This is an optimization exercise on Yosys and OpenROAD, whose aim is small area, a short achievable clock period and few clock cycles per item, not a production implementation.
RTL that was checked went through simulation tests only; none was proved equivalent to the original.
Some runs may be left out. An edit can pass the tests and still lose a function that they never use.
The RTL of runs 2 to 5, 9 and 10 was laid out without a check of its function.

==> design.v <==
module processor(
input   clk,
input   rst,
input   inst_valid,
input   [63:0] p_rdata,
output  reg [31:0] p_wdata,
output  reg done
    );
parameter IDLE = 0;
parameter INST = 1;
parameter ADD  = 2;
parameter SUB  = 3;
parameter MUL  = 4;
parameter TRAN = 5;
parameter DET  = 6;
parameter DONE = 7;
reg [2:0] state,n_state;
reg [4:0] inst;
reg  [6:0] A_0,A_1,A_2,A_3,B_0,B_1,B_2,B_3;
always@(posedge clk or posedge rst) begin
    if(rst) begin
        state <= 0;
    end
    else begin
        state <= n_state;
    end
end
always@(*) begin
    case(state)
    IDLE:begin
        n_state =(inst_valid == 1)? INST : IDLE; 
    end
    INST:begin
        case(inst)
            5'b00001:   n_state = ADD;
            5'b00010:   n_state = SUB;
            5'b00100:   n_state = MUL;
            5'b01000:   n_state = TRAN;
            5'b10000:   n_state = DET;
            default:     n_state = IDLE;
        endcase
    end
    ADD:begin
        n_state = DONE;
    end
    SUB:begin
        n_state = DONE;
    end
    MUL:begin
        n_state = DONE;
    end
    TRAN:begin
        n_state = DONE;
    end
    DET:begin
        n_state = DONE;
    end
    DONE:begin
        n_state = IDLE;
    end
    default:begin
        n_state = IDLE;
    end
    endcase
end
always@(posedge clk) begin
    case(state)
    IDLE:begin
         p_wdata <= 0;
         done    <= 0;
         inst <= (inst_valid == 1)? p_rdata[60:56] : 5'd0;
         A_0  <= (inst_valid == 1)? p_rdata[6:0] : 7'd0;
         A_1  <= (inst_valid == 1)? p_rdata[13:7] : 7'd0;
         A_2  <= (inst_valid == 1)? p_rdata[20:14] : 7'd0;
         A_3  <= (inst_valid == 1)? p_rdata[27:21] : 7'd0;
         B_0  <= (inst_valid == 1)? p_rdata[34:28] : 7'd0;
         B_1  <= (inst_valid == 1)? p_rdata[41:35] : 7'd0;
         B_2  <= (inst_valid == 1)? p_rdata[48:42] : 7'd0;
         B_3  <= (inst_valid == 1)? p_rdata[55:49] : 7'd0;
    end
    INST:begin
    end
    ADD:begin
        p_wdata[6:0]   <= A_0 + B_0;
        p_wdata[13:7]  <= A_1 + B_1;
        p_wdata[20:14] <= A_2 + B_2;
        p_wdata[27:21] <= A_3 + B_3;
        p_wdata[31:28] <= 4'd0;
        done <= 1;
    end
    SUB:begin
        p_wdata[6:0]   <= A_0 - B_0;
        p_wdata[13:7]  <= A_1 - B_1;
        p_wdata[20:14] <= A_2 - B_2;
        p_wdata[27:21] <= A_3 - B_3;
        p_wdata[31:28] <= 4'd0;
        done <= 1;
    end
    MUL:begin
        p_wdata[6:0]     <= (A_0 * B_0) + (A_1 * B_2);
        p_wdata[13:7]    <= (A_0 * B_1) + (A_1 * B_3);
        p_wdata[20:14]   <= (A_2 * B_0) + (A_3 * B_2);
        p_wdata[27:21]   <= (A_2 * B_1) + (A_3 * B_3);
        p_wdata[31:28] <= 4'd0;
        done <= 1;
    end
    TRAN:begin
        p_wdata[6:0]     <= A_0;
        p_wdata[13:7]    <= A_2;
        p_wdata[20:14]   <= A_1;
        p_wdata[27:21]   <= A_3; 
        p_wdata[31:28] <= 4'd0;
        done <= 1;
    end
    DET:begin
        p_wdata[6:0]     <= (A_0 * A_3) - (A_1 * A_2);
        p_wdata[31:6] <= 25'd0;
        done <= 1;
    end
    DONE:begin
        done <= 0;
    end
    default:begin
        p_wdata <= 0;
        done    <= 0;
    end
    endcase
end
endmodule
module controller(
input clk,
input rst,
input done,
input  [31:0] p_wdata,
input  [31:0] b_rdata,
output reg [31:0] b_wdata,
output [63:0] p_rdata,
output reg [31:0] addr,
output reg inst_valid,
output reg [3:0] we,
output reg en
    );
parameter bram_base_addr   = 32'h00000000;  
parameter result_base_addr   =  32'h00000000 ; 
parameter RESET_1     = 0;
parameter RESET_2     = 1;
parameter IDLE      = 2;
parameter R_BEGIN_1 = 3;
parameter R_BEGIN_2 = 4;
parameter READ_1    = 5;
parameter READ_2    = 6;
parameter READ_3    = 7;
parameter READ_4    = 8;
parameter WAIT      = 9;
parameter WRITE_1   = 10;
parameter WRITE_2   = 11;
reg [31:0] data1,data2;
reg start;
reg [3:0]  state,n_state;
reg [31:0] counter_r,counter_w;
reg [31:0] count,count_goal;
assign   p_rdata = {data2,data1};
always@(posedge clk or posedge rst) begin
    if(rst) begin
        state <= RESET_1;
    end
    else begin
        state <= n_state;
    end
end
always@(*) begin
    case(state)
        RESET_1:begin
            n_state = RESET_2;
        end
        RESET_2:begin
            n_state = (count == count_goal)? IDLE : RESET_2;
        end
        IDLE:begin
            n_state = (start)? READ_1 : R_BEGIN_1;
        end
        R_BEGIN_1:begin
             n_state = R_BEGIN_2;
        end
        R_BEGIN_2:begin
             n_state = IDLE;
        end
        READ_1:begin
            n_state = READ_2;
        end
        READ_2:begin
            n_state = READ_3;
        end
        READ_3:begin
            n_state = READ_4;
        end
        READ_4:begin
            n_state = WAIT;
        end
        WAIT:begin
            n_state = (done)? WRITE_1 : WAIT;
        end
        WRITE_1:begin
            n_state = WRITE_2;
        end
        WRITE_2:begin
            n_state = IDLE;
        end 
        default: begin
            n_state = IDLE;
        end 
    endcase
end
always@(posedge clk) begin
    case(state)
        RESET_1:begin
            inst_valid <= 0;
            counter_r    <= 32'd4;
            counter_w    <= 32'd40;
            addr       <= 0;
            we         <= 4'h0;
            en         <= 0;
            start      <= 0;
            data1      <= 0;
            data2      <= 0;
            count      <= 0;
            count_goal <=15; 
            b_wdata    <= 0;
        end 
        RESET_2:begin
            en         <= (count == count_goal)? 1:0;
            count      <= (count == count_goal)? 0 : count +1;
        end
        IDLE:begin
            addr <= (start)? bram_base_addr + counter_r : bram_base_addr;
            we   <= 0;
        end
        R_BEGIN_1:begin
             addr <= addr;
        end
        R_BEGIN_2:begin
              start <= (b_rdata[31] == 1)? 1:0;
        end
        READ_1:begin
            addr <= addr;
            counter_r <= counter_r + 32'd4;
        end
        READ_2:begin
            data1  <= b_rdata;
            addr <= bram_base_addr + counter_r;
        end
        READ_3:begin
            addr <= addr;
            counter_r <= counter_r + 32'd4;
        end
        READ_4:begin
            data2  <= b_rdata;
            counter_r <= counter_r + 32'd4;
        end
        WAIT:begin
            inst_valid <= 1;
            b_wdata    <= (done == 1)? p_wdata : 0;
        end
        WRITE_1:begin
            inst_valid <= 0;
            addr <= result_base_addr + counter_w;
            we   <= 4'hf;
        end
        WRITE_2:begin
            counter_w    <= counter_w + 32'd4;
            we   <= 4'hf;
            start <= 0;
        end 
        default: begin
            inst_valid <= 0;
            counter_r    <= 32'd4;
            counter_w    <= 32'd40;
            addr       <= 0;
            we         <= 4'h0;
            en         <= 0;
            start      <= 0;
            data1      <= 0;
            data2      <= 0;
            count      <= 0;
            count_goal <=15; 
            b_wdata    <= 0;
        end 
    endcase
end
endmodule
`timescale 1ns / 1ps
module top(
input clk,
input rst,
input  [31:0] b_rdata,
output [31:0] b_wdata,
output [31:0] addr,
output [3:0] we,
output en,
output rstout
    );
wire inst_valid;
wire [63:0] p_rdata;
wire [31:0] p_wdata;
wire done;
assign rstout = ~rst;
processor po(
        .clk(clk),
        .rst(rstout),
        .inst_valid(inst_valid),
        .p_rdata(p_rdata),
        .p_wdata(p_wdata),
        .done(done)
    );
controller co(
        .clk(clk),
        .rst(rstout),
        .done(done),
        .p_wdata(p_wdata),
        .b_rdata(b_rdata),
        .b_wdata(b_wdata),   
        .p_rdata(p_rdata),
        .addr(addr),
        .inst_valid(inst_valid),
        .we(we),
        .en(en)
    );
endmodule
==> run.sh <==
#!/bin/bash
# synth_recipe.tcl (not shown) runs the flow's synth.tcl, then flattens the netlist and writes it again
# the make line also repeats each setting of config.mk as NAME=value (left out here)
make -C /OpenROAD-flow-scripts/flow DESIGN_CONFIG=/design/flow/config.mk WORK_HOME=/design/flow/orfs CLKGATE_MAP_FILE= SYNTH_SCRIPT=/design/flow/synth_recipe.tcl finish
==> config.mk <==
export PLATFORM = sky130hd
export DESIGN_NAME = top
export DESIGN_NICKNAME = top
export VERILOG_FILES = /design/flow/design.v
export SDC_FILE = /design/flow/constraint.sdc
export NUM_CORES = 4
export LEC_CHECK = 0
export CAP_MARGIN = 20
export CORE_MARGIN = 2
export CORE_UTILIZATION = 40
export SLEW_MARGIN = 20
==> constraint.sdc <==
create_clock -name core_clock -period 6.0 [get_ports {clk}]
set_input_delay 1.2000 -clock core_clock [delete_from_list [all_inputs] [get_ports {clk}]]
set_output_delay 1.2000 -clock core_clock [all_outputs]
set_load 0.01 [all_outputs]
Figure 1. Signal wires by layer (run 1).
Drawn at 3 px/micron. Only two layers are drawn.
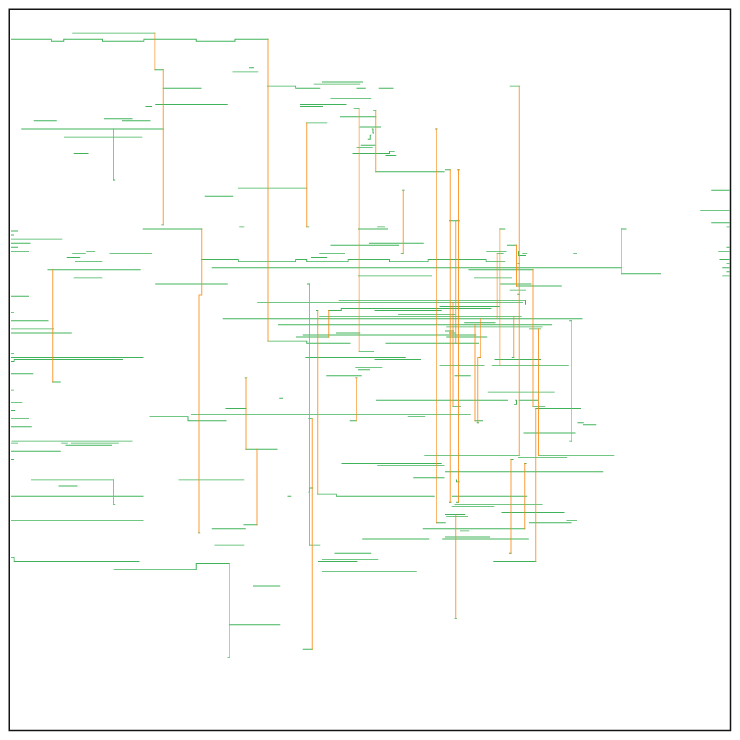
[met3] green | wire length: 3,340 microns
[met4] orange | wire length: 1,810 microns
wire length per cell: 19.32 microns
global-route usage over all layers: 20.48%
detailed-route via count: 15,334

Figure 2. Register map, names as in the netlist (run 1).
Drawn at 3 px/micron. Other sequential cells in the stronger grey, the rest of the logic in the fainter grey.
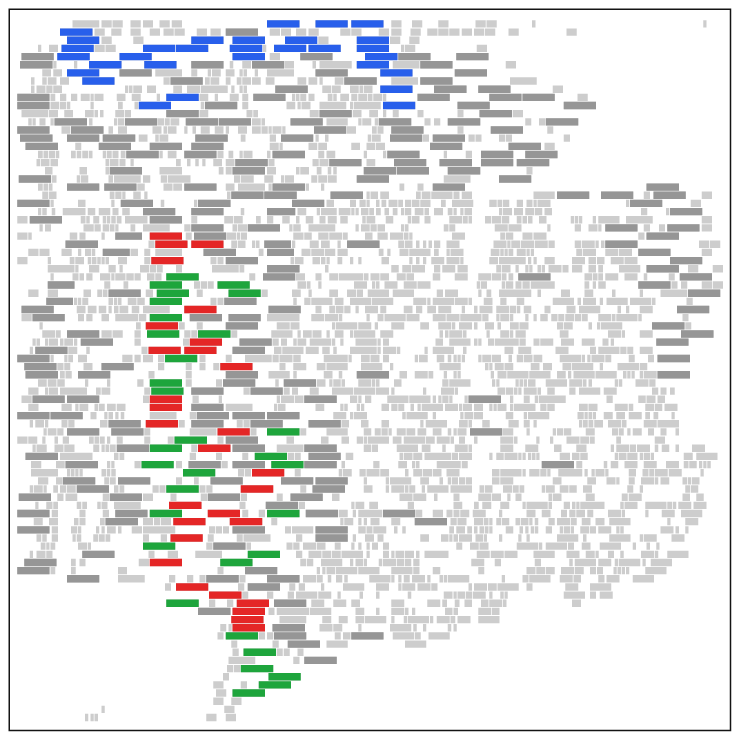
[`co.data1`] green | flops: 32
[`co.data2`] red | flops: 29
[`co.addr`] blue | flops: 30
not coloured: 221

Figure 3. Close-up of the layout (run 1).
Region (95, 95) to (145, 145) microns. Cells in grey, sequential cells in the stronger grey; small squares are vias.
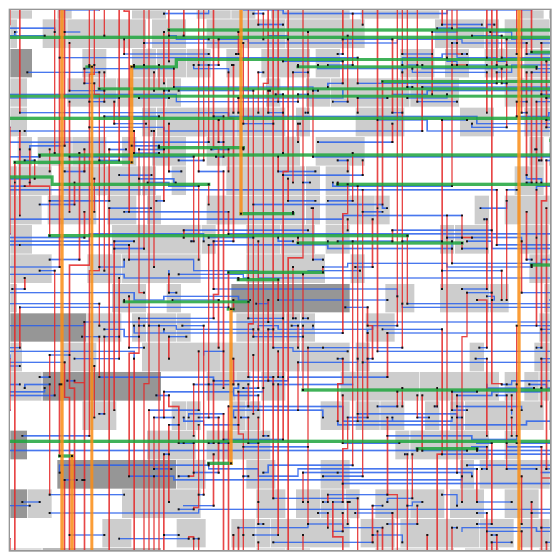
[met4] orange
[met1] blue
[met2] red
[met3] green
cells with their middle in the window: 146
sequential cells in the window: 4
most frequent: inv_1 (24), fa_1 (22), ha_1 (20)
netlist names of flops here include: `po.B_0` (3), `po.A_2` (1)

==> qor_table.md, run 1 <==
| Metric | Value | Unit |
| --- | --- | --- |
| Main combinational cell family by area after synthesis | adder cells | - |
| Setup tns final | 0 | ns |
| Reported max-cap violation count | 0 | - |
| Post-place setup slack | 0.2969 | ns |
| Post-route non-filler standard cell count | 2,974 | - |
| Top cell type's share of synthesized area | 41.14 | % |
| Register fraction of the total cell area | 36.44 | % |
| Post-detailed-placement half-perimeter wirelength | 42,900 | microns |
| Number of distinct standard cells referenced by the synthesized netlist | 59 | - |
| Final Max Slew Viols | 0 | - |
| Clock transition at the registers of the reported paths | 0.06 | ns |
| Ant. Diodes | 0 | - |
| Layout net count | 2,496 | - |
| Non-clock inverter instance count of the final layout | 169 | - |
| Register cell area after layout | 0.009335 | sq mm |
| Adder-Cell Fraction of Synth Area | 18.23 | % |
| Top Family by Delay on Critical Path | adder cells | - |
| Cell with the most instances on the worst path | sky130_fd_sc_hd__fa_1 | - |
| CLK BUF | 46 | - |
| Ratio of cells with drive above 1 in the final layout | 6.424 | % |
| Leading cell types in the layout, fill and taps excluded | 305 x sky130_fd_sc_hd__edfxtp_1, 278 x sky130_fd_sc_hd__and2_1, 171 x sky130_fd_sc_hd__nand2_1 | - |
| Last element of the critical path | po.p_wdata[6] | - |
| Wire length of the first global-routing pass | 89,910 | microns |
| Sequential element share of the synthesized area | 41.92 | % |
| Post-cts hold buffer count | 0 | - |
| Maximum single-stage delay on the critical path | 0.53 | ns |
| Multi-input combinational cell count | 1,513 | - |
| Cell type contributing the most total cell area after synthesis | sky130_fd_sc_hd__edfxtp_1 | - |
| Flop-to-flop setup slack | 0.32 | ns |
| Unrepaired setup endpoints after global routing | false | - |
| Layout overhead on the synthesized area | 15.07 | % |
| Final weighted congestion in routability-driven placement | 0.9222 | - |
| Number of DRC violations after detailed routing | 0 | - |
| Critical path peak fanout | 7 | - |
| Drt first-iter violations | 1,117 | - |
| Count of warnings emitted by yosys | 2 | - |
| Global-route layer with the greatest usage | met2 | - |
| Run status | timing/DRC/antenna clean | - |
| Number of instances in the synthesized netlist | 2,093 | - |
| Post-Route M1 WL | 25,170 | microns |
| CTS sink count | 312 | - |
| Die span in y | 239.9 | microns |
| Final hold violation count | 0 | - |
| Most used flip-flop cell after synthesis | sky130_fd_sc_hd__edfxtp_1 | - |
| Critical path origin | po.B_0[3] | - |
| Critical path endpoint category | flop | - |
| Crit path launch type | flop | - |
| List of most frequent post-synthesis cells | 305 x sky130_fd_sc_hd__edfxtp_1, 278 x sky130_fd_sc_hd__and2_1, 171 x sky130_fd_sc_hd__nand2_1, 168 x sky130_fd_sc_hd__inv_1, 163 x sky130_fd_sc_hd__nor2_1 | - |
| Tap Count | 748 | - |
| Global routing met2 resource utilization | 33.49 | % |
| Ranking of synthesized cells by area | sky130_fd_sc_hd__edfxtp_1 41%, sky130_fd_sc_hd__ha_1 9.1%, sky130_fd_sc_hd__fa_1 9.1%, sky130_fd_sc_hd__and2_1 7.8%, sky130_fd_sc_hd__xnor2_1 5.7% | - |
| Top flop regs | co.count (32), co.data1 (32) | - |
| Share of synthesized flip-flops with an asynchronous set or reset | 2.244 | % |
| Clock root cell | sky130_fd_sc_hd__clkbuf_16 | - |
| Latest clock arrival within the worst-skew pair | 0.60 | ns |
| Total number of sequential cells | 312 | - |
| GR Layer Usage met1 | 27.32 | % |
| Area fraction in and, or, nand and nor cells after synthesis | 17.70 | % |
| Path category of the worst min-delay check | reg -> reg | - |
Testbench counts for the RTL of run 1, summed over its fixed seeds: cycles 20,160, items 960.
==> inputs of run 2 (changes only) <==
==> design.v (replaced) <==
module processor(
input   clk,
input   [31:0] b_rdata,
output  [31:0] b_wdata
    );
reg [31:0] w1;
always @(posedge clk) w1 <= b_rdata;
wire [63:0] p = {b_rdata, w1};
wire [6:0] a0 = p[6:0],   a1 = p[13:7],  a2 = p[20:14], a3 = p[27:21];
wire [6:0] b0 = p[34:28], b1 = p[41:35], b2 = p[48:42], b3 = p[55:49];
wire [4:0] op = p[60:56];
wire [6:0] m0 = a0 * b0 + a1 * b2;
wire [6:0] m1 = a0 * b1 + a1 * b3;
wire [6:0] m2 = a2 * b0 + a3 * b2;
wire [6:0] m3 = a2 * b1 + a3 * b3;
wire [6:0] d  = a0 * a3 - a1 * a2;
wire       sub = op[1];
wire [6:0] s0 = a0 + (b0 ^ {7{sub}}) + {6'd0, sub};
wire [6:0] s1 = a1 + (b1 ^ {7{sub}}) + {6'd0, sub};
wire [6:0] s2 = a2 + (b2 ^ {7{sub}}) + {6'd0, sub};
wire [6:0] s3 = a3 + (b3 ^ {7{sub}}) + {6'd0, sub};
wire as = op[0] | op[1];
assign b_wdata = ({32{as}}    & {4'd0, s3, s2, s1, s0})
               | ({32{op[2]}} & {4'd0, m3, m2, m1, m0})
               | ({32{op[3]}} & {4'd0, a3, a1, a2, a0})
               | ({32{op[4]}} & {26'd0, d[5:0]});
endmodule
module controller(
input clk,
input rst,                
input  [31:0] b_rdata,
output [31:0] addr,
output [3:0] we,
output en
    );
localparam F  = 2'd0;
localparam R1 = 2'd1;
localparam R2 = 2'd2;
localparam WR = 2'd3;
reg [1:0] ph;
reg [1:0] k;        
reg [3:0] widx;     
reg       wr;
reg [1:0] n_ph;
reg [1:0] n_k;
reg [3:0] n_widx;
always @(*) begin
    n_ph = ph;
    n_k  = k;
    case (ph)
        F:  n_ph = (k == 2'd3) ? F : R1;
        R1: n_ph = b_rdata[31] ? R2 : F;
        R2: n_ph = WR;
        WR: begin
            n_ph = F;
            n_k  = k + 2'd1;
        end
    endcase
    case (n_ph)
        F:  n_widx = 4'd0;
        R1: n_widx = {n_k, 2'b00} - {2'b00, n_k} + 4'd1;    
        R2: n_widx = {n_k, 2'b00} - {2'b00, n_k} + 4'd2;    
        default: n_widx = 4'd10 + {2'b00, n_k};
    endcase
end
always @(posedge clk or negedge rst) begin
    if (!rst) begin
        ph   <= F;
        k    <= 2'd0;
        widx <= 4'd0;
        wr   <= 1'b0;
    end else begin
        ph   <= n_ph;
        k    <= n_k;
        widx <= n_widx;
        wr   <= (n_ph == WR);
    end
end
assign en   = 1'b1;
assign we   = {4{wr}};
assign addr = {26'd0, widx, 2'b00};
endmodule
module top(
input clk,
input rst,
input  [31:0] b_rdata,
output [31:0] b_wdata,
output [31:0] addr,
output [3:0] we,
output en,
output rstout
    );
wire [31:0] p_rdata_d;
assign rstout = ~rst;
processor po(
        .clk(clk),
        .b_rdata(b_rdata),
        .b_wdata(b_wdata)
    );
controller co(
        .clk(clk),
        .rst(rst),
        .b_rdata(b_rdata),
        .addr(addr),
        .we(we),
        .en(en)
    );
endmodule
Figure 4. Close-up of the layout (run 2).
Region (55, 55) to (105, 105) microns. Cells in grey, sequential cells in the stronger grey; small squares are vias.
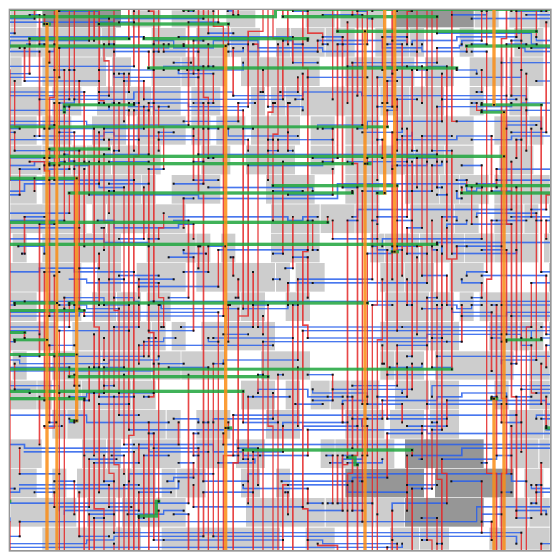
[met4] orange
[met3] green
[met2] red
[met1] blue
most frequent: buf_4 (35), ha_1 (23), inv_1 (20)
cells with their middle in the window: 202
netlist names of flops here include: `po.w1` (6)
sequential cells in the window: 6

Figure 5. The metal 2 layer (run 2).
Drawn at 3 px/micron.
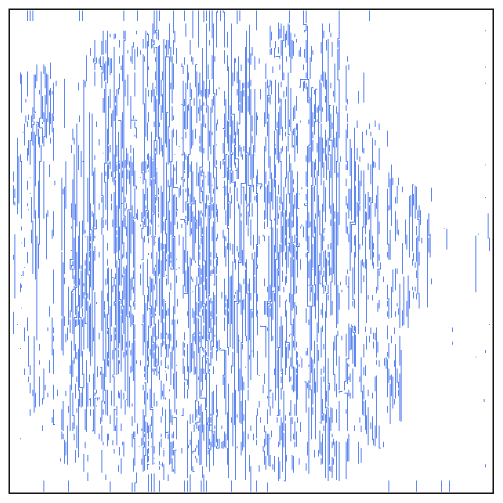
share of all routed wire: 46%
longest straight run: 59.2 microns
nets with wire on the layer: 1,354
main direction: vertical
wire length on this layer: 14,500 microns

==> qor_table.md, run 2 <==
| Metric | Value | Unit | Change |
| --- | --- | --- | --- |
| Final weighted congestion in routability-driven placement | 0.9319 | - | +1.1% |
| Run status | finished with violations | - |  |
| Clock transition at the registers of the reported paths | 0.07 | ns | about the same |
| Critical path endpoint category | output port | - |  |
| Ranking of synthesized cells by area | sky130_fd_sc_hd__fa_1 20%, sky130_fd_sc_hd__ha_1 19%, sky130_fd_sc_hd__xnor2_1 12%, sky130_fd_sc_hd__and2_1 8.5%, sky130_fd_sc_hd__dfxtp_1 6.5% | - |  |
| Register cell area after layout | 865.8 | sq um | -91% |
| Clock root cell | sky130_fd_sc_hd__clkbuf_16 | - |  |
| Area fraction in and, or, nand and nor cells after synthesis | 15.02 | % | -2.7 points |
| Tap Count | 324 | - | -57% |
| Top flop regs | po.w1 (32), co.widx (4) | - |  |
| Number of distinct standard cells referenced by the synthesized netlist | 44 | - | -25% |
| Crit path required time | 4.80 | ns |  |
| Register fraction of the total cell area | 6.634 | % | -30 points |
| Top Family by Delay on Critical Path | adder cells | - |  |
| Resized cells post-CTS | 207 | - |  |
| Wire length of the first global-routing pass | 48,270 | microns | -46% |
| Maximum single-stage delay on the critical path | 0.54 | ns | about the same |
| GR Layer Usage met1 | 33.85 | % | +6.5 points |
| Non-clock inverter instance count of the final layout | 166 | - | -1.8% |
| Critical path peak fanout | 6 | - | -1 |
| Drt first-iter violations | 555 | - | -50% |
| Final Max Slew Viols | 0 | - | unchanged |
| Total congestion overflow after global routing | 0 | - |  |
| Wire length per cell | 18.85 | microns | -2.4% |
| Flop and latch count out of synthesis | 41 | - |  |
| Critical path origin | b_rdata[7] | - |  |
| Global-route layer with the greatest usage | met2 | - |  |
| CLK BUF | 5 | - | -89% |
| Unrepaired setup endpoints after global routing | true | - |  |
| Worst setup margin | -1.106 | ns |  |
| Post-detailed-placement half-perimeter wirelength | 25,100 | microns | -42% |
| Global routing met2 resource utilization | 40.38 | % | +6.9 points |
| Cell with the most instances on the worst path | sky130_fd_sc_hd__fa_1 | - |  |
| Main combinational cell family by area after synthesis | adder cells | - |  |
| Reported max-cap violation count | 0 | - | unchanged |
| Last element of the critical path | b_wdata[13] | - |  |
| Adder-Cell Fraction of Synth Area | 39.17 | % | +21 points |
| Post-cts hold buffer count | 0 | - | unchanged |
| Count of warnings emitted by yosys | 2 | - | unchanged |
| Leading cell types in the layout, fill and taps excluded | 148 x sky130_fd_sc_hd__inv_1, 134 x sky130_fd_sc_hd__buf_4, 130 x sky130_fd_sc_hd__nand2_1 | - |  |
| Latest clock arrival within the worst-skew pair | 0.30 | ns | -0.30 ns |
| Number of instances in the synthesized netlist | 1,158 | - | -45% |
| Share of synthesized flip-flops with an asynchronous set or reset | 21.95 | % | +20 points |
| Post-place setup slack | -1.916 | ns | -2.213 ns |
| Number of endpoints failing setup at the final stage | 12 | - |  |
| Global-route usage over all layers | 24.38 | % | +3.9 points |
| CTS sink count | 41 | - | -87% |
| Detailed-route via count | 8,291 | - | -46% |
| Floorplan die area | 0.02587 | sq mm |  |
| Top cell type's share of synthesized area | 20.35 | % | -21 points |
| Instance area after placement | 0.01201 | sq mm |  |
| Most used flip-flop cell after synthesis | sky130_fd_sc_hd__dfxtp_1 | - |  |
| Layout net count | 1,625 | - | -35% |
| Total number of sequential cells | 41 | - | -87% |
| Checks that blocked a clean result | negative setup slack | - |  |
| Post-Route M1 WL | 13,780 | microns | -45% |
| Cell type contributing the most total cell area after synthesis | sky130_fd_sc_hd__fa_1 | - |  |
| Minimum period implied by the final worst setup slack | 7.106 | ns |  |
| Average cell area after synthesis | 8.497 | sq um |  |
| Setup tns final | -10.17 | ns | -10.17 ns |
| Crit path launch type | input pin | - |  |
| Number of search-and-repair iterations in the first detailed-routing pass | 5 | - |  |
| Sequential element share of the synthesized area | 8.800 | % | -33 points |
| Layout overhead on the synthesized area | 32.64 | % |  |
| Wire length on met2 | 14,510 | microns |  |
| Final hold violation count | 0 | - | unchanged |
| Ant. Diodes | 1 | - | +1 |
| Path category of the worst min-delay check | reg -> reg | - |  |
| Critical path's slowest cell | sky130_fd_sc_hd__fa_1 | - |  |
Figure 6. Full-chip view from the flow's report step (run 2).
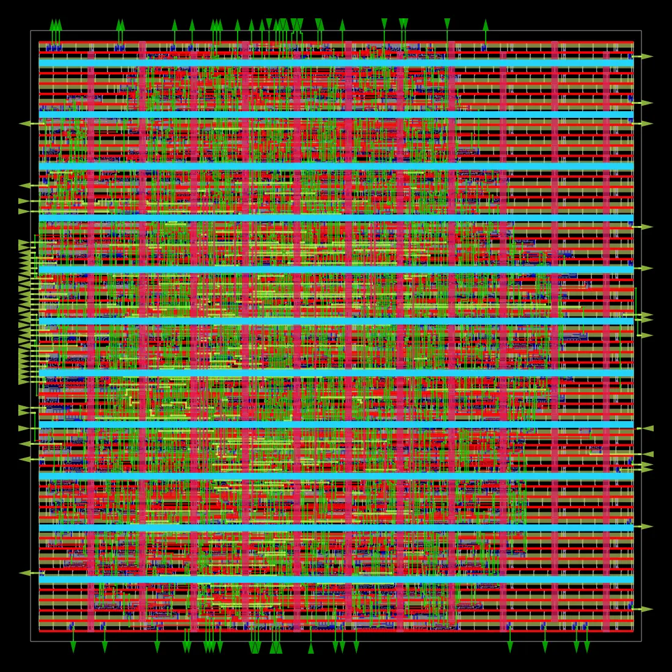
die span in y: 160.8 microns
post-route non-filler standard cell count: 1,669

==> run 3: a larger rewrite; changed files in full <==
==> design.v <==
module processor(
input   clk,
input   ld_a,
input   [3:0] l,
input   [31:0] b_rdata,
output  [31:0] b_wdata
    );
reg [31:0] w1;
always @(posedge clk) if (ld_a) w1 <= b_rdata;
wire [63:0] p = {b_rdata, w1};
wire [6:0] a0 = p[6:0],   a1 = p[13:7],  a2 = p[20:14], a3 = p[27:21];
wire [6:0] b0 = p[34:28], b1 = p[41:35], b2 = p[48:42], b3 = p[55:49];
wire [4:0] op = p[60:56];
wire is_add = op[0], is_sub = op[1], is_mul = op[2], is_tra = op[3], is_det = op[4];
wire is_as = is_add | is_sub;
wire sel01 = l[0] | l[1];
wire sel02 = l[0] | l[2];
wire det0 = is_det & l[0];
wire [6:0] ma = sel01 ? a0 : a2;
wire [6:0] mb = sel01 ? a1 : a3;
wire [6:0] max3 = ma + {ma[5:0], 1'b0};
wire [6:0] mbx3 = mb + {mb[5:0], 1'b0};
wire [6:0] na2 = ~a2 + 7'd1;
wire [6:0] da = det0 ? a3 : (sel02 ? b0 : b1);
wire [6:0] db = det0 ? na2 : (sel02 ? b2 : b3);
wire mulen = is_mul | det0;
wire adda = is_as & sel02;
wire addb = is_as & ~sel02;
wire [6:0] bl = ({7{l[0]}} & b0) | ({7{l[1]}} & b1) | ({7{l[2]}} & b2) | ({7{l[3]}} & b3);
wire [6:0] tl = ({7{l[0]}} & a0) | ({7{l[1]}} & a2) | ({7{l[2]}} & a1) | ({7{l[3]}} & a3);
wire [6:0] x = ({7{is_as}} & (bl ^ {7{is_sub}})) | ({7{is_tra}} & tl);
wire pa0_1 = ((mulen & da[0] & ~da[1]) | adda);
wire pa0_2 = mulen & ~da[0] & da[1];
wire pa0_3 = mulen & da[0] & da[1];
wire pa0_r0 = (pa0_1 & ma[0]) | (pa0_3 & max3[0]);
wire pa0_r1 = (pa0_1 & ma[1]) | (pa0_2 & ma[0]) | (pa0_3 & max3[1]);
wire pa0_r2 = (pa0_1 & ma[2]) | (pa0_2 & ma[1]) | (pa0_3 & max3[2]);
wire pa0_r3 = (pa0_1 & ma[3]) | (pa0_2 & ma[2]) | (pa0_3 & max3[3]);
wire pa0_r4 = (pa0_1 & ma[4]) | (pa0_2 & ma[3]) | (pa0_3 & max3[4]);
wire pa0_r5 = (pa0_1 & ma[5]) | (pa0_2 & ma[4]) | (pa0_3 & max3[5]);
wire pa0_r6 = (pa0_1 & ma[6]) | (pa0_2 & ma[5]) | (pa0_3 & max3[6]);
wire pa1_1 = (mulen & da[2] & ~da[3]);
wire pa1_2 = mulen & ~da[2] & da[3];
wire pa1_3 = mulen & da[2] & da[3];
wire pa1_r2 = (pa1_1 & ma[0]) | (pa1_3 & max3[0]);
wire pa1_r3 = (pa1_1 & ma[1]) | (pa1_2 & ma[0]) | (pa1_3 & max3[1]);
wire pa1_r4 = (pa1_1 & ma[2]) | (pa1_2 & ma[1]) | (pa1_3 & max3[2]);
wire pa1_r5 = (pa1_1 & ma[3]) | (pa1_2 & ma[2]) | (pa1_3 & max3[3]);
wire pa1_r6 = (pa1_1 & ma[4]) | (pa1_2 & ma[3]) | (pa1_3 & max3[4]);
wire pa2_1 = (mulen & da[4] & ~da[5]);
wire pa2_2 = mulen & ~da[4] & da[5];
wire pa2_3 = mulen & da[4] & da[5];
wire pa2_r4 = (pa2_1 & ma[0]) | (pa2_3 & max3[0]);
wire pa2_r5 = (pa2_1 & ma[1]) | (pa2_2 & ma[0]) | (pa2_3 & max3[1]);
wire pa2_r6 = (pa2_1 & ma[2]) | (pa2_2 & ma[1]) | (pa2_3 & max3[2]);
wire pa3_1 = (mulen & da[6] & ~1'b0);
wire pa3_2 = mulen & ~da[6] & 1'b0;
wire pa3_3 = mulen & da[6] & 1'b0;
wire pa3_r6 = (pa3_1 & ma[0]) | (pa3_3 & max3[0]);
wire pb0_1 = ((mulen & db[0] & ~db[1]) | addb);
wire pb0_2 = mulen & ~db[0] & db[1];
wire pb0_3 = mulen & db[0] & db[1];
wire pb0_r0 = (pb0_1 & mb[0]) | (pb0_3 & mbx3[0]);
wire pb0_r1 = (pb0_1 & mb[1]) | (pb0_2 & mb[0]) | (pb0_3 & mbx3[1]);
wire pb0_r2 = (pb0_1 & mb[2]) | (pb0_2 & mb[1]) | (pb0_3 & mbx3[2]);
wire pb0_r3 = (pb0_1 & mb[3]) | (pb0_2 & mb[2]) | (pb0_3 & mbx3[3]);
wire pb0_r4 = (pb0_1 & mb[4]) | (pb0_2 & mb[3]) | (pb0_3 & mbx3[4]);
wire pb0_r5 = (pb0_1 & mb[5]) | (pb0_2 & mb[4]) | (pb0_3 & mbx3[5]);
wire pb0_r6 = (pb0_1 & mb[6]) | (pb0_2 & mb[5]) | (pb0_3 & mbx3[6]);
wire pb1_1 = (mulen & db[2] & ~db[3]);
wire pb1_2 = mulen & ~db[2] & db[3];
wire pb1_3 = mulen & db[2] & db[3];
wire pb1_r2 = (pb1_1 & mb[0]) | (pb1_3 & mbx3[0]);
wire pb1_r3 = (pb1_1 & mb[1]) | (pb1_2 & mb[0]) | (pb1_3 & mbx3[1]);
wire pb1_r4 = (pb1_1 & mb[2]) | (pb1_2 & mb[1]) | (pb1_3 & mbx3[2]);
wire pb1_r5 = (pb1_1 & mb[3]) | (pb1_2 & mb[2]) | (pb1_3 & mbx3[3]);
wire pb1_r6 = (pb1_1 & mb[4]) | (pb1_2 & mb[3]) | (pb1_3 & mbx3[4]);
wire pb2_1 = (mulen & db[4] & ~db[5]);
wire pb2_2 = mulen & ~db[4] & db[5];
wire pb2_3 = mulen & db[4] & db[5];
wire pb2_r4 = (pb2_1 & mb[0]) | (pb2_3 & mbx3[0]);
wire pb2_r5 = (pb2_1 & mb[1]) | (pb2_2 & mb[0]) | (pb2_3 & mbx3[1]);
wire pb2_r6 = (pb2_1 & mb[2]) | (pb2_2 & mb[1]) | (pb2_3 & mbx3[2]);
wire pb3_1 = (mulen & db[6] & ~1'b0);
wire pb3_2 = mulen & ~db[6] & 1'b0;
wire pb3_3 = mulen & db[6] & 1'b0;
wire pb3_r6 = (pb3_1 & mb[0]) | (pb3_3 & mbx3[0]);
wire t_s1;
wire t_c2;
wire t_s3;
wire t_c4;
wire t_s5;
wire t_s6;
assign t_s1 = pa0_r4 ^ pa1_r4;
assign t_c2 = pa0_r4 & pa1_r4;
assign t_s3 = pa0_r5 ^ pa1_r5 ^ pa2_r5;
assign t_c4 = (pa0_r5 & pa1_r5) | (pa0_r5 & pa2_r5) | (pa1_r5 & pa2_r5);
assign t_s5 = pa0_r6 ^ pa1_r6 ^ pa2_r6;
assign t_s6 = pa3_r6 ^ pb0_r6 ^ pb1_r6;
reg [34:0] s1;
reg s1_det;
always @(posedge clk) begin
    s1 <= {t_s6, t_s5, t_c4, x[6], pb3_r6, pb2_r6, t_s3, t_c2, x[5], pb2_r5, pb1_r5, pb0_r5, t_s1, x[4], pb2_r4, pb1_r4, pb0_r4, pa2_r4, x[3], pb1_r3, pb0_r3, pa1_r3, pa0_r3, x[2], pb1_r2, pb0_r2, pa1_r2, pa0_r2, x[1], pb0_r1, pa0_r1, is_sub, x[0], pb0_r0, pa0_r0};
    s1_det <= det0;
end
wire u_s1;
wire u_c2;
wire u_s3;
wire u_c4;
wire u_s5;
wire u_c6;
wire u_s7;
wire u_c8;
wire u_s9;
wire u_c10;
wire u_s11;
wire u_c12;
wire u_s13;
wire u_s14;
wire u_s15;
wire u_c16;
wire u_s17;
wire u_c18;
wire u_s19;
wire u_c20;
wire u_s21;
wire u_c22;
wire u_s23;
wire u_c24;
wire u_s25;
wire u_c26;
wire u_s27;
wire u_s28;
wire u_c29;
wire u_s30;
wire u_c31;
wire u_s32;
wire u_c33;
wire u_s34;
wire u_c35;
wire u_s36;
wire u_c37;
wire u_s38;
wire u_c39;
wire u_s40;
assign u_s1 = s1[7] ^ s1[8];
assign u_c2 = s1[7] & s1[8];
assign u_s3 = s1[12] ^ s1[13] ^ s1[14];
assign u_c4 = (s1[12] & s1[13]) | (s1[12] & s1[14]) | (s1[13] & s1[14]);
assign u_s5 = s1[17] ^ s1[18] ^ s1[19];
assign u_c6 = (s1[17] & s1[18]) | (s1[17] & s1[19]) | (s1[18] & s1[19]);
assign u_s7 = s1[20] ^ s1[21];
assign u_c8 = s1[20] & s1[21];
assign u_s9 = s1[23] ^ s1[24] ^ s1[25];
assign u_c10 = (s1[23] & s1[24]) | (s1[23] & s1[25]) | (s1[24] & s1[25]);
assign u_s11 = s1[26] ^ s1[27] ^ s1[28];
assign u_c12 = (s1[26] & s1[27]) | (s1[26] & s1[28]) | (s1[27] & s1[28]);
assign u_s13 = s1[29] ^ s1[30] ^ s1[31];
assign u_s14 = s1[32] ^ s1[33] ^ s1[34];
assign u_s15 = s1[0] ^ s1[1];
assign u_c16 = s1[0] & s1[1];
assign u_s17 = s1[4] ^ s1[5];
assign u_c18 = s1[4] & s1[5];
assign u_s19 = s1[9] ^ s1[10] ^ s1[11];
assign u_c20 = (s1[9] & s1[10]) | (s1[9] & s1[11]) | (s1[10] & s1[11]);
assign u_s21 = s1[15] ^ s1[16] ^ u_c2;
assign u_c22 = (s1[15] & s1[16]) | (s1[15] & u_c2) | (s1[16] & u_c2);
assign u_s23 = s1[22] ^ u_c4 ^ u_s5;
assign u_c24 = (s1[22] & u_c4) | (s1[22] & u_s5) | (u_c4 & u_s5);
assign u_s25 = u_c6 ^ u_c8 ^ u_s9;
assign u_c26 = (u_c6 & u_c8) | (u_c6 & u_s9) | (u_c8 & u_s9);
assign u_s27 = u_c10 ^ u_c12 ^ u_s13;
assign u_s28 = s1[2] ^ s1[3];
assign u_c29 = s1[2] & s1[3];
assign u_s30 = s1[6] ^ u_c16 ^ u_s17;
assign u_c31 = (s1[6] & u_c16) | (s1[6] & u_s17) | (u_c16 & u_s17);
assign u_s32 = u_s1 ^ u_c18 ^ u_s19;
assign u_c33 = (u_s1 & u_c18) | (u_s1 & u_s19) | (u_c18 & u_s19);
assign u_s34 = u_s3 ^ u_c20 ^ u_s21;
assign u_c35 = (u_s3 & u_c20) | (u_s3 & u_s21) | (u_c20 & u_s21);
assign u_s36 = u_s7 ^ u_c22 ^ u_s23;
assign u_c37 = (u_s7 & u_c22) | (u_s7 & u_s23) | (u_c22 & u_s23);
assign u_s38 = u_s11 ^ u_c24 ^ u_s25;
assign u_c39 = (u_s11 & u_c24) | (u_s11 & u_s25) | (u_c24 & u_s25);
assign u_s40 = u_s14 ^ u_c26 ^ u_s27;
wire [6:0] ra = {u_c39, u_c37, u_c35, u_c33, u_c31, u_c29, u_s15};
wire [6:0] rb = {u_s40, u_s38, u_s36, u_s34, u_s32, u_s30, u_s28};
wire [6:0] r = ra + rb;
reg [27:0] res;
always @(posedge clk) res <= {r[6] & ~s1_det, r[5:0], res[27:7]};
assign b_wdata = {4'd0, res};
endmodule
module controller(
input clk,
input rst,                
input  [31:0] b_rdata,
output [31:0] addr,
output [3:0] we,
output en,
output ld_a,
output [3:0] l
    );
localparam F  = 4'd0;
localparam R1 = 4'd1;
localparam R2 = 4'd2;
localparam C0 = 4'd3;
localparam C1 = 4'd4;
localparam C2 = 4'd5;
localparam C3 = 4'd6;
localparam C4 = 4'd7;
localparam WR = 4'd8;
reg [3:0] ph;
reg [1:0] k;
always @(posedge clk or negedge rst) begin
    if (!rst) begin
        ph <= F;
        k  <= 2'd0;
    end else begin
        case (ph)
            F:  ph <= (k == 2'd3) ? F : R1;
            R1: ph <= b_rdata[31] ? R2 : F;
            WR: begin
                ph <= F;
                k  <= k + 2'd1;
            end
            default: ph <= ph + 4'd1;
        endcase
    end
end
wire [3:0] k3 = {k, 2'b00} - {2'b00, k};
reg  [3:0] widx;
always @(*) begin
    case (ph)
        F:  widx = 4'd0;
        R1: widx = k3 + 4'd1;
        R2: widx = k3 + 4'd2;
        default: widx = 4'd10 + {2'b00, k};
    endcase
end
assign en   = (ph == F) ? (k != 2'd3) : (ph == R1 || ph == R2 || ph == WR);
assign we   = {4{ph == WR}};
assign addr = {26'd0, widx, 2'b00};
assign ld_a = (ph == R2);
assign l    = {ph == C3, ph == C2, ph == C1, ph == C0};
endmodule
module top(
input clk,
input rst,
input  [31:0] b_rdata,
output [31:0] b_wdata,
output [31:0] addr,
output [3:0] we,
output en,
output rstout
    );
wire       ld_a;
wire [3:0] l;
assign rstout = ~rst;
processor po(
        .clk(clk),
        .ld_a(ld_a),
        .l(l),
        .b_rdata(b_rdata),
        .b_wdata(b_wdata)
    );
controller co(
        .clk(clk),
        .rst(rst),
        .b_rdata(b_rdata),
        .addr(addr),
        .we(we),
        .en(en),
        .ld_a(ld_a),
        .l(l)
    );
endmodule
Figure 7. Register map, names as in the netlist (run 3).
Drawn at 6 px/micron. Other sequential cells in the stronger grey, the rest of the logic in the fainter grey.
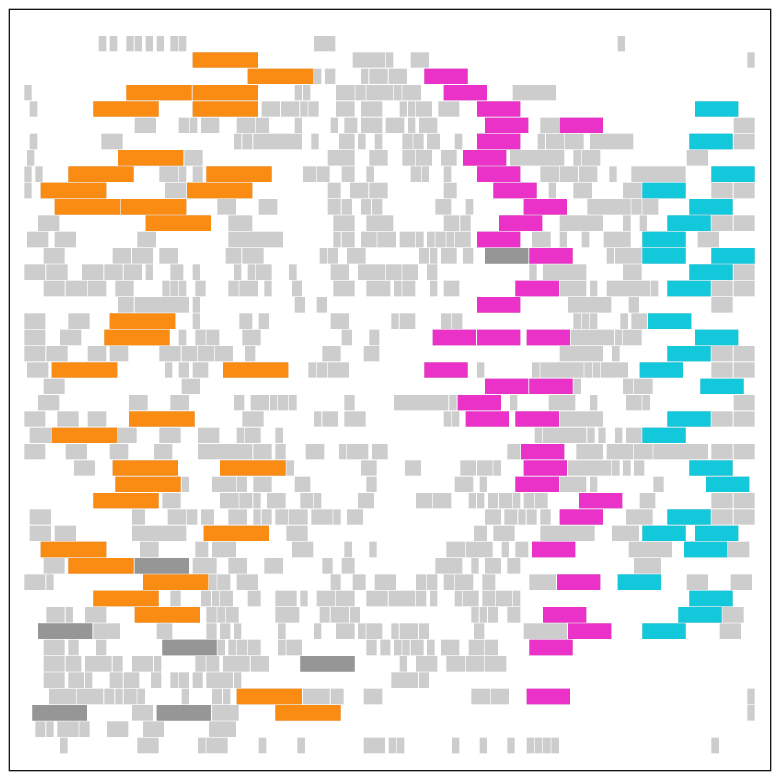
[`po.res`] cyan | flops: 28
[`po.w1`] orange | flops: 32 | where: a vertical strip on the left
[`po.s1`] magenta | flops: 35
register cell area after layout: 0.002392 sq mm
register fraction of the total cell area: 33.99%
share of the core filled with cells in the final layout: 48.25%

Figure 8. Close-up of the layout (run 3).
Region (38, 38) to (88, 88) microns. Cells in grey, sequential cells in the stronger grey; small squares are vias.
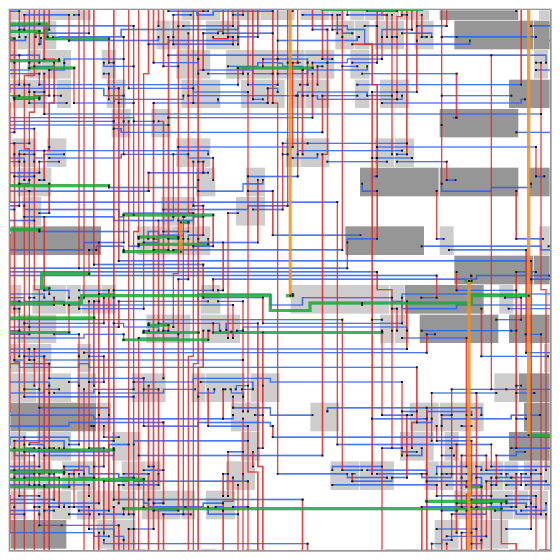
[met2] red
[met4] orange
[met3] green
[met1] blue
netlist names of flops here include: `po.s1` (10), `po.w1` (2)
sequential cells in the window: 13
cells with their middle in the window: 124
most frequent: nor2_1 (14), dfxtp_1 (11)

==> qor_table.md, run 3 <==
| Metric | Value | Unit | Change |
| --- | --- | --- | --- |
| Run status | timing/DRC/antenna clean | - |  |
| Minimum period implied by the final worst setup slack | 4.473 | ns | -2.633 ns |
| Number of DRC violations after detailed routing | 0 | - |  |
| Crit path launch type | flop | - |  |
| Final hold violation count | 0 | - | unchanged |
| Total congestion overflow after global routing | 0 | - | unchanged |
| Unrepaired setup endpoints after global routing | false | - |  |
| Top flop regs | po.s1 (35), po.w1 (32), po.res (28) | - |  |
| Wire length per cell | 19.70 | microns | +4.5% |
| Main combinational cell family by area after synthesis | compound AO/OA/AOI/OAI gates | - |  |
| Clock transition at the registers of the reported paths | 0.07 | ns | about the same |
| Top Family by Delay on Critical Path | adder cells | - |  |
| GR Layer Usage met1 | 28.13 | % | -5.7 points |
| Number of instances in the synthesized netlist | 625 | - | -46% |
| Non-clock inverter instance count of the final layout | 58 | - | -65% |
| Resized cells post-CTS | 0 | - | -100% |
| Area fraction in and, or, nand and nor cells after synthesis | 10.96 | % | -4.1 points |
| Adder-Cell Fraction of Synth Area | 11.19 | % | -28 points |
| Reported max-cap violation count | 0 | - | unchanged |
| Worst setup margin | 1.527 | ns | +2.633 ns |
| Final weighted congestion in routability-driven placement | 0.9744 | - | +4.6% |
| Metal3 WL | 969 | microns |  |
| Ant. Diodes | 0 | - | -1 |
| Number of endpoints failing setup at the final stage | 0 | - | -12 |
| Post-cts hold buffer count | 0 | - | unchanged |
| Most used flip-flop cell after synthesis | sky130_fd_sc_hd__dfxtp_1 | - |  |
| Post-detailed-placement half-perimeter wirelength | 13,400 | microns | -47% |
| Sequential element share of the synthesized area | 39.76 | % | +31 points |
| Top cell type's share of synthesized area | 21.29 | % | +0.95 points |
| Flop and latch count out of synthesis | 102 | - | +150% |
| Instance area after placement | 0.006759 | sq mm | -44% |
| Final Max Slew Viols | 0 | - | unchanged |
| Latest clock arrival within the worst-skew pair | 0.36 | ns | +0.06 ns |
| Wire length of the first global-routing pass | 26,150 | microns | -46% |
| Share of synthesized flip-flops with an asynchronous set or reset | 5.882 | % | -16 points |
| Setup tns final | 0 | ns | +10.17 ns |
| Detailed-route via count | 4,830 | - | -42% |
| Logic depth of the worst register-to-register path | 15 | - |  |
| Total number of sequential cells | 102 | - | +150% |
| Post-Route M1 WL | 7549 | microns | -45% |
| Ranking of synthesized cells by area | sky130_fd_sc_hd__dfxtp_1 21%, sky130_fd_sc_hd__edfxtp_1 16%, sky130_fd_sc_hd__ha_1 6.0%, sky130_fd_sc_hd__fa_1 5.0%, sky130_fd_sc_hd__buf_4 4.4% | - |  |
| Count of warnings emitted by yosys | 2 | - | unchanged |
| Layout overhead on the synthesized area | 16.99 | % |  |
| Number of distinct standard cells referenced by the synthesized netlist | 70 | - | +59% |
| Critical path origin | co.ph[0] | - |  |
| Clock root cell | sky130_fd_sc_hd__clkbuf_16 | - |  |
| Tap Count | 184 | - | -43% |
| Maximum single-stage delay on the critical path | 0.54 | ns | about the same |
| Floorplan die area | 0.01604 | sq mm | -38% |
| Wire length on met2 | 8467 | microns | -42% |
| Layout net count | 763 | - | -53% |
| Leading cell types in the layout, fill and taps excluded | 71 x sky130_fd_sc_hd__clkdlybuf4s50_1, 64 x sky130_fd_sc_hd__dfxtp_1, 55 x sky130_fd_sc_hd__inv_1 | - |  |
| Number of search-and-repair iterations in the first detailed-routing pass | 5 | - | unchanged |
| Post-route non-filler standard cell count | 874 | - | -48% |
| Critical path's slowest cell | sky130_fd_sc_hd__nand2_1 | - |  |
| CTS sink count | 102 | - | +150% |
| Crit path required time | 6.24 | ns | +1.44 ns |
| Average cell area after synthesis | 9.627 | sq um | +13% |
Figure 9. Routing congestion map (run 3).
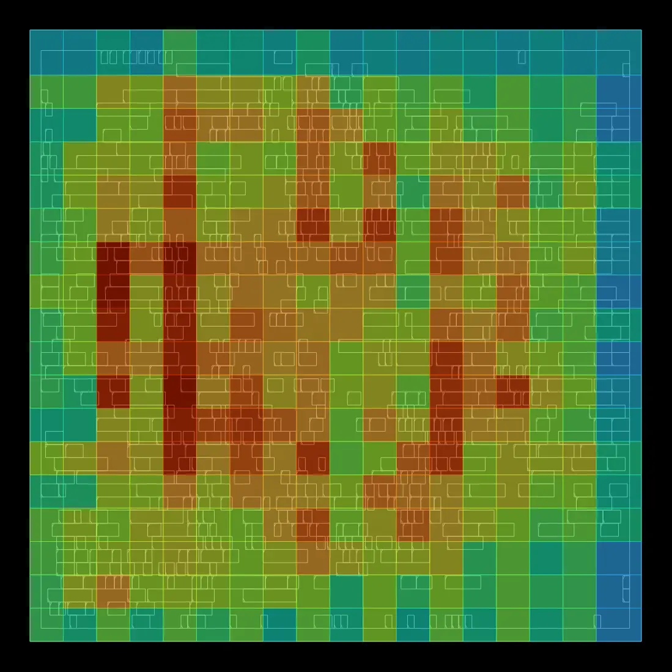
global routing met2 resource utilization: 37.18%
global-route usage over all layers: 21.59%
global-route layer with the greatest usage: met2

==> inputs of run 4 (changes only) <==
--- a/config.mk
+++ b/config.mk
@@ -7,2 +7,3 @@
 export LEC_CHECK = 0
+export ABC_CLOCK_PERIOD_IN_PS = 2800
 export CAP_MARGIN = 20
Figure 10. Signal wires by layer (run 4).
Drawn at 6 px/micron. Only two layers are drawn.
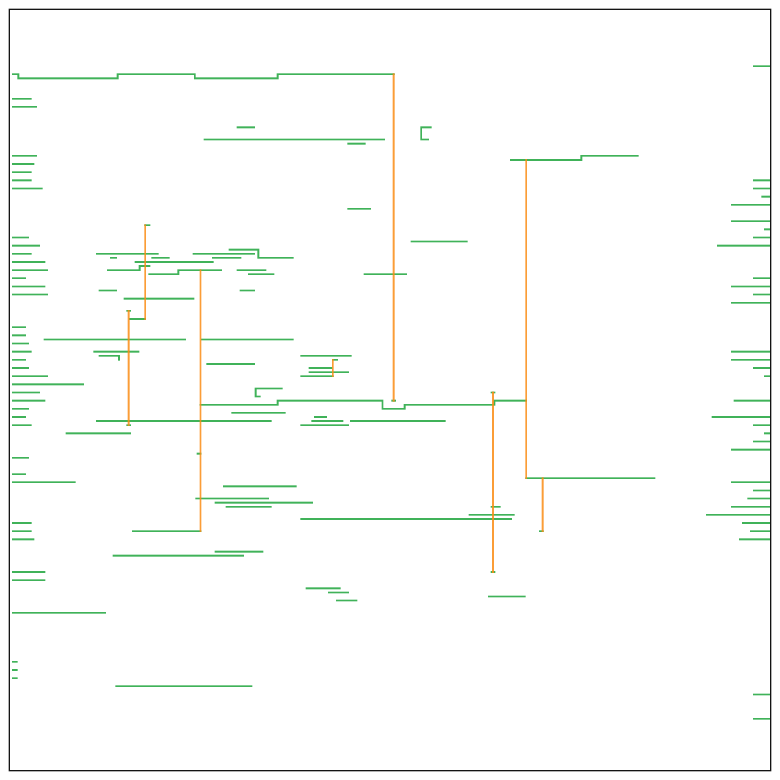
[met3] green | wire length: 970 microns
[met4] orange | wire length: 227 microns

Figure 11. Full-chip view from the flow's report step (run 4).
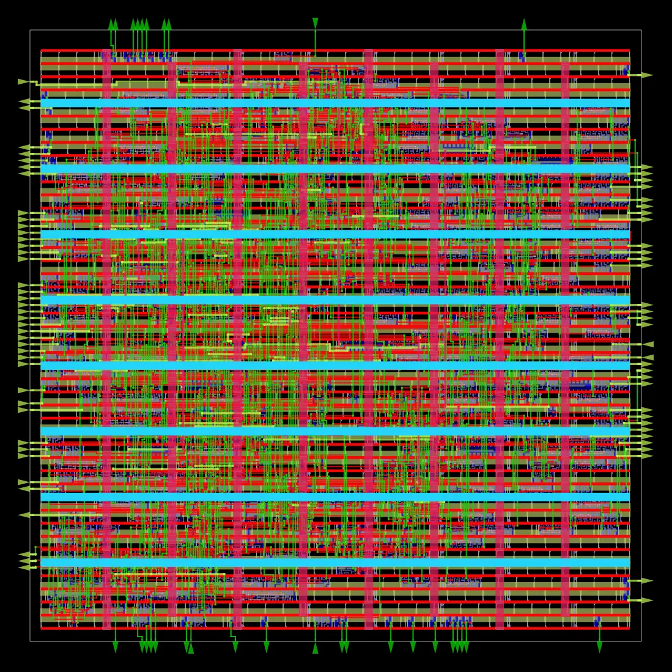
Die X-Extent: 126.7 microns
Final Routed Wirelength: 17,210 microns
die span in y: 126.7 microns
count of pins on the block boundary: 104

==> qor_table.md, run 4 <==
| Metric | Value | Unit | Change |
| --- | --- | --- | --- |
| Metal3 WL | 969 | microns | unchanged |
| Non-clock buffer total of the final layout | 77 | - |  |
| Clock root cell | sky130_fd_sc_hd__clkbuf_16 | - |  |
| Layout net count | 763 | - | unchanged |
| Total number of sequential cells | 102 | - | unchanged |
| GR Layer Usage met1 | 28.13 | % | unchanged |
| Cell type contributing the most total cell area after synthesis | sky130_fd_sc_hd__dfxtp_1 | - |  |
| Ranking of synthesized cells by area | sky130_fd_sc_hd__dfxtp_1 21%, sky130_fd_sc_hd__edfxtp_1 16%, sky130_fd_sc_hd__ha_1 6.0%, sky130_fd_sc_hd__fa_1 5.0%, sky130_fd_sc_hd__buf_4 4.4% | - |  |
| Top Family by Delay on Critical Path | adder cells | - |  |
| Post-Route M1 WL | 7549 | microns | unchanged |
| Logic depth of the worst register-to-register path | 15 | - | unchanged |
| Layout overhead on the synthesized area | 16.99 | % | unchanged |
| Wire length per cell | 19.70 | microns | unchanged |
| Critical path's slowest cell | sky130_fd_sc_hd__nand2_1 | - |  |
| Tap Count | 184 | - | unchanged |
| Last element of the critical path | po.s1[34] | - |  |
| Area fraction in and, or, nand and nor cells after synthesis | 10.96 | % | unchanged |
| Count of buffers from port buffering | 71 | - |  |
| Top cell type's share of synthesized area | 21.29 | % | unchanged |
| Final Max Slew Viols | 0 | - | unchanged |
| Non-clock inverter instance count of the final layout | 58 | - | unchanged |
| Wire length on met2 | 8467 | microns | unchanged |
| Number of search-and-repair iterations in the first detailed-routing pass | 5 | - | unchanged |
| Flop and latch count out of synthesis | 102 | - | unchanged |
| Top flop regs | po.s1 (35), po.w1 (32), po.res (28) | - |  |
| Latest clock arrival within the worst-skew pair | 0.36 | ns | about the same |
| Final weighted congestion in routability-driven placement | 0.9744 | - | unchanged |
| Critical path origin | co.ph[0] | - |  |
| Via count of the first global-routing pass | 4,495 | - |  |
| Ratio of cells with drive above 1 in the final layout | 4.928 | % |  |
| Floorplan die area | 0.01604 | sq mm | unchanged |
| Register cell area after layout | 0.002392 | sq mm | unchanged |
| Critical path peak fanout | 13 | - |  |
| Critical Path, Cell by Cell | inv_1, ha_1, mux2_2, nand2_1, mux2i_1, inv_1, ha_1, nor4bb_1, nor4_1, a32oi_1, maj3_1, a21oi_1, xnor2_1, a221oi_2, xnor2_1 | - |  |
| List of most frequent post-synthesis cells | 64 x sky130_fd_sc_hd__dfxtp_1, 55 x sky130_fd_sc_hd__inv_1, 48 x sky130_fd_sc_hd__nand2_1, 35 x sky130_fd_sc_hd__buf_4, 34 x sky130_fd_sc_hd__a21oi_1 | - |  |
| Sequential element share of the synthesized area | 39.76 | % | unchanged |
| Post-detailed-placement half-perimeter wirelength | 13,400 | microns | unchanged |
| Register fraction of the total cell area | 33.99 | % | unchanged |
| Ant. Diodes | 0 | - | unchanged |
| Detailed-route via count | 4,830 | - | unchanged |
| Clk buf depth | 2 | - |  |
| Reported max-cap violation count | 0 | - | unchanged |
| Most used flip-flop cell after synthesis | sky130_fd_sc_hd__dfxtp_1 | - |  |
| Count of warnings emitted by yosys | 2 | - | unchanged |
| Leading cell types in the layout, fill and taps excluded | 71 x sky130_fd_sc_hd__clkdlybuf4s50_1, 64 x sky130_fd_sc_hd__dfxtp_1, 55 x sky130_fd_sc_hd__inv_1 | - |  |
| Average cell area after synthesis | 9.627 | sq um | unchanged |
| Clock transition at the registers of the reported paths | 0.07 | ns | about the same |
| Setup tns final | 0 | ns | unchanged |
| Worst setup margin | 1.527 | ns | unchanged |
| Number of distinct standard cells referenced by the synthesized netlist | 70 | - | unchanged |
| Instance area after placement | 0.006759 | sq mm | unchanged |
| Placed cells | 858 | - |  |
| Wire length of the first global-routing pass | 26,150 | microns | unchanged |
| Run status | timing/DRC/antenna clean | - |  |
| CTS sink count | 102 | - | unchanged |
| Global-route layer with the greatest usage | met2 | - |  |
| Area of the mapped netlist | 0.006017 | sq mm |  |
| Largest net degree at the start of global routing | 34 | - |  |
| Post-route non-filler standard cell count | 874 | - | unchanged |
| Adder-Cell Fraction of Synth Area | 11.19 | % | unchanged |
| Main combinational cell family by area after synthesis | compound AO/OA/AOI/OAI gates | - |  |
| Minimum period implied by the final worst setup slack | 4.473 | ns | unchanged |
| Crit path launch type | flop | - |  |
| Crit path required time | 6.24 | ns | about the same |
| Row cnt | 44 | - |  |
| Share of the core filled with cells in the final layout | 48.25 | % | unchanged |
| Maximum single-stage delay on the critical path | 0.54 | ns | about the same |
| Number of endpoints failing setup at the final stage | 0 | - | unchanged |
| Global routing met2 resource utilization | 37.18 | % | unchanged |
| Total congestion overflow after global routing | 0 | - | unchanged |
| Share of synthesized flip-flops with an asynchronous set or reset | 5.882 | % | unchanged |
| Non-Clock Buffer Area Fraction | 10.74 | % |  |
| Resized cells post-CTS | 0 | - | unchanged |
| Unrepaired setup endpoints after global routing | false | - |  |
| Number of DRC violations after detailed routing | 0 | - | unchanged |
| Hold-critical path endpoint | po.res[10] | - |  |
| Post-cts hold buffer count | 0 | - | unchanged |
| Number of instances in the synthesized netlist | 625 | - | unchanged |
| Met3 global-route usage | 3.838 | % |  |
| Fin crit share | 74.55 | % |  |
| Global-route usage over all layers | 21.59 | % | unchanged |
| Final hold violation count | 0 | - | unchanged |
| Core box area | 0.01459 | sq mm |  |
| Worst Hold Slack | 0.3491 | ns |  |
Figure 12. The metal 2 layer (run 4).
Drawn at 4 px/micron.
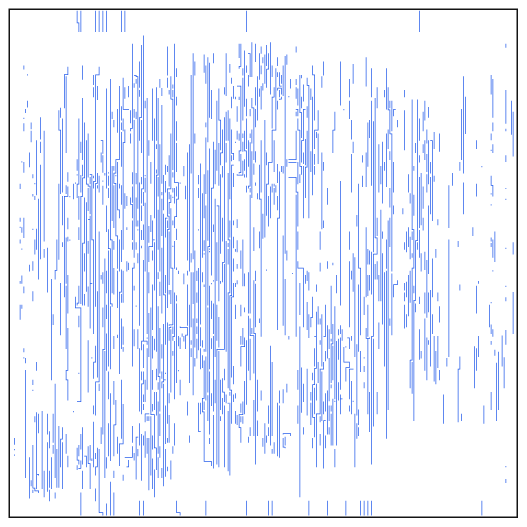
share of all routed wire: 49%
nets with wire on the layer: 636

==> inputs of run 5 (changes only) <==
--- a/config.mk
+++ b/config.mk
@@ -11,2 +11,3 @@
 export CORE_UTILIZATION = 40
+export SETUP_SLACK_MARGIN = 3.1
 export SLEW_MARGIN = 20
Figure 13. Close-up of the layout (run 5).
Region (38, 38) to (88, 88) microns. Cells in grey, sequential cells in the stronger grey; small squares are vias.
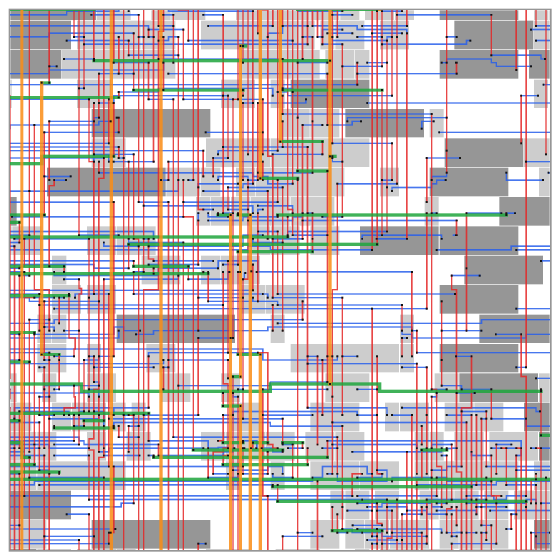
[met1] blue
[met4] orange
[met3] green
[met2] red
sequential cells in the window: 20
cells with their middle in the window: 130
most frequent: buf_4 (20), nand2_1 (15), dfxtp_1 (14)
netlist names of flops here include: `po.s1` (13), `po.w1` (6)

Figure 14. Full-chip view from the flow's report step (run 5).
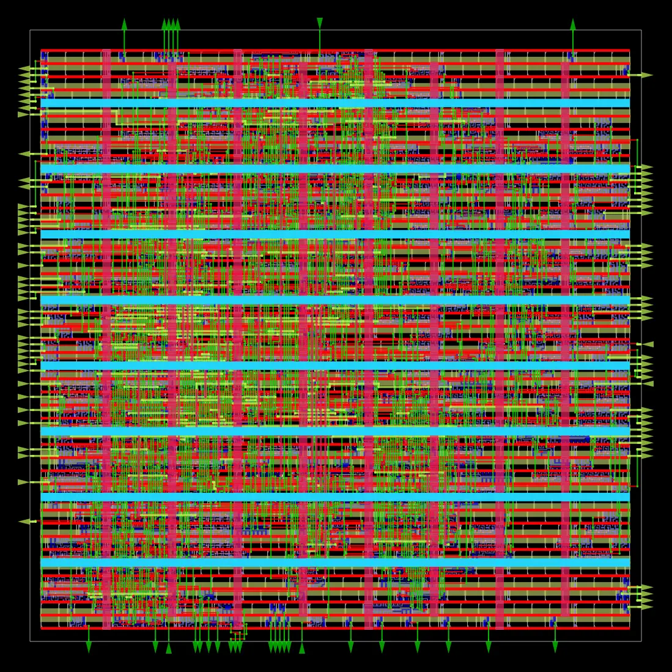
row cnt: 44
post-route non-filler standard cell count: 956
share of the core filled with cells in the final layout: 57.19%

==> qor_table.md, run 5 <==
| Metric | Value | Unit | Change |
| --- | --- | --- | --- |
| Run status | timing/DRC/antenna clean | - |  |
| Critical path data arrival time | 3.72 | ns |  |
| Wire length on met2 | 9212 | microns | +8.8% |
| Resized cells post-CTS | 123 | - | +123 |
| Post-detailed-placement half-perimeter wirelength | 13,510 | microns | +0.85% |
| Fin crit share | 57.24 | % | -17 points |
| Flop and latch count out of synthesis | 102 | - | unchanged |
| Post-cts hold buffer count | 0 | - | unchanged |
| Last element of the critical path | po.s1[34] | - |  |
| Critical path origin | co.ph[1] | - |  |
| Ranking of synthesized cells by area | sky130_fd_sc_hd__dfxtp_1 21%, sky130_fd_sc_hd__edfxtp_1 16%, sky130_fd_sc_hd__ha_1 6.0%, sky130_fd_sc_hd__fa_1 5.0%, sky130_fd_sc_hd__buf_4 4.4% | - |  |
| Die span in y | 126.7 | microns | unchanged |
| Adder-Cell Fraction of Synth Area | 11.19 | % | unchanged |
| CTS sink count | 102 | - | unchanged |
| Layout net count | 845 | - | +11% |
| Placed cells | 857 | - | -0.12% |
| Die X-Extent | 126.7 | microns | unchanged |
| Crit path launch type | flop | - |  |
| Number of search-and-repair iterations in the first detailed-routing pass | 4 | - | -1 |
| Number of DRC violations after detailed routing | 0 | - | unchanged |
| Final weighted congestion in routability-driven placement | 0.9454 | - | -3.0% |
| Count of pins on the block boundary | 104 | - | unchanged |
| Top Family by Delay on Critical Path | adder cells | - |  |
| Top cell type's share of synthesized area | 21.29 | % | unchanged |
| Average cell area after synthesis | 9.627 | sq um | unchanged |
| Layout overhead on the synthesized area | 38.66 | % |  |
| Non-Clock Buffer Area Fraction | 16.51 | % | +5.8 points |
| Total number of sequential cells | 102 | - | unchanged |
| Number of endpoints failing setup at the final stage | 0 | - | unchanged |
| Relative slew margins | 36.62 | % |  |
| Maximum level of the CTS H-tree | 3 | - |  |
| Latest clock arrival within the worst-skew pair | 0.36 | ns | about the same |
| Wire length of the first global-routing pass | 28,000 | microns | +7.1% |
| Register fraction of the total cell area | 28.76 | % | -5.2 points |
| Largest net degree at the start of global routing | 19 | - | -44% |
| Maximum frequency from static timing analysis | 0.2912 | GHz |  |
| Detailed-route via count | 5,316 | - | +10% |
| Number of enable-type register cells in the synthesized netlist | 32 | - |  |
| Setup tns final | 0 | ns | unchanged |
| Number of antenna violations at the first check in global routing | 0 | - |  |
| Critical path peak fanout | 6 | - | -7 |
| Count of buffers from port buffering | 71 | - | unchanged |
| Crit path required time | 6.29 | ns | +0.05 ns |
| Total congestion overflow after global routing | 0 | - | unchanged |
| Post-Route M1 WL | 7633 | microns | +1.1% |
| Count of warnings emitted by yosys | 2 | - | unchanged |
| Most used flip-flop cell after synthesis | sky130_fd_sc_hd__dfxtp_1 | - |  |
| Critical Path, Cell by Cell | inv_4, ha_4, mux2_4, nand2_8, mux2_4, ha_4, nor4bb_4, nor4_4, a32oi_4, maj3_2, a21oi_2, xnor2_1, a221oi_2, xnor2_1 | - |  |
| Ant. Diodes | 0 | - | unchanged |
| Global-route layer with the greatest usage | met2 | - |  |
| Critical path's slowest cell | sky130_fd_sc_hd__dfrtp_2 | - |  |
| Final Max Slew Viols | 0 | - | unchanged |
| Clk buf depth | 2 | - | unchanged |
| Metal3 WL | 1439 | microns | +49% |
| Number of instances in the synthesized netlist | 625 | - | unchanged |
| Cell type contributing the most total cell area after synthesis | sky130_fd_sc_hd__dfxtp_1 | - |  |
| Levels on crit path | 14 | - |  |
| Main combinational cell family by area after synthesis | compound AO/OA/AOI/OAI gates | - |  |
| Non-clock inverter instance count of the final layout | 58 | - | unchanged |
| Number of distinct standard cells referenced by the synthesized netlist | 70 | - | unchanged |
| Critical path endpoint category | flop | - |  |
| Reported max-cap violation count | 0 | - | unchanged |
| Via count of the first global-routing pass | 5,014 | - | +12% |
| Worst setup margin | 2.565 | ns | +1.038 ns |
| Clock transition at the registers of the reported paths | 0.07 | ns | about the same |
| Non-clock buffer total of the final layout | 158 | - | +110% |
| Leading cell types in the layout, fill and taps excluded | 78 x sky130_fd_sc_hd__buf_4, 63 x sky130_fd_sc_hd__dfxtp_1, 58 x sky130_fd_sc_hd__clkdlybuf4s50_1 | - |  |
| Share of synthesized flip-flops with an asynchronous set or reset | 5.882 | % | unchanged |
| Area fraction in and, or, nand and nor cells after synthesis | 10.96 | % | unchanged |
| Top flop regs | po.s1 (35), po.w1 (32), po.res (28) | - |  |
| Area of the mapped netlist | 0.006017 | sq mm | unchanged |
| Instance area after placement | 0.006840 | sq mm | +1.2% |
| Minimum period implied by the final worst setup slack | 3.435 | ns | -1.038 ns |
| Ratio of cells with drive above 1 in the final layout | 27.33 | % | +22 points |
| Sequential element share of the synthesized area | 39.76 | % | unchanged |
| Maximum single-stage delay on the critical path | 0.45 | ns | -0.09 ns |
| Hold-critical path endpoint | po.res[3] | - |  |
| Floorplan die area | 0.01604 | sq mm | unchanged |
| Final Routed Wirelength | 19,060 | microns | +11% |
| Tap Count | 184 | - | unchanged |
| Logic depth of the worst register-to-register path | 14 | - | -1 |
| Flip-flop count of the largest register after layout | 35 | - |  |
| Clock root cell | sky130_fd_sc_hd__clkbuf_16 | - |  |
| List of most frequent post-synthesis cells | 64 x sky130_fd_sc_hd__dfxtp_1, 55 x sky130_fd_sc_hd__inv_1, 48 x sky130_fd_sc_hd__nand2_1, 35 x sky130_fd_sc_hd__buf_4, 34 x sky130_fd_sc_hd__a21oi_1 | - |  |
| Post-place setup slack | 1.713 | ns |  |
| Core box area | 0.01459 | sq mm | unchanged |
| Register cell area after layout | 0.002400 | sq mm | +0.31% |
| Unrepaired setup endpoints after global routing | true | - |  |
| Final hold violation count | 0 | - | unchanged |
| Worst Hold Slack | 0.3511 | ns | +0.002018 ns |
Figure 15. Routing congestion map (run 5).
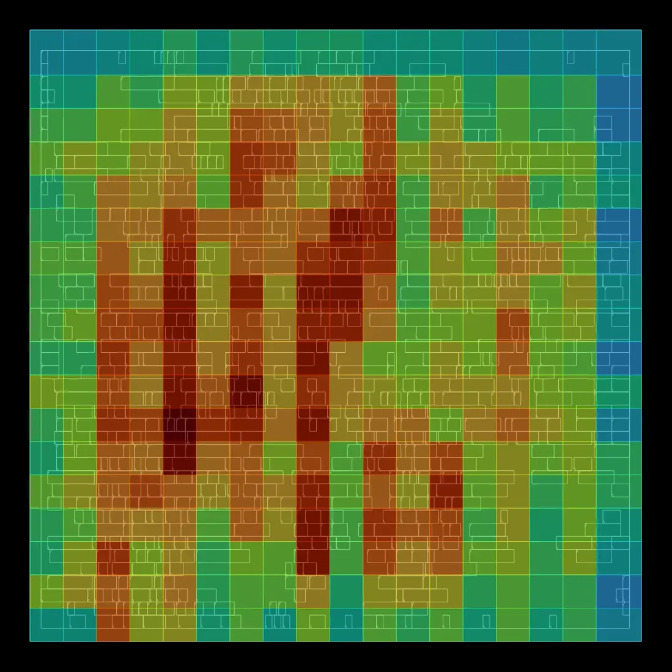
GR Layer Usage met1: 28.16%
global-route usage over all layers: 22.98%
met3 global-route usage: 5.778%
wire length per cell: 19.93 microns
global routing met2 resource utilization: 38.38%

==> inputs of run 6 (changes only) <==
--- a/design.v
+++ b/design.v
@@ -202,44 +202,43 @@
     );
-localparam F  = 4'd0;
-localparam R1 = 4'd1;
-localparam R2 = 4'd2;
-localparam C0 = 4'd3;
-localparam C1 = 4'd4;
-localparam C2 = 4'd5;
-localparam C3 = 4'd6;
-localparam C4 = 4'd7;
-localparam WR = 4'd8;
-reg [3:0] ph;
+reg r1, r2, c0, c1, c2, c3, c4, wr;
 reg [1:0] k;
+wire f = ~(r1 | r2 | c0 | c1 | c2 | c3 | c4 | wr);
+wire done = k[1] & k[0];
 always @(posedge clk or negedge rst) begin
     if (!rst) begin
-        ph <= F;
+        r1 <= 1'b0;
+        r2 <= 1'b0;
+        c0 <= 1'b0;
+        c1 <= 1'b0;
+        c2 <= 1'b0;
+        c3 <= 1'b0;
+        c4 <= 1'b0;
+        wr <= 1'b0;
         k  <= 2'd0;
     end else begin
-        case (ph)
-            F:  ph <= (k == 2'd3) ? F : R1;
-            R1: ph <= b_rdata[31] ? R2 : F;
-            WR: begin
-                ph <= F;
-                k  <= k + 2'd1;
-            end
-            default: ph <= ph + 4'd1;
-        endcase
+        r1 <= f & ~done;
+        r2 <= r1 & b_rdata[31];
+        c0 <= r2;
+        c1 <= c0;
+        c2 <= c1;
+        c3 <= c2;
+        c4 <= c3;
+        wr <= c4;
+        if (wr) k <= k + 2'd1;
     end
 end
-wire [3:0] k3 = {k, 2'b00} - {2'b00, k};
-reg  [3:0] widx;
+reg [3:0] widx;
 always @(*) begin
-    case (ph)
-        F:  widx = 4'd0;
-        R1: widx = k3 + 4'd1;
-        R2: widx = k3 + 4'd2;
-        default: widx = 4'd10 + {2'b00, k};
+    case (k)
+        2'd0: widx = r1 ? 4'd1 : r2 ? 4'd2 : 4'd10;
+        2'd1: widx = r1 ? 4'd4 : r2 ? 4'd5 : 4'd11;
+        default: widx = r1 ? 4'd7 : r2 ? 4'd8 : 4'd12;
     endcase
+    if (f) widx = 4'd0;
 end
-assign en   = (ph == F) ? (k != 2'd3) : (ph == R1 || ph == R2 || ph == WR);
-assign we   = {4{ph == WR}};
+assign en   = (f & ~done) | r1 | r2 | wr;
+assign we   = {4{wr}};
 assign addr = {26'd0, widx, 2'b00};
-assign ld_a = (ph == R2);
-assign l    = {ph == C3, ph == C2, ph == C1, ph == C0};
+assign ld_a = r2;
+assign l    = {c3, c2, c1, c0};
 endmodule
--- a/config.mk
+++ b/config.mk
@@ -7,3 +7,2 @@
 export LEC_CHECK = 0
-export ABC_CLOCK_PERIOD_IN_PS = 2800
 export CAP_MARGIN = 20
@@ -11,3 +10,3 @@
 export CORE_UTILIZATION = 40
-export SETUP_SLACK_MARGIN = 3.1
+export SETUP_SLACK_MARGIN = 2.5
 export SLEW_MARGIN = 20
Figure 16. Close-up of the layout (run 6).
Region (37, 37) to (87, 87) microns. Cells in grey, sequential cells in the stronger grey; small squares are vias.
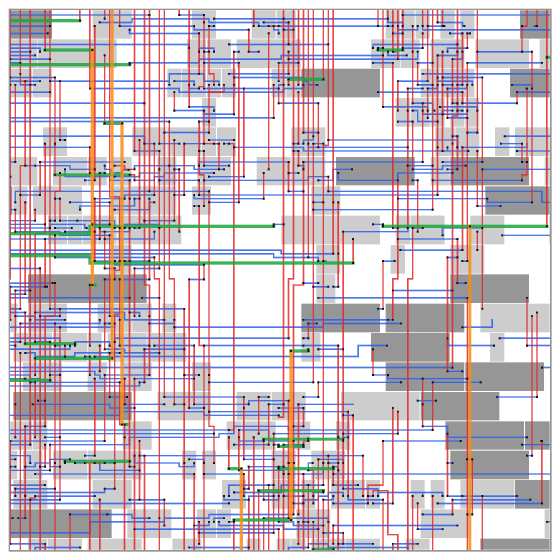
[met4] orange
[met2] red
[met3] green
[met1] blue
cells with their middle in the window: 138
most frequent: nor2_1 (17), dfxtp_1 (14)
sequential cells in the window: 17
netlist names of flops here include: `po.s1` (13), `po.w1` (3)

Figure 17. Signal wires by layer (run 6).
Drawn at 6 px/micron. Only two layers are drawn.
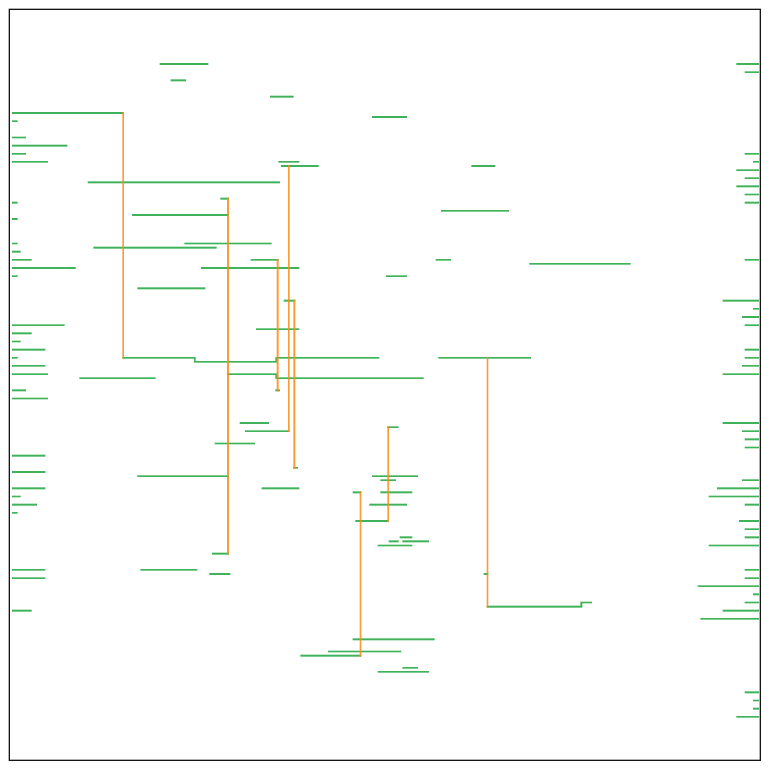
[met4] orange | wire length: 278 microns
[met3] green | wire length: 714 microns

==> qor_table.md, run 6 <==
| Metric | Value | Unit | Change |
| --- | --- | --- | --- |
| Final Max Slew Viols | 0 | - | unchanged |
| Number of enable-type register cells in the synthesized netlist | 32 | - | unchanged |
| Flip-flop count of the largest register after layout | 35 | - | unchanged |
| Register cell area after layout | 0.002495 | sq mm | +4.0% |
| Total congestion overflow after global routing | 0 | - | unchanged |
| Global routing met2 resource utilization | 30.79 | % | -7.6 points |
| Crit path launch type | flop | - |  |
| Adder-Cell Fraction of Synth Area | 11.38 | % | +0.19 points |
| Total number of sequential cells | 106 | - | +3.9% |
| Ratio of cells with drive above 1 in the final layout | 8.202 | % | -19 points |
| Setup tns final | 0 | ns | unchanged |
| Number of DRC violations after detailed routing | 0 | - | unchanged |
| List of most frequent post-synthesis cells | 64 x sky130_fd_sc_hd__dfxtp_1, 50 x sky130_fd_sc_hd__inv_1, 38 x sky130_fd_sc_hd__buf_4, 35 x sky130_fd_sc_hd__mux2i_1, 33 x sky130_fd_sc_hd__nor2_1 | - |  |
| Run status | timing/DRC/antenna clean | - |  |
| Wire length of the first global-routing pass | 22,650 | microns | -19% |
| Number of antenna violations at the first check in global routing | 0 | - | unchanged |
| Layout overhead on the synthesized area | 19.10 | % |  |
| GR Layer Usage met1 | 24.52 | % | -3.6 points |
| Maximum frequency from static timing analysis | 0.2912 | GHz | about the same |
| Layout net count | 706 | - | -16% |
| Final hold violation count | 0 | - | unchanged |
| Clock transition at the registers of the reported paths | 0.07 | ns | about the same |
| Share of synthesized flip-flops with an asynchronous set or reset | 9.434 | % | +3.6 points |
| Non-clock inverter instance count of the final layout | 51 | - | -12% |
| Placed cells | 795 | - | -7.2% |
| Row cnt | 44 | - | unchanged |
| Detailed-route via count | 4,287 | - | -19% |
| Last element of the critical path | addr[5] | - |  |
| Die X-Extent | 124.9 | microns | -1.4% |
| Largest net degree at the start of global routing | 39 | - | +20 |
| Critical path data arrival time | 2.23 | ns | -1.49 ns |
| Main combinational cell family by area after synthesis | compound AO/OA/AOI/OAI gates | - |  |
| Top Family by Delay on Critical Path | buffers and inverters | - |  |
| Flop and latch count out of synthesis | 106 | - | +3.9% |
| Unrepaired setup endpoints after global routing | true | - |  |
| Global-route layer with the greatest usage | met2 | - |  |
| Critical Path, Cell by Cell | buf_8, nor2_4, buf_4, and3_1, a211oi_1, clkdlybuf4s50_1 | - |  |
| Floorplan die area | 0.01561 | sq mm | -2.7% |
| Wire length on met2 | 6881 | microns | -25% |
Testbench counts for the RTL of run 6, summed over its fixed seeds: cycles 8,960, items 960.
Figure 18. The metal 2 layer (run 6).
Drawn at 4 px/micron.
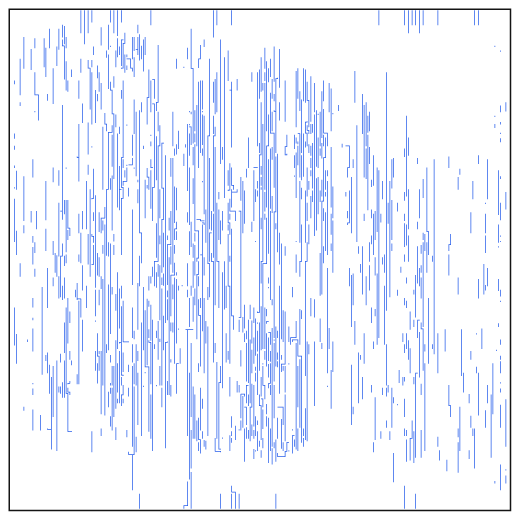
nets with wire on the layer: 618
wire length on this layer: 6,880 microns

==> inputs of run 7 (changes only) <==
--- a/config.mk
+++ b/config.mk
@@ -10,3 +10,3 @@
 export CORE_UTILIZATION = 40
-export SETUP_SLACK_MARGIN = 2.5
+export SETUP_SLACK_MARGIN = 3.1
 export SLEW_MARGIN = 20
Figure 19. Close-up of the layout (run 7).
Region (37, 37) to (87, 87) microns. Cells in grey, sequential cells in the stronger grey; small squares are vias.
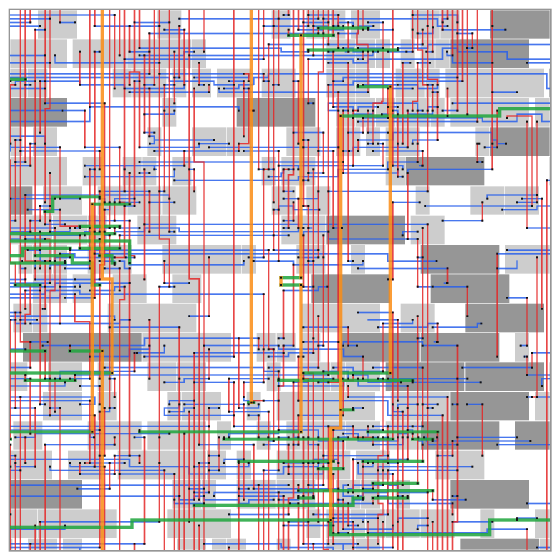
[met2] red
[met1] blue
[met3] green
[met4] orange
netlist names of flops here include: `po.s1` (16), `po.w1` (2)
cells with their middle in the window: 164
sequential cells in the window: 19
most frequent: nor2_1 (19), dfxtp_1 (17), a21oi_1 (10)

Figure 20. Signal wires by layer (run 7).
Drawn at 6 px/micron. Only two layers are drawn.
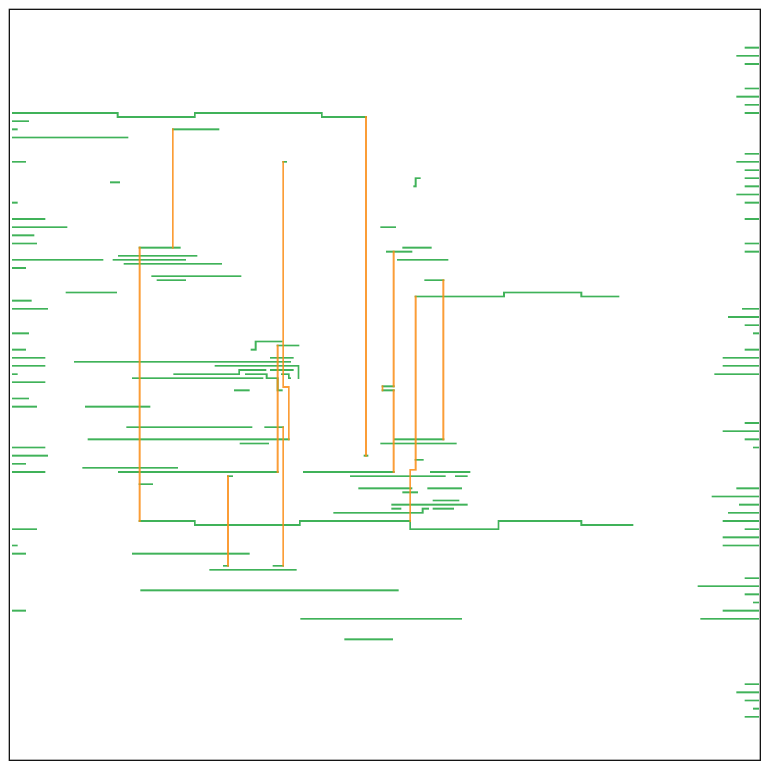
[met3] green | wire length: 1,050 microns
[met4] orange | wire length: 330 microns

==> qor_table.md, run 7 <==
| Metric | Value | Unit | Change |
| --- | --- | --- | --- |
| Run status | timing/DRC/antenna clean | - |  |
| Flop-to-flop setup slack | 2.98 | ns |  |
| Total number of sequential cells | 106 | - | unchanged |
| Critical Path, Cell by Cell | buf_12, nor2_4, buf_12, buf_8, mux2_4, ha_4, inv_2, fa_2, inv_2, a21o_1, a21oi_2, xnor2_1, nand2_1, o221ai_2, fa_1 | - |  |
| Metal3 WL | 1047 | microns |  |
| Row cnt | 44 | - | unchanged |
| Top Family by Delay on Critical Path | adder cells | - |  |
| Floorplan die area | 0.01561 | sq mm | unchanged |
| Wire length on met2 | 7386 | microns | +7.3% |
| Main combinational cell family by area after synthesis | compound AO/OA/AOI/OAI gates | - |  |
| Placed cells | 794 | - | -0.13% |
| List of most frequent post-synthesis cells | 64 x sky130_fd_sc_hd__dfxtp_1, 50 x sky130_fd_sc_hd__inv_1, 38 x sky130_fd_sc_hd__buf_4, 35 x sky130_fd_sc_hd__mux2i_1, 33 x sky130_fd_sc_hd__nor2_1 | - |  |
| Area of the mapped netlist | 0.005851 | sq mm |  |
| Wire length of the first global-routing pass | 23,360 | microns | +3.2% |
| Critical path data arrival time | 3.25 | ns | +1.02 ns |
| Met3 global-route usage | 4.750 | % |  |
| Flip-flop count of the largest register after layout | 35 | - | unchanged |
| Global-route layer with the greatest usage | met2 | - |  |
| Share of synthesized flip-flops with an asynchronous set or reset | 9.434 | % | unchanged |
| Adder-Cell Fraction of Synth Area | 11.38 | % | unchanged |
| Die X-Extent | 124.9 | microns | unchanged |
| Setup tns final | 0 | ns | unchanged |
| Minimum period implied by the final worst setup slack | 3.016 | ns |  |
| Maximum frequency from static timing analysis | 0.3316 | GHz | +14% |
| Instance area after placement | 0.006581 | sq mm |  |
| Levels on crit path | 15 | - |  |
| Number of DRC violations after detailed routing | 0 | - | unchanged |
| Total congestion overflow after global routing | 0 | - | unchanged |
| Number of antenna violations at the first check in global routing | 0 | - | unchanged |
| Last element of the critical path | po.s1[28] | - |  |
| Flop and latch count out of synthesis | 106 | - | unchanged |
| Ratio of cells with drive above 1 in the final layout | 19.63 | % | +11 points |
| Area fraction in and, or, nand and nor cells after synthesis | 8.319 | % |  |
| Number of enable-type register cells in the synthesized netlist | 32 | - | unchanged |
| Worst R2R End | po.s1[28] | - |  |
| Crit path launch type | flop | - |  |
| Wire length per cell | 18.08 | microns |  |
| Worst Hold Slack | 0.3499 | ns |  |
| Layout net count | 729 | - | +3.3% |
| Hold path cells | 0 | - |  |
| Layout overhead on the synthesized area | 28.23 | % |  |
| Unrepaired setup endpoints after global routing | true | - |  |
| Non-clock inverter instance count of the final layout | 51 | - | unchanged |
| Final Max Slew Viols | 0 | - | unchanged |
| Clock transition at the registers of the reported paths | 0.07 | ns | about the same |
| Global routing met2 resource utilization | 32.69 | % | +1.9 points |
| Mux share of post-synthesis cell area | 8.618 | % |  |
| Final hold violation count | 0 | - | unchanged |
| GR Layer Usage met1 | 24.27 | % | -0.25 points |
| Multi-input gate area | 0.003263 | sq mm |  |
| Largest net degree at the start of global routing | 32 | - | -18% |
Figure 21. Register map, names as in the netlist (run 7).
Drawn at 6 px/micron. Other sequential cells in the stronger grey, the rest of the logic in the fainter grey.
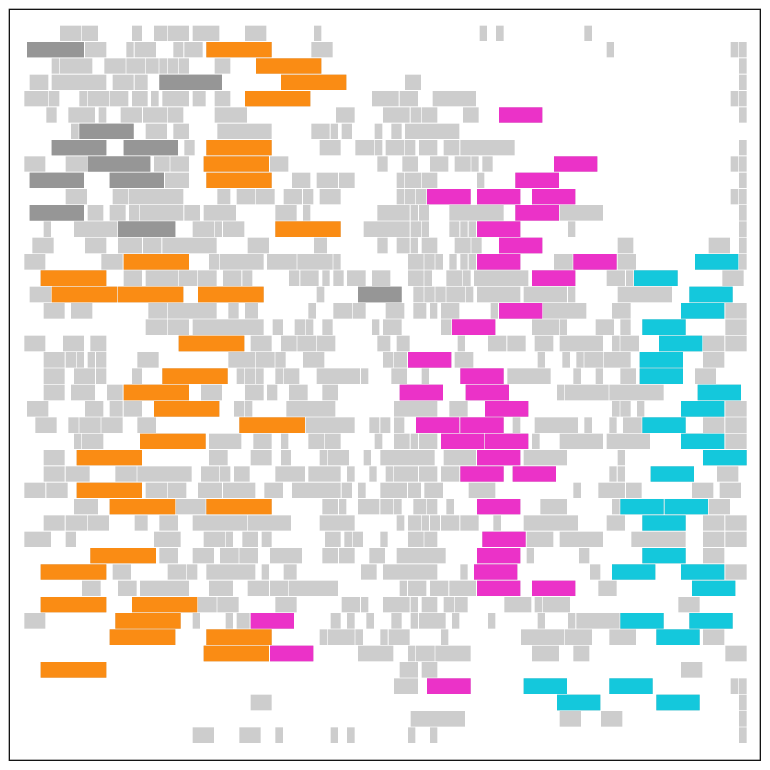
[`po.w1`] orange | flops: 32
[`po.s1`] magenta | flops: 35
[`po.res`] cyan | flops: 28
share of the core filled with cells in the final layout: 52.01%
register cell area after layout: 0.002502 sq mm

==> inputs of run 8 (changes only) <==
==> flow/run.sh (new file) <==
#!/bin/bash
set -e
export BUFFER_PORTS_ARGS="-buffer_cell sky130_fd_sc_hd__buf_2"
bash standard.sh > standard.log 2>&1
==> standard.sh (new file) <==
#!/bin/bash
# synth_recipe.tcl (not shown) runs the flow's synth.tcl, then flattens the netlist and writes it again
# the make line also repeats each setting of config.mk as NAME=value (left out here)
make -C /OpenROAD-flow-scripts/flow DESIGN_CONFIG=/design/flow/config.mk WORK_HOME=/design/flow/orfs CLKGATE_MAP_FILE= SYNTH_SCRIPT=/design/flow/synth_recipe.tcl "${@:-finish}"
removed: run.sh
Figure 22. Full-chip view from the flow's report step (run 8).
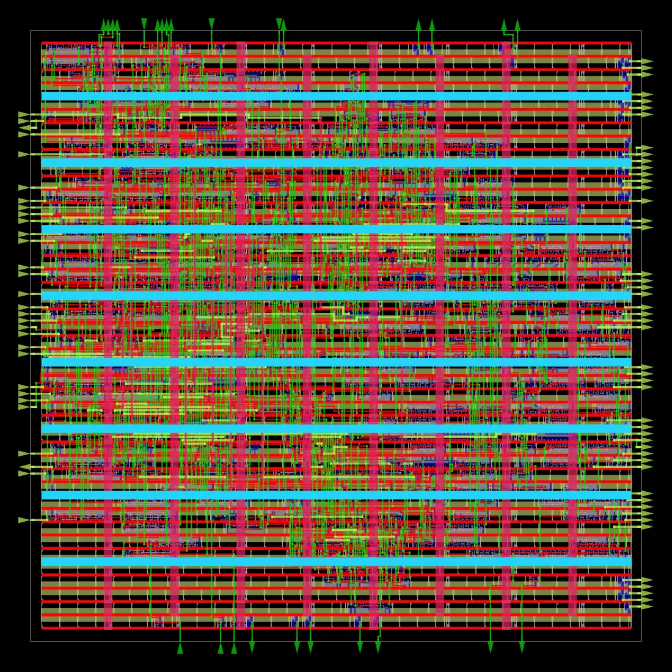
share of the core filled with cells in the final layout: 49.69%
Final Routed Wirelength: 15,070 microns

Figure 23. Signal wires by layer (run 8).
Drawn at 6 px/micron. Only two layers are drawn.
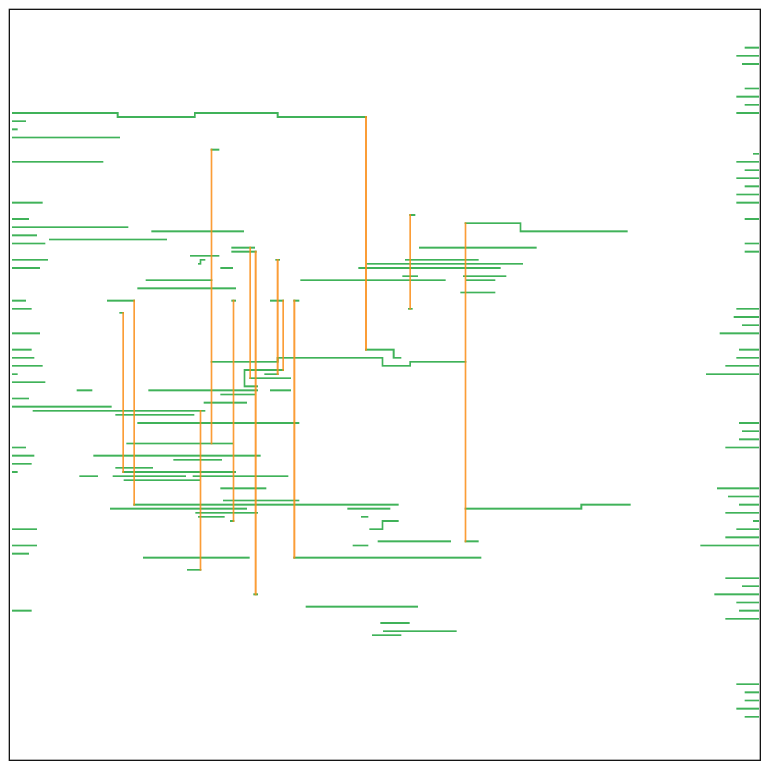
[met4] orange | wire length: 433 microns
[met3] green | wire length: 1,170 microns
wire length per cell: 17.94 microns
global-route usage over all layers: 19.13%
detailed-route via count: 4,440

==> qor_table.md, run 8 <==
| Metric | Value | Unit | Change |
| --- | --- | --- | --- |
| Run status | timing/DRC/antenna clean | - |  |
| Critical Path, Cell by Cell | buf_12, nor2_4, buf_12, buf_12, and3_4, a211oi_2, buf_2 | - |  |
| Critical path peak fanout | 5 | - |  |
| Levels on crit path | 7 | - | -8 |
| Biggest area consumer among cell classes | multi-input combinational cells | - |  |
| Largest net degree at the start of global routing | 33 | - | +3.1% |
| Logic depth of the worst register-to-register path | 14 | - |  |
| Hold Startpoint | po.res[20] | - |  |
| Count of pins on the block boundary | 104 | - |  |
| Top Family by Delay on Critical Path | buffers and inverters | - |  |
| Clock transition at the registers of the reported paths | 0.08 | ns | about the same |
| Post-detailed-placement half-perimeter wirelength | 10,990 | microns |  |
| Fin crit share | 48.75 | % |  |
| Startpoint-to-endpoint class of the critical path | reg -> out | - |  |
| Number of enable-type register cells in the synthesized netlist | 32 | - | unchanged |
| Complex-gate fraction of the synthesized area | 14.44 | % |  |
| Non-clock buffer total of the final layout | 103 | - |  |
| Layout overhead on the synthesized area | 22.50 | % |  |
| Critical path data arrival time | 1.72 | ns | -1.53 ns |
| Row cnt | 44 | - | unchanged |
| Maximum level of the CTS H-tree | 3 | - |  |
| Number of instances in the synthesized netlist | 557 | - |  |
| Flop-to-flop setup slack | 3.18 | ns | +0.20 ns |
| Largest register by flop count | po.s1 | - |  |
| Flip-flop count of the largest register after layout | 35 | - | unchanged |
| Total congestion overflow after global routing | 0 | - | unchanged |
| Maximum frequency from static timing analysis | 0.3419 | GHz | +3.1% |
| Post-place setup slack | 2.338 | ns |  |
| Average cell area after synthesis | 10.50 | sq um |  |
| Final-layout clock-cell area share | 4.574 | % |  |
| Share of synthesized flip-flops with an asynchronous set or reset | 9.434 | % | unchanged |
| Non-clock inverter instance count of the final layout | 51 | - | unchanged |
| GR Layer Usage met1 | 24.64 | % | +0.36 points |
| Placed cells | 795 | - | +0.13% |
| Minimum period implied by the final worst setup slack | 2.925 | ns | -0.09069 ns |
| Mux share of post-synthesis cell area | 8.618 | % | unchanged |
| Adder-Cell Fraction of Synth Area | 11.38 | % | unchanged |
| Hold-critical path endpoint | po.res[13] | - |  |
| Number of distinct standard cells referenced by the synthesized netlist | 58 | - |  |
| Launch instance of the worst register-to-register path | co.c0 | - |  |
| Transition at the pin with the smallest max-transition slack | 0.8107 | ns |  |
| Unrepaired setup endpoints after global routing | true | - |  |
| Most common cell after layout, fill and taps aside | sky130_fd_sc_hd__buf_2 | - |  |
| Top flop regs | po.s1 (35), po.w1 (32), po.res (28) | - |  |
| Sequential element share of the synthesized area | 42.60 | % |  |
| Worst Hold Slack | 0.3474 | ns | -0.002585 ns |
| Hold path cells | 0 | - | unchanged |
| Critical path origin | co.c0 | - |  |
| Area fraction in and, or, nand and nor cells after synthesis | 8.319 | % | unchanged |
| Core box area | 0.01442 | sq mm |  |
| Multi-input gate area | 0.003219 | sq mm | -1.3% |
| Final hold violation count | 0 | - | unchanged |
| Drt first-iter violations | 235 | - |  |
| Total number of sequential cells | 106 | - | unchanged |
| Library cell with the highest instance count after synthesis | sky130_fd_sc_hd__dfxtp_1 | - |  |
| Non-Clock Buffer Area Fraction | 9.637 | % |  |
| Cell type contributing the most total cell area after synthesis | sky130_fd_sc_hd__dfxtp_1 | - |  |
| Critical path's slowest cell | sky130_fd_sc_hd__dfrtp_1 | - |  |
| Flop and latch count out of synthesis | 106 | - | unchanged |
| Initial standard-cell utilization of the core | 40.56 | % |  |
| Maximum single-stage delay on the critical path | 0.41 | ns |  |
| Area of the mapped netlist | 0.005851 | sq mm | unchanged |
| Post-route non-filler standard cell count | 840 | - |  |
| Number of DRC violations after detailed routing | 0 | - | unchanged |
| Metal3 WL | 1166 | microns | +11% |
| List of most frequent post-synthesis cells | 64 x sky130_fd_sc_hd__dfxtp_1, 50 x sky130_fd_sc_hd__inv_1, 38 x sky130_fd_sc_hd__buf_4, 35 x sky130_fd_sc_hd__mux2i_1, 33 x sky130_fd_sc_hd__nor2_1 | - |  |
| Number of antenna violations at the first check in global routing | 0 | - | unchanged |
| CTS sink count | 106 | - |  |
| Resized cells post-CTS | 30 | - |  |
| CLK BUF | 9 | - |  |
| Worst path buffer plus inverter count | 4 | - |  |
| Crit path launch type | flop | - |  |
| Main combinational cell family by area after synthesis | compound AO/OA/AOI/OAI gates | - |  |
| Ranking of synthesized cells by area | sky130_fd_sc_hd__dfxtp_1 22%, sky130_fd_sc_hd__edfxtp_1 16%, sky130_fd_sc_hd__mux2i_1 6.0%, sky130_fd_sc_hd__fa_1 5.8%, sky130_fd_sc_hd__ha_1 5.6% | - |  |
| Instance area after placement | 0.006233 | sq mm | -5.3% |
| Final design instance area without fill | 0.007167 | sq mm |  |
| Layout net count | 728 | - | -0.14% |
| Met3 global-route usage | 4.878 | % | +0.13 points |
| Via count of the first global-routing pass | 4,216 | - |  |
| Last element of the critical path | addr[3] | - |  |
| Post-cts hold buffer count | 0 | - |  |
| Worst R2R End | po.s1[28] | - |  |
| Ant. Diodes | 0 | - |  |
| Die span in y | 124.9 | microns |  |
| Reported max-cap violation count | 0 | - |  |
| Most used flip-flop cell after synthesis | sky130_fd_sc_hd__dfxtp_1 | - |  |
| Synthesized-area fraction occupied by xor and xnor cells | 5.240 | % |  |
| Latest clock arrival within the worst-skew pair | 0.36 | ns |  |
| Wire length of the first global-routing pass | 23,120 | microns | -1.1% |
| Die X-Extent | 124.9 | microns | unchanged |
| Wire length on met2 | 7109 | microns | -3.8% |
| Setup tns final | 0 | ns | unchanged |
| Floorplan die area | 0.01561 | sq mm | unchanged |
| Global-route layer with the greatest usage | met2 | - |  |
| Ratio of cells with drive above 1 in the final layout | 28.51 | % | +8.9 points |
| Clk buf depth | 2 | - |  |
| Final Max Slew Viols | 0 | - | unchanged |
| Register cell area after layout | 0.002501 | sq mm | about the same |
| Clock root cell | sky130_fd_sc_hd__clkbuf_16 | - |  |
Figure 24. The metal 2 layer (run 8).
Drawn at 4 px/micron.
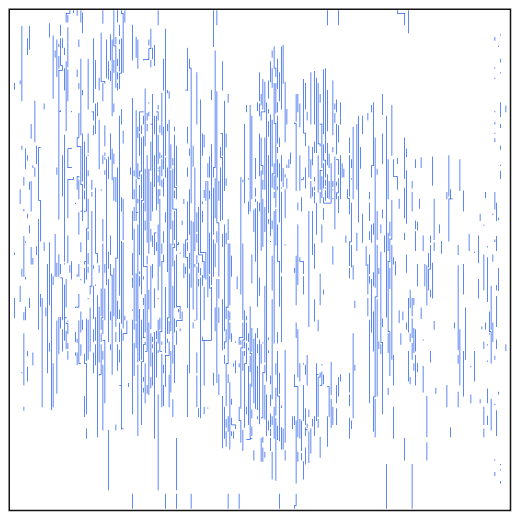
share of all routed wire: 47%
main direction: vertical
wire length on this layer: 7,110 microns
global routing met2 resource utilization: 31.28%

==> inputs of run 9 (changes only) <==
--- a/design.v
+++ b/design.v
@@ -204,4 +204,19 @@
 reg [1:0] k;
-wire f = ~(r1 | r2 | c0 | c1 | c2 | c3 | c4 | wr);
+reg [3:0] widx;     
+reg       en_q, we_q;
+wire f    = ~(r1 | r2 | c0 | c1 | c2 | c3 | c4 | wr);
 wire done = k[1] & k[0];
+wire n_r1 = f & ~done;
+wire n_r2 = r1 & b_rdata[31];
+wire [1:0] n_k = wr ? k + 2'd1 : k;
+wire n_f  = ~(n_r1 | n_r2 | r2 | c0 | c1 | c2 | c3 | c4);
+reg [3:0] n_widx;
+always @(*) begin
+    case (k)
+        2'd0: n_widx = n_r1 ? 4'd1 : n_r2 ? 4'd2 : 4'd10;
+        2'd1: n_widx = n_r1 ? 4'd4 : n_r2 ? 4'd5 : 4'd11;
+        default: n_widx = n_r1 ? 4'd7 : n_r2 ? 4'd8 : 4'd12;
+    endcase
+    if (n_f) n_widx = 4'd0;
+end
 always @(posedge clk or negedge rst) begin
@@ -217,5 +232,8 @@
         k  <= 2'd0;
+        widx <= 4'd0;
+        en_q <= 1'b1;
+        we_q <= 1'b0;
     end else begin
-        r1 <= f & ~done;
-        r2 <= r1 & b_rdata[31];
+        r1 <= n_r1;
+        r2 <= n_r2;
         c0 <= r2;
@@ -226,16 +244,10 @@
         wr <= c4;
-        if (wr) k <= k + 2'd1;
+        k  <= n_k;
+        widx <= n_widx;
+        en_q <= (n_f & ~(n_k[1] & n_k[0])) | n_r1 | n_r2 | c4;
+        we_q <= c4;
     end
 end
-reg [3:0] widx;
-always @(*) begin
-    case (k)
-        2'd0: widx = r1 ? 4'd1 : r2 ? 4'd2 : 4'd10;
-        2'd1: widx = r1 ? 4'd4 : r2 ? 4'd5 : 4'd11;
-        default: widx = r1 ? 4'd7 : r2 ? 4'd8 : 4'd12;
-    endcase
-    if (f) widx = 4'd0;
-end
-assign en   = (f & ~done) | r1 | r2 | wr;
-assign we   = {4{wr}};
+assign en   = en_q;
+assign we   = {4{we_q}};
 assign addr = {26'd0, widx, 2'b00};
Figure 25. Close-up of the layout (run 9).
Region (38, 38) to (88, 88) microns. Cells in grey, sequential cells in the stronger grey; small squares are vias.
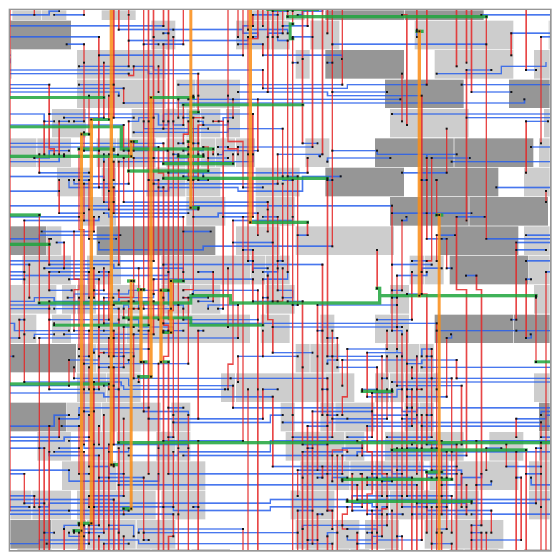
[met3] green
[met4] orange
[met2] red
[met1] blue
cells with their middle in the window: 140
sequential cells in the window: 15
netlist names of flops here include: `po.s1` (12), `po.w1` (2)
most frequent: dfxtp_1 (13), mux2i_1 (11)

Figure 26. Signal wires by layer (run 9).
Drawn at 6 px/micron. Only two layers are drawn.
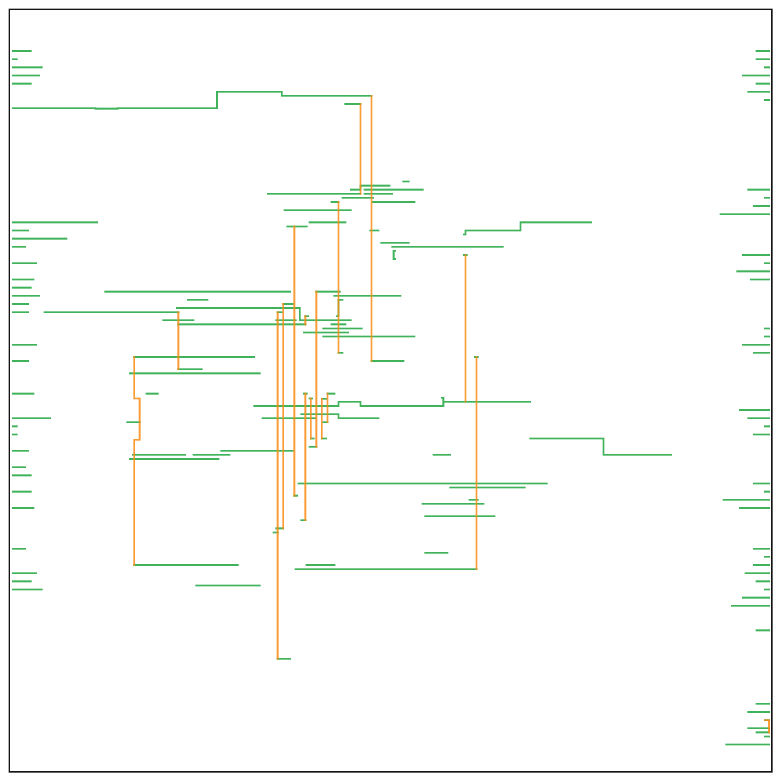
[met3] green | wire length: 938 microns
[met4] orange | wire length: 399 microns
global-route usage over all layers: 18.52%
Final Routed Wirelength: 14,780 microns

==> qor_table.md, run 9 <==
| Metric | Value | Unit | Change |
| --- | --- | --- | --- |
| Crit path launch type | input pin | - |  |
| Flop and latch count out of synthesis | 111 | - | +4.7% |
| Most common cell after layout, fill and taps aside | sky130_fd_sc_hd__buf_2 | - |  |
| Final design instance area without fill | 0.007088 | sq mm | -1.1% |
| Global-route layer with the greatest usage | met2 | - |  |
| Die X-Extent | 126.9 | microns | +1.5% |
| Reported max-cap violation count | 0 | - | unchanged |
| Mux share of post-synthesis cell area | 10.24 | % | +1.6 points |
| Maximum level of the CTS H-tree | 3 | - | unchanged |
| Final Max Slew Viols | 0 | - | unchanged |
| Area of the mapped netlist | 0.006037 | sq mm | +3.2% |
| Ranking of synthesized cells by area | sky130_fd_sc_hd__dfxtp_1 21%, sky130_fd_sc_hd__edfxtp_1 16%, sky130_fd_sc_hd__mux2i_1 7.6%, sky130_fd_sc_hd__dfrtp_1 5.8%, sky130_fd_sc_hd__fa_1 5.6% | - |  |
| Non-clock inverter instance count of the final layout | 44 | - | -14% |
| Maximum frequency from static timing analysis | 0.3388 | GHz | -0.89% |
| Levels on crit path | 8 | - | +1 |
| Biggest area consumer among cell classes | multi-input combinational cells | - |  |
| Cell type contributing the most total cell area after synthesis | sky130_fd_sc_hd__dfxtp_1 | - |  |
| List of most frequent post-synthesis cells | 64 x sky130_fd_sc_hd__dfxtp_1, 46 x sky130_fd_sc_hd__mux2i_1, 44 x sky130_fd_sc_hd__inv_1, 38 x sky130_fd_sc_hd__buf_4, 32 x sky130_fd_sc_hd__edfxtp_1 | - |  |
| CTS sink count | 111 | - | +4.7% |
| Core box area | 0.01464 | sq mm | +1.5% |
| Critical path data arrival time | 3.18 | ns | +1.46 ns |
| Synthesized-area fraction occupied by xor and xnor cells | 4.207 | % | -1.0 points |
| Largest net degree at the start of global routing | 35 | - | +6.1% |
| Adder-Cell Fraction of Synth Area | 11.03 | % | -0.35 points |
| Hold Startpoint | po.res[23] | - |  |
| Wire length on met2 | 6874 | microns | -3.3% |
| Clock transition at the registers of the reported paths | 0.07 | ns | about the same |
| Clk buf depth | 2 | - | unchanged |
| Initial standard-cell utilization of the core | 41.23 | % | +0.66 points |
| Run status | timing/DRC/antenna clean | - |  |
| Post-place setup slack | 2.249 | ns | -0.08953 ns |
| Number of antenna violations at the first check in global routing | 0 | - | unchanged |
| Wire length of the first global-routing pass | 23,150 | microns | +0.15% |
| Resized cells post-CTS | 19 | - | -37% |
| Transition at the pin with the smallest max-transition slack | 0.8663 | ns | +0.05562 ns |
| Worst R2R End | po.s1[33] | - |  |
| Hold path cells | 0 | - | unchanged |
| Row cnt | 44 | - | unchanged |
| Startpoint-to-endpoint class of the critical path | in -> reg | - |  |
| Register cell area after layout | 0.002621 | sq mm | +4.8% |
| Instance area after placement | 0.006416 | sq mm | +2.9% |
Figure 27. The metal 2 layer (run 9).
Drawn at 4 px/micron.
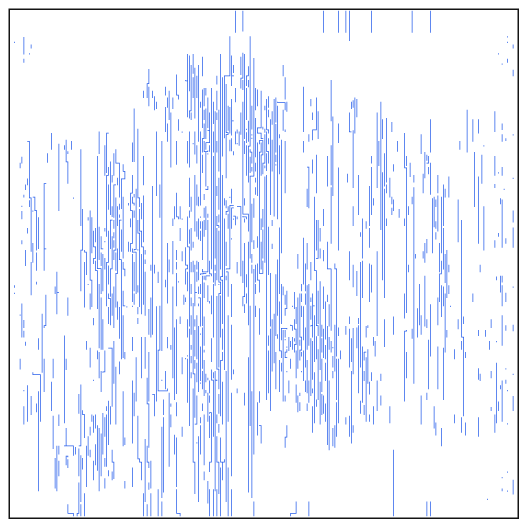
wire length on this layer: 6,870 microns
longest straight run: 56.1 microns
share of all routed wire: 47%
nets with wire on the layer: 612
global routing met2 resource utilization: 31.21%
detailed-route via count: 4,424

==> inputs of run 10 (changes only) <==
--- a/design.v
+++ b/design.v
@@ -4,2 +4,3 @@
 input   [3:0] l,
+input   [3:0] wb,
 input   [31:0] b_rdata,
@@ -8,3 +9,12 @@
 reg [31:0] w1;
-always @(posedge clk) if (ld_a) w1 <= b_rdata;
+wire [6:0] rm;
+always @(posedge clk) begin
+    if (ld_a) w1 <= b_rdata;
+    else begin
+        if (wb[0]) w1[6:0]   <= rm;
+        if (wb[1]) w1[13:7]  <= rm;
+        if (wb[2]) w1[20:14] <= rm;
+        if (wb[3]) w1[27:21] <= rm;
+    end
+end
 wire [63:0] p = {b_rdata, w1};
@@ -188,5 +198,4 @@
 wire [6:0] r = ra + rb;
-reg [27:0] res;
-always @(posedge clk) res <= {r[6] & ~s1_det, r[5:0], res[27:7]};
-assign b_wdata = {4'd0, res};
+assign rm = {r[6] & ~s1_det, r[5:0]};
+assign b_wdata = {4'd0, w1[27:0]};
 endmodule
@@ -200,3 +209,4 @@
 output ld_a,
-output [3:0] l
+output [3:0] l,
+output [3:0] wb
     );
@@ -255,2 +265,3 @@
 assign l    = {c3, c2, c1, c0};
+assign wb   = {c4, c3, c2, c1};
 endmodule
@@ -268,2 +279,3 @@
 wire [3:0] l;
+wire [3:0] wb;
 assign rstout = ~rst;
@@ -273,2 +285,3 @@
         .l(l),
+        .wb(wb),
         .b_rdata(b_rdata),
@@ -284,3 +297,4 @@
         .ld_a(ld_a),
-        .l(l)
+        .l(l),
+        .wb(wb)
     );
Figure 28. Close-up of the layout (run 10).
Region (37, 37) to (87, 87) microns. Cells in grey, sequential cells in the stronger grey; small squares are vias.
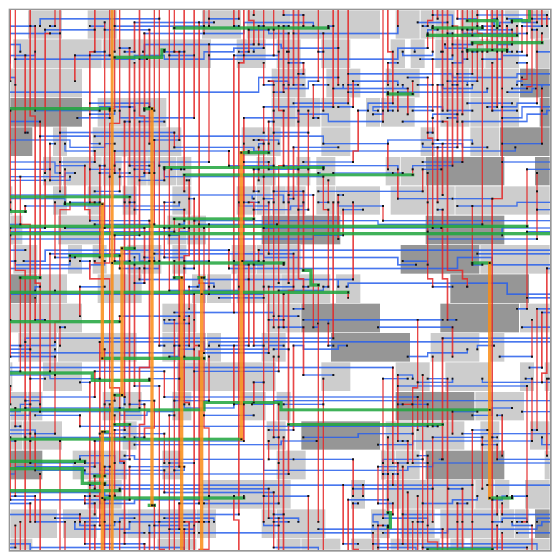
[met4] orange
[met1] blue
[met2] red
[met3] green
netlist names of flops here include: `po.s1` (11)
cells with their middle in the window: 165
sequential cells in the window: 13
most frequent: nand2_1 (21), dfxtp_1 (12)

Figure 29. Routing congestion map (run 10).
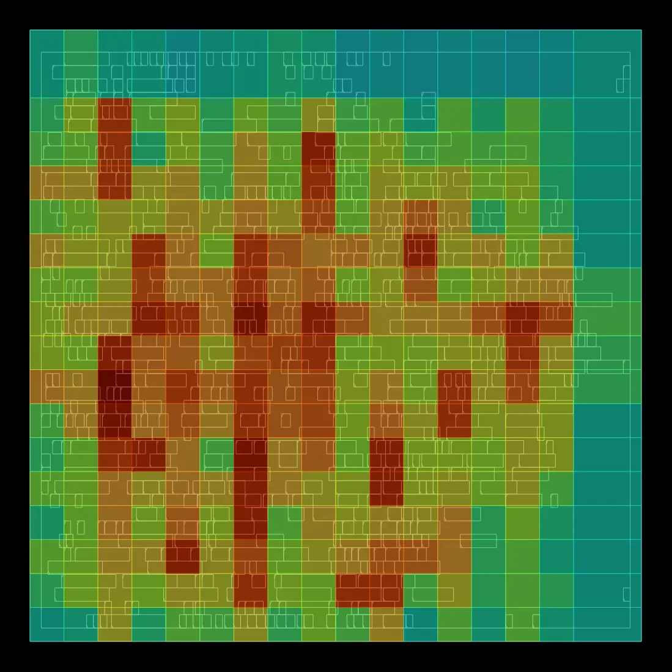
share of the core filled with cells in the final layout: 50.35%
GR Layer Usage met1: 31.04%
wire length per cell: 20.20 microns
global routing met2 resource utilization: 37.74%
met3 global-route usage: 4.853%

==> qor_table.md, run 10 <==
| Metric | Value | Unit | Change |
| --- | --- | --- | --- |
| Die X-Extent | 124.2 | microns | -2.1% |
| Global-route usage over all layers | 23.78 | % | +5.3 points |
| Cell type contributing the most total cell area after synthesis | sky130_fd_sc_hd__edfxtp_1 | - |  |
| Wire length of the first global-routing pass | 26,930 | microns | +16% |
| Maximum level of the CTS H-tree | 3 | - | unchanged |
| Transition at the pin with the smallest max-transition slack | 0.6487 | ns | -0.2176 ns |
| Flop and latch count out of synthesis | 83 | - | -25% |
| Clock transition at the registers of the reported paths | 0.07 | ns | about the same |
| Area of the mapped netlist | 0.005778 | sq mm | -4.3% |
| Adder-Cell Fraction of Synth Area | 11.52 | % | +0.49 points |
| Worst R2R End | po.w1[13] | - |  |
| Biggest area consumer among cell classes | multi-input combinational cells | - |  |
| Worst setup margin | 2.724 | ns |  |
| Ant. Diodes | 0 | - |  |
| Register cell area after layout | 0.002063 | sq mm | -21% |
| Final-layout clock-cell area share | 4.139 | % |  |
| Critical path data arrival time | 3.49 | ns | +0.31 ns |
| Number of antenna violations at the first check in global routing | 0 | - | unchanged |
| Detailed-route via count | 4,819 | - | +8.9% |
| Reported max-cap violation count | 0 | - | unchanged |
| Synthesized-area fraction occupied by xor and xnor cells | 4.851 | % | +0.64 points |
| Placed cells | 828 | - |  |
| Total congestion overflow after global routing | 0 | - |  |
| Initial standard-cell utilization of the core | 41.31 | % | +0.081 points |
| CTS sink count | 83 | - | -25% |
| Final hold violation count | 0 | - |  |
| Flop-to-flop setup slack | 2.72 | ns |  |
| Instance area after placement | 0.006117 | sq mm | -4.7% |
| Most common cell after layout, fill and taps aside | sky130_fd_sc_hd__nand2_1 | - |  |
| Resized cells post-CTS | 34 | - | +15 |
| Final Routed Wirelength | 17,780 | microns | +20% |
| Core box area | 0.01399 | sq mm | -4.5% |
| Hold Startpoint | co.c4 | - |  |
| Mux share of post-synthesis cell area | 9.809 | % | -0.43 points |
| Startpoint-to-endpoint class of the critical path | reg -> reg | - |  |
| Post-place setup slack | 2.397 | ns | +0.1479 ns |
| Share of cell area taken by multi-input logic gates | 50.54 | % |  |
| Share of synthesized flip-flops with an asynchronous set or reset | 18.07 | % |  |
| CTS tree | done | - |  |
| Crit path launch type | flop | - |  |
| Tap Count | 180 | - |  |
| Ranking of synthesized cells by area | sky130_fd_sc_hd__edfxtp_1 17%, sky130_fd_sc_hd__dfxtp_1 12%, sky130_fd_sc_hd__mux2i_1 6.4%, sky130_fd_sc_hd__dfrtp_1 6.1%, sky130_fd_sc_hd__fa_1 5.9% | - |  |
| Levels on crit path | 12 | - | +4 |
| Post-Route M1 WL | 7451 | microns |  |
| Maximum frequency from static timing analysis | 0.3052 | GHz | -9.9% |
| Hold path cells | 0 | - | unchanged |
| Run status | timing/DRC/antenna clean | - |  |
| Clock root cell | sky130_fd_sc_hd__clkbuf_16 | - |  |
| Largest register by flop count | po.s1 | - |  |
| Wire length on met2 | 8537 | microns | +24% |
| List of most frequent post-synthesis cells | 81 x sky130_fd_sc_hd__nand2_1, 51 x sky130_fd_sc_hd__inv_1, 37 x sky130_fd_sc_hd__buf_4, 37 x sky130_fd_sc_hd__mux2i_1, 36 x sky130_fd_sc_hd__dfxtp_1 | - |  |
| Non-clock inverter instance count of the final layout | 54 | - | +23% |
| Global-route layer with the greatest usage | met2 | - |  |
| Largest net degree at the start of global routing | 45 | - | +29% |
| Final Max Slew Viols | 0 | - | unchanged |
| Minimum period implied by the final worst setup slack | 3.276 | ns |  |
| Drt first-iter violations | 309 | - |  |
| Clk buf depth | 2 | - | unchanged |
| Floorplan die area | 0.01542 | sq mm |  |
Figure 30. Full-chip view from the flow's report step (run 10).
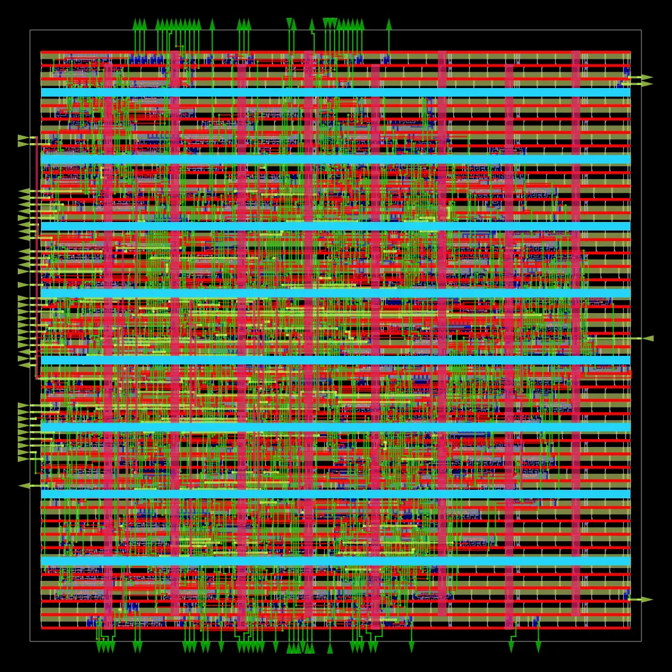
die span in y: 124.2 microns
final design instance area without fill: 0.007043 sq mm
row cnt: 43


## Gallery

Routing congestion map.
shot_01.png
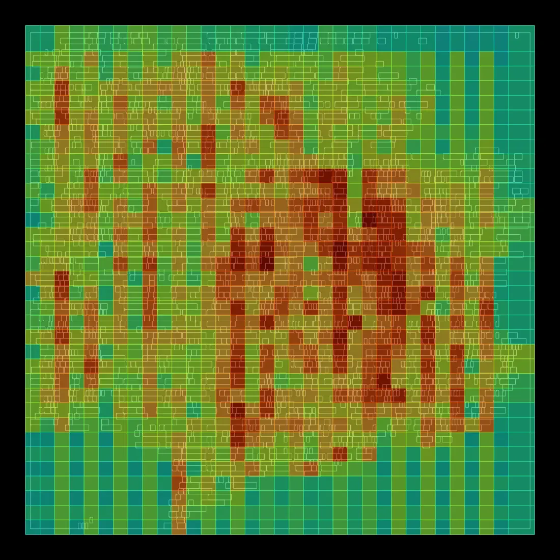
shot_02.png
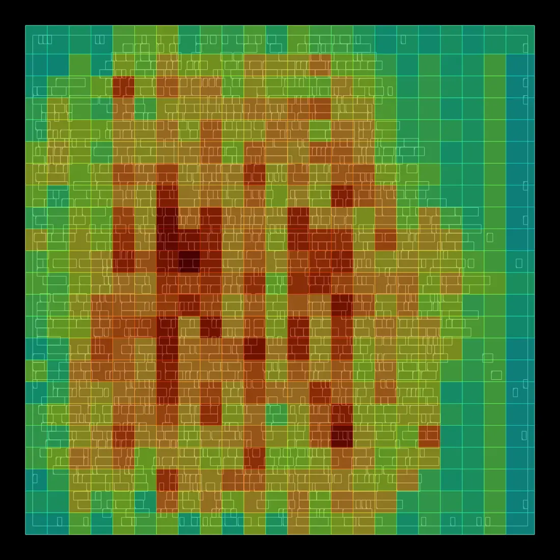
shot_03.png
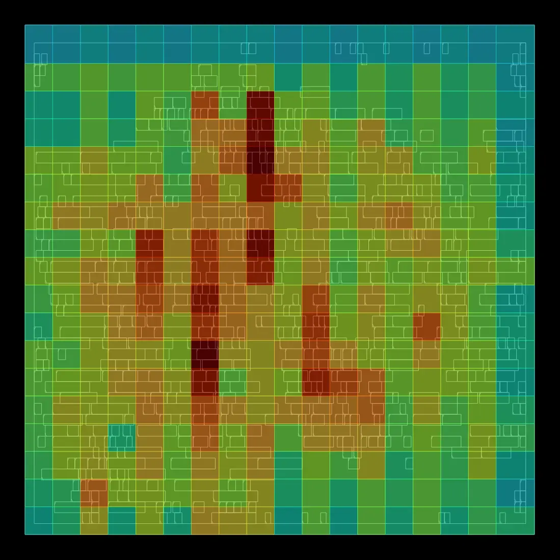
shot_04.png
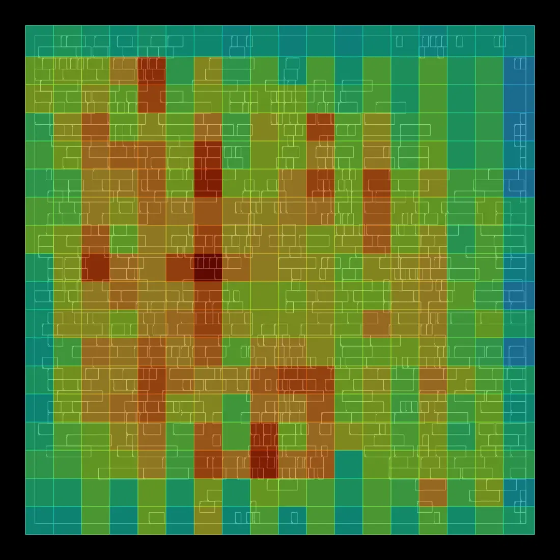
shot_01.png is run 1.
shot_04.png is run 6.
shot_02.png is run 2.
shot_03.png is run 9.


## Gallery

Register map, names as in the netlist.
Plate I
Drawn at 6 px/micron. Other sequential cells in the stronger grey, the rest of the logic in the fainter grey.
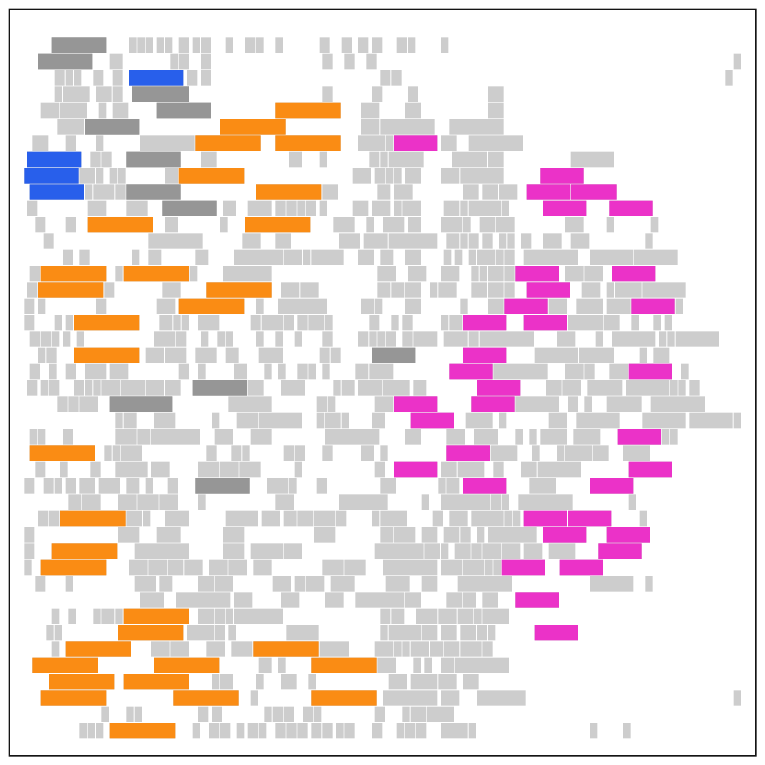
Plate II
Drawn at 4 px/micron. Other sequential cells in the stronger grey, the rest of the logic in the fainter grey.
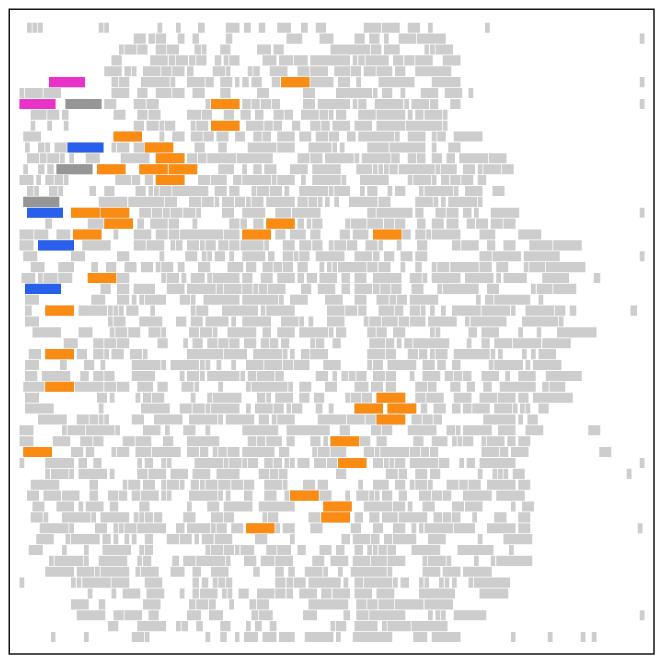
Plate III
Drawn at 6 px/micron. Other sequential cells in the stronger grey, the rest of the logic in the fainter grey.
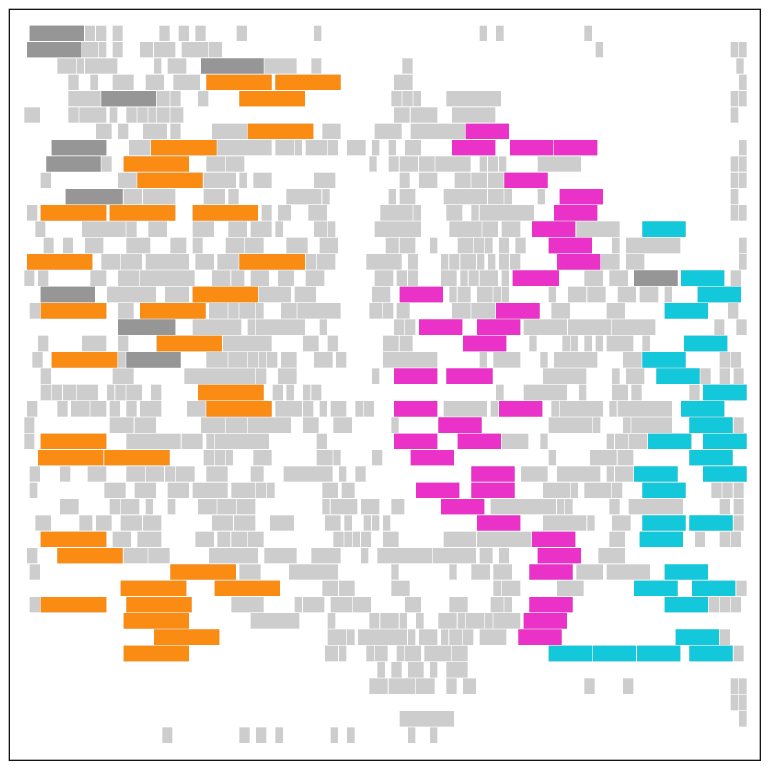
Plate IV
Drawn at 6 px/micron. Other sequential cells in the stronger grey, the rest of the logic in the fainter grey.
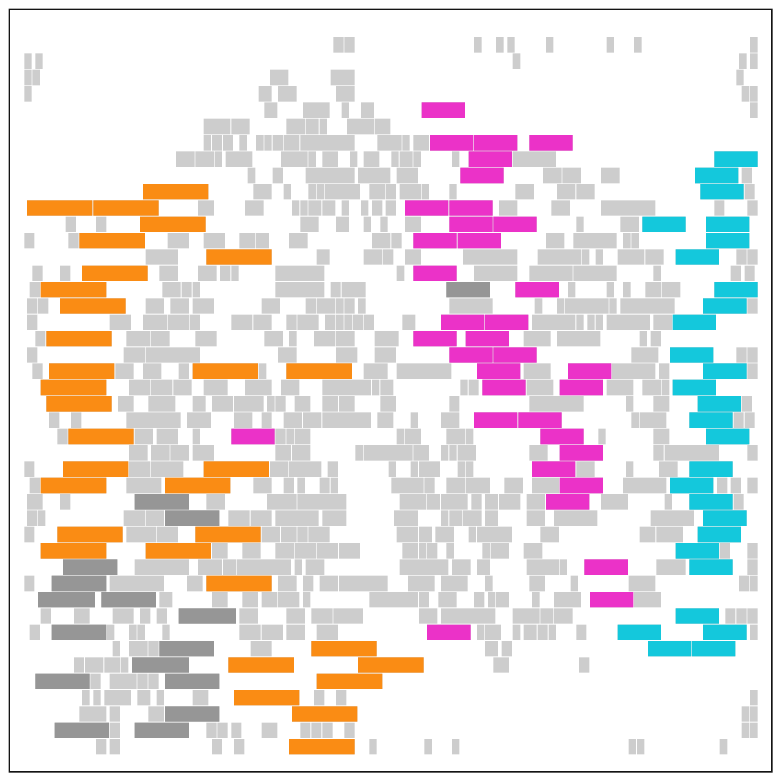
Plate V
Drawn at 6 px/micron. Other sequential cells in the stronger grey, the rest of the logic in the fainter grey.
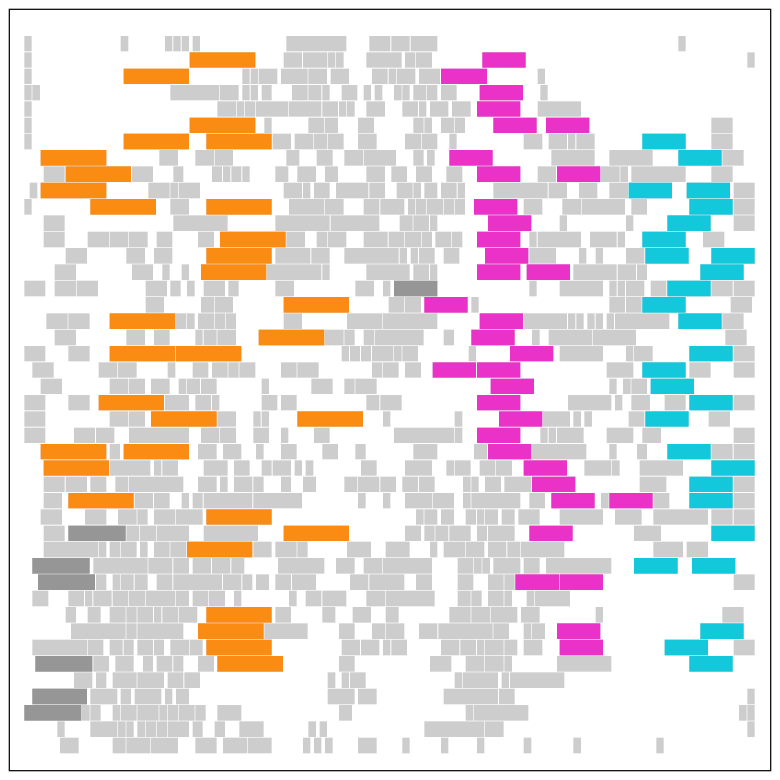
run 2 -> Plate II
run 5 -> Plate V
run 9 -> Plate IV
run 8 -> Plate III
run 10 -> Plate I
Of these, most cells: Plate II

Key to Plate V:
[`po.w1`] orange | flops: 32
[`po.s1`] magenta | flops: 35
[`po.res`] cyan | flops: 28
not coloured: 7

[port drivers added, routing unchanged]
The results above use ideal ports. As a check the final layouts listed here were re-extracted and re-timed, cells and wires unchanged. Step 1 (the two cells are an assumption about what drives the block):
set clk [get_ports {clk}]
set_driving_cell -lib_cell sky130_fd_sc_hd__clkbuf_16 $clk
set_driving_cell -lib_cell sky130_fd_sc_hd__buf_2 [delete_from_list [all_inputs] $clk]
Step 2 moves the port delays by t, midway between the first and last clock arrival at a register: inputs arrive t later, outputs are due t later. That takes back most of the time a late clock gives input paths. a / b / c = ideal ports / drivers / drivers and shift; a / b = the first two.
run | t, ns | setup slack, ns | latest minus earliest clock arrival (ns)
run 1 | 0.631 | 0.319 / 0.319 / 0.319 | 0.055 / 0.055
run 2 | 0.333 | -1.106 / -1.170 / -1.170 | 0.009 / 0.009
run 3 | 0.398 | 1.527 / 1.527 / 1.457 | 0.010 / 0.010
run 4 | 0.398 | 1.527 / 1.527 / 1.457 | 0.010 / 0.010
run 5 | 0.394 | 2.565 / 2.565 / 2.514 | 0.007 / 0.008
run 6 | 0.393 | 2.566 / 2.524 / 2.198 | 0.008 / 0.008
run 7 | 0.397 | 2.984 / 2.984 / 2.610 | 0.009 / 0.009
run 8 | 0.397 | 3.075 / 3.034 / 2.797 | 0.008 / 0.008
run 9 | 0.393 | 3.049 / 3.066 / 2.673 | 0.011 / 0.010
run 10 | 0.381 | 2.724 / 2.724 / 2.595 | 0.008 / 0.008
The setup slack of run 9, which loses most, moves by +0.017 ns with the drivers and by -0.376 ns with both steps.
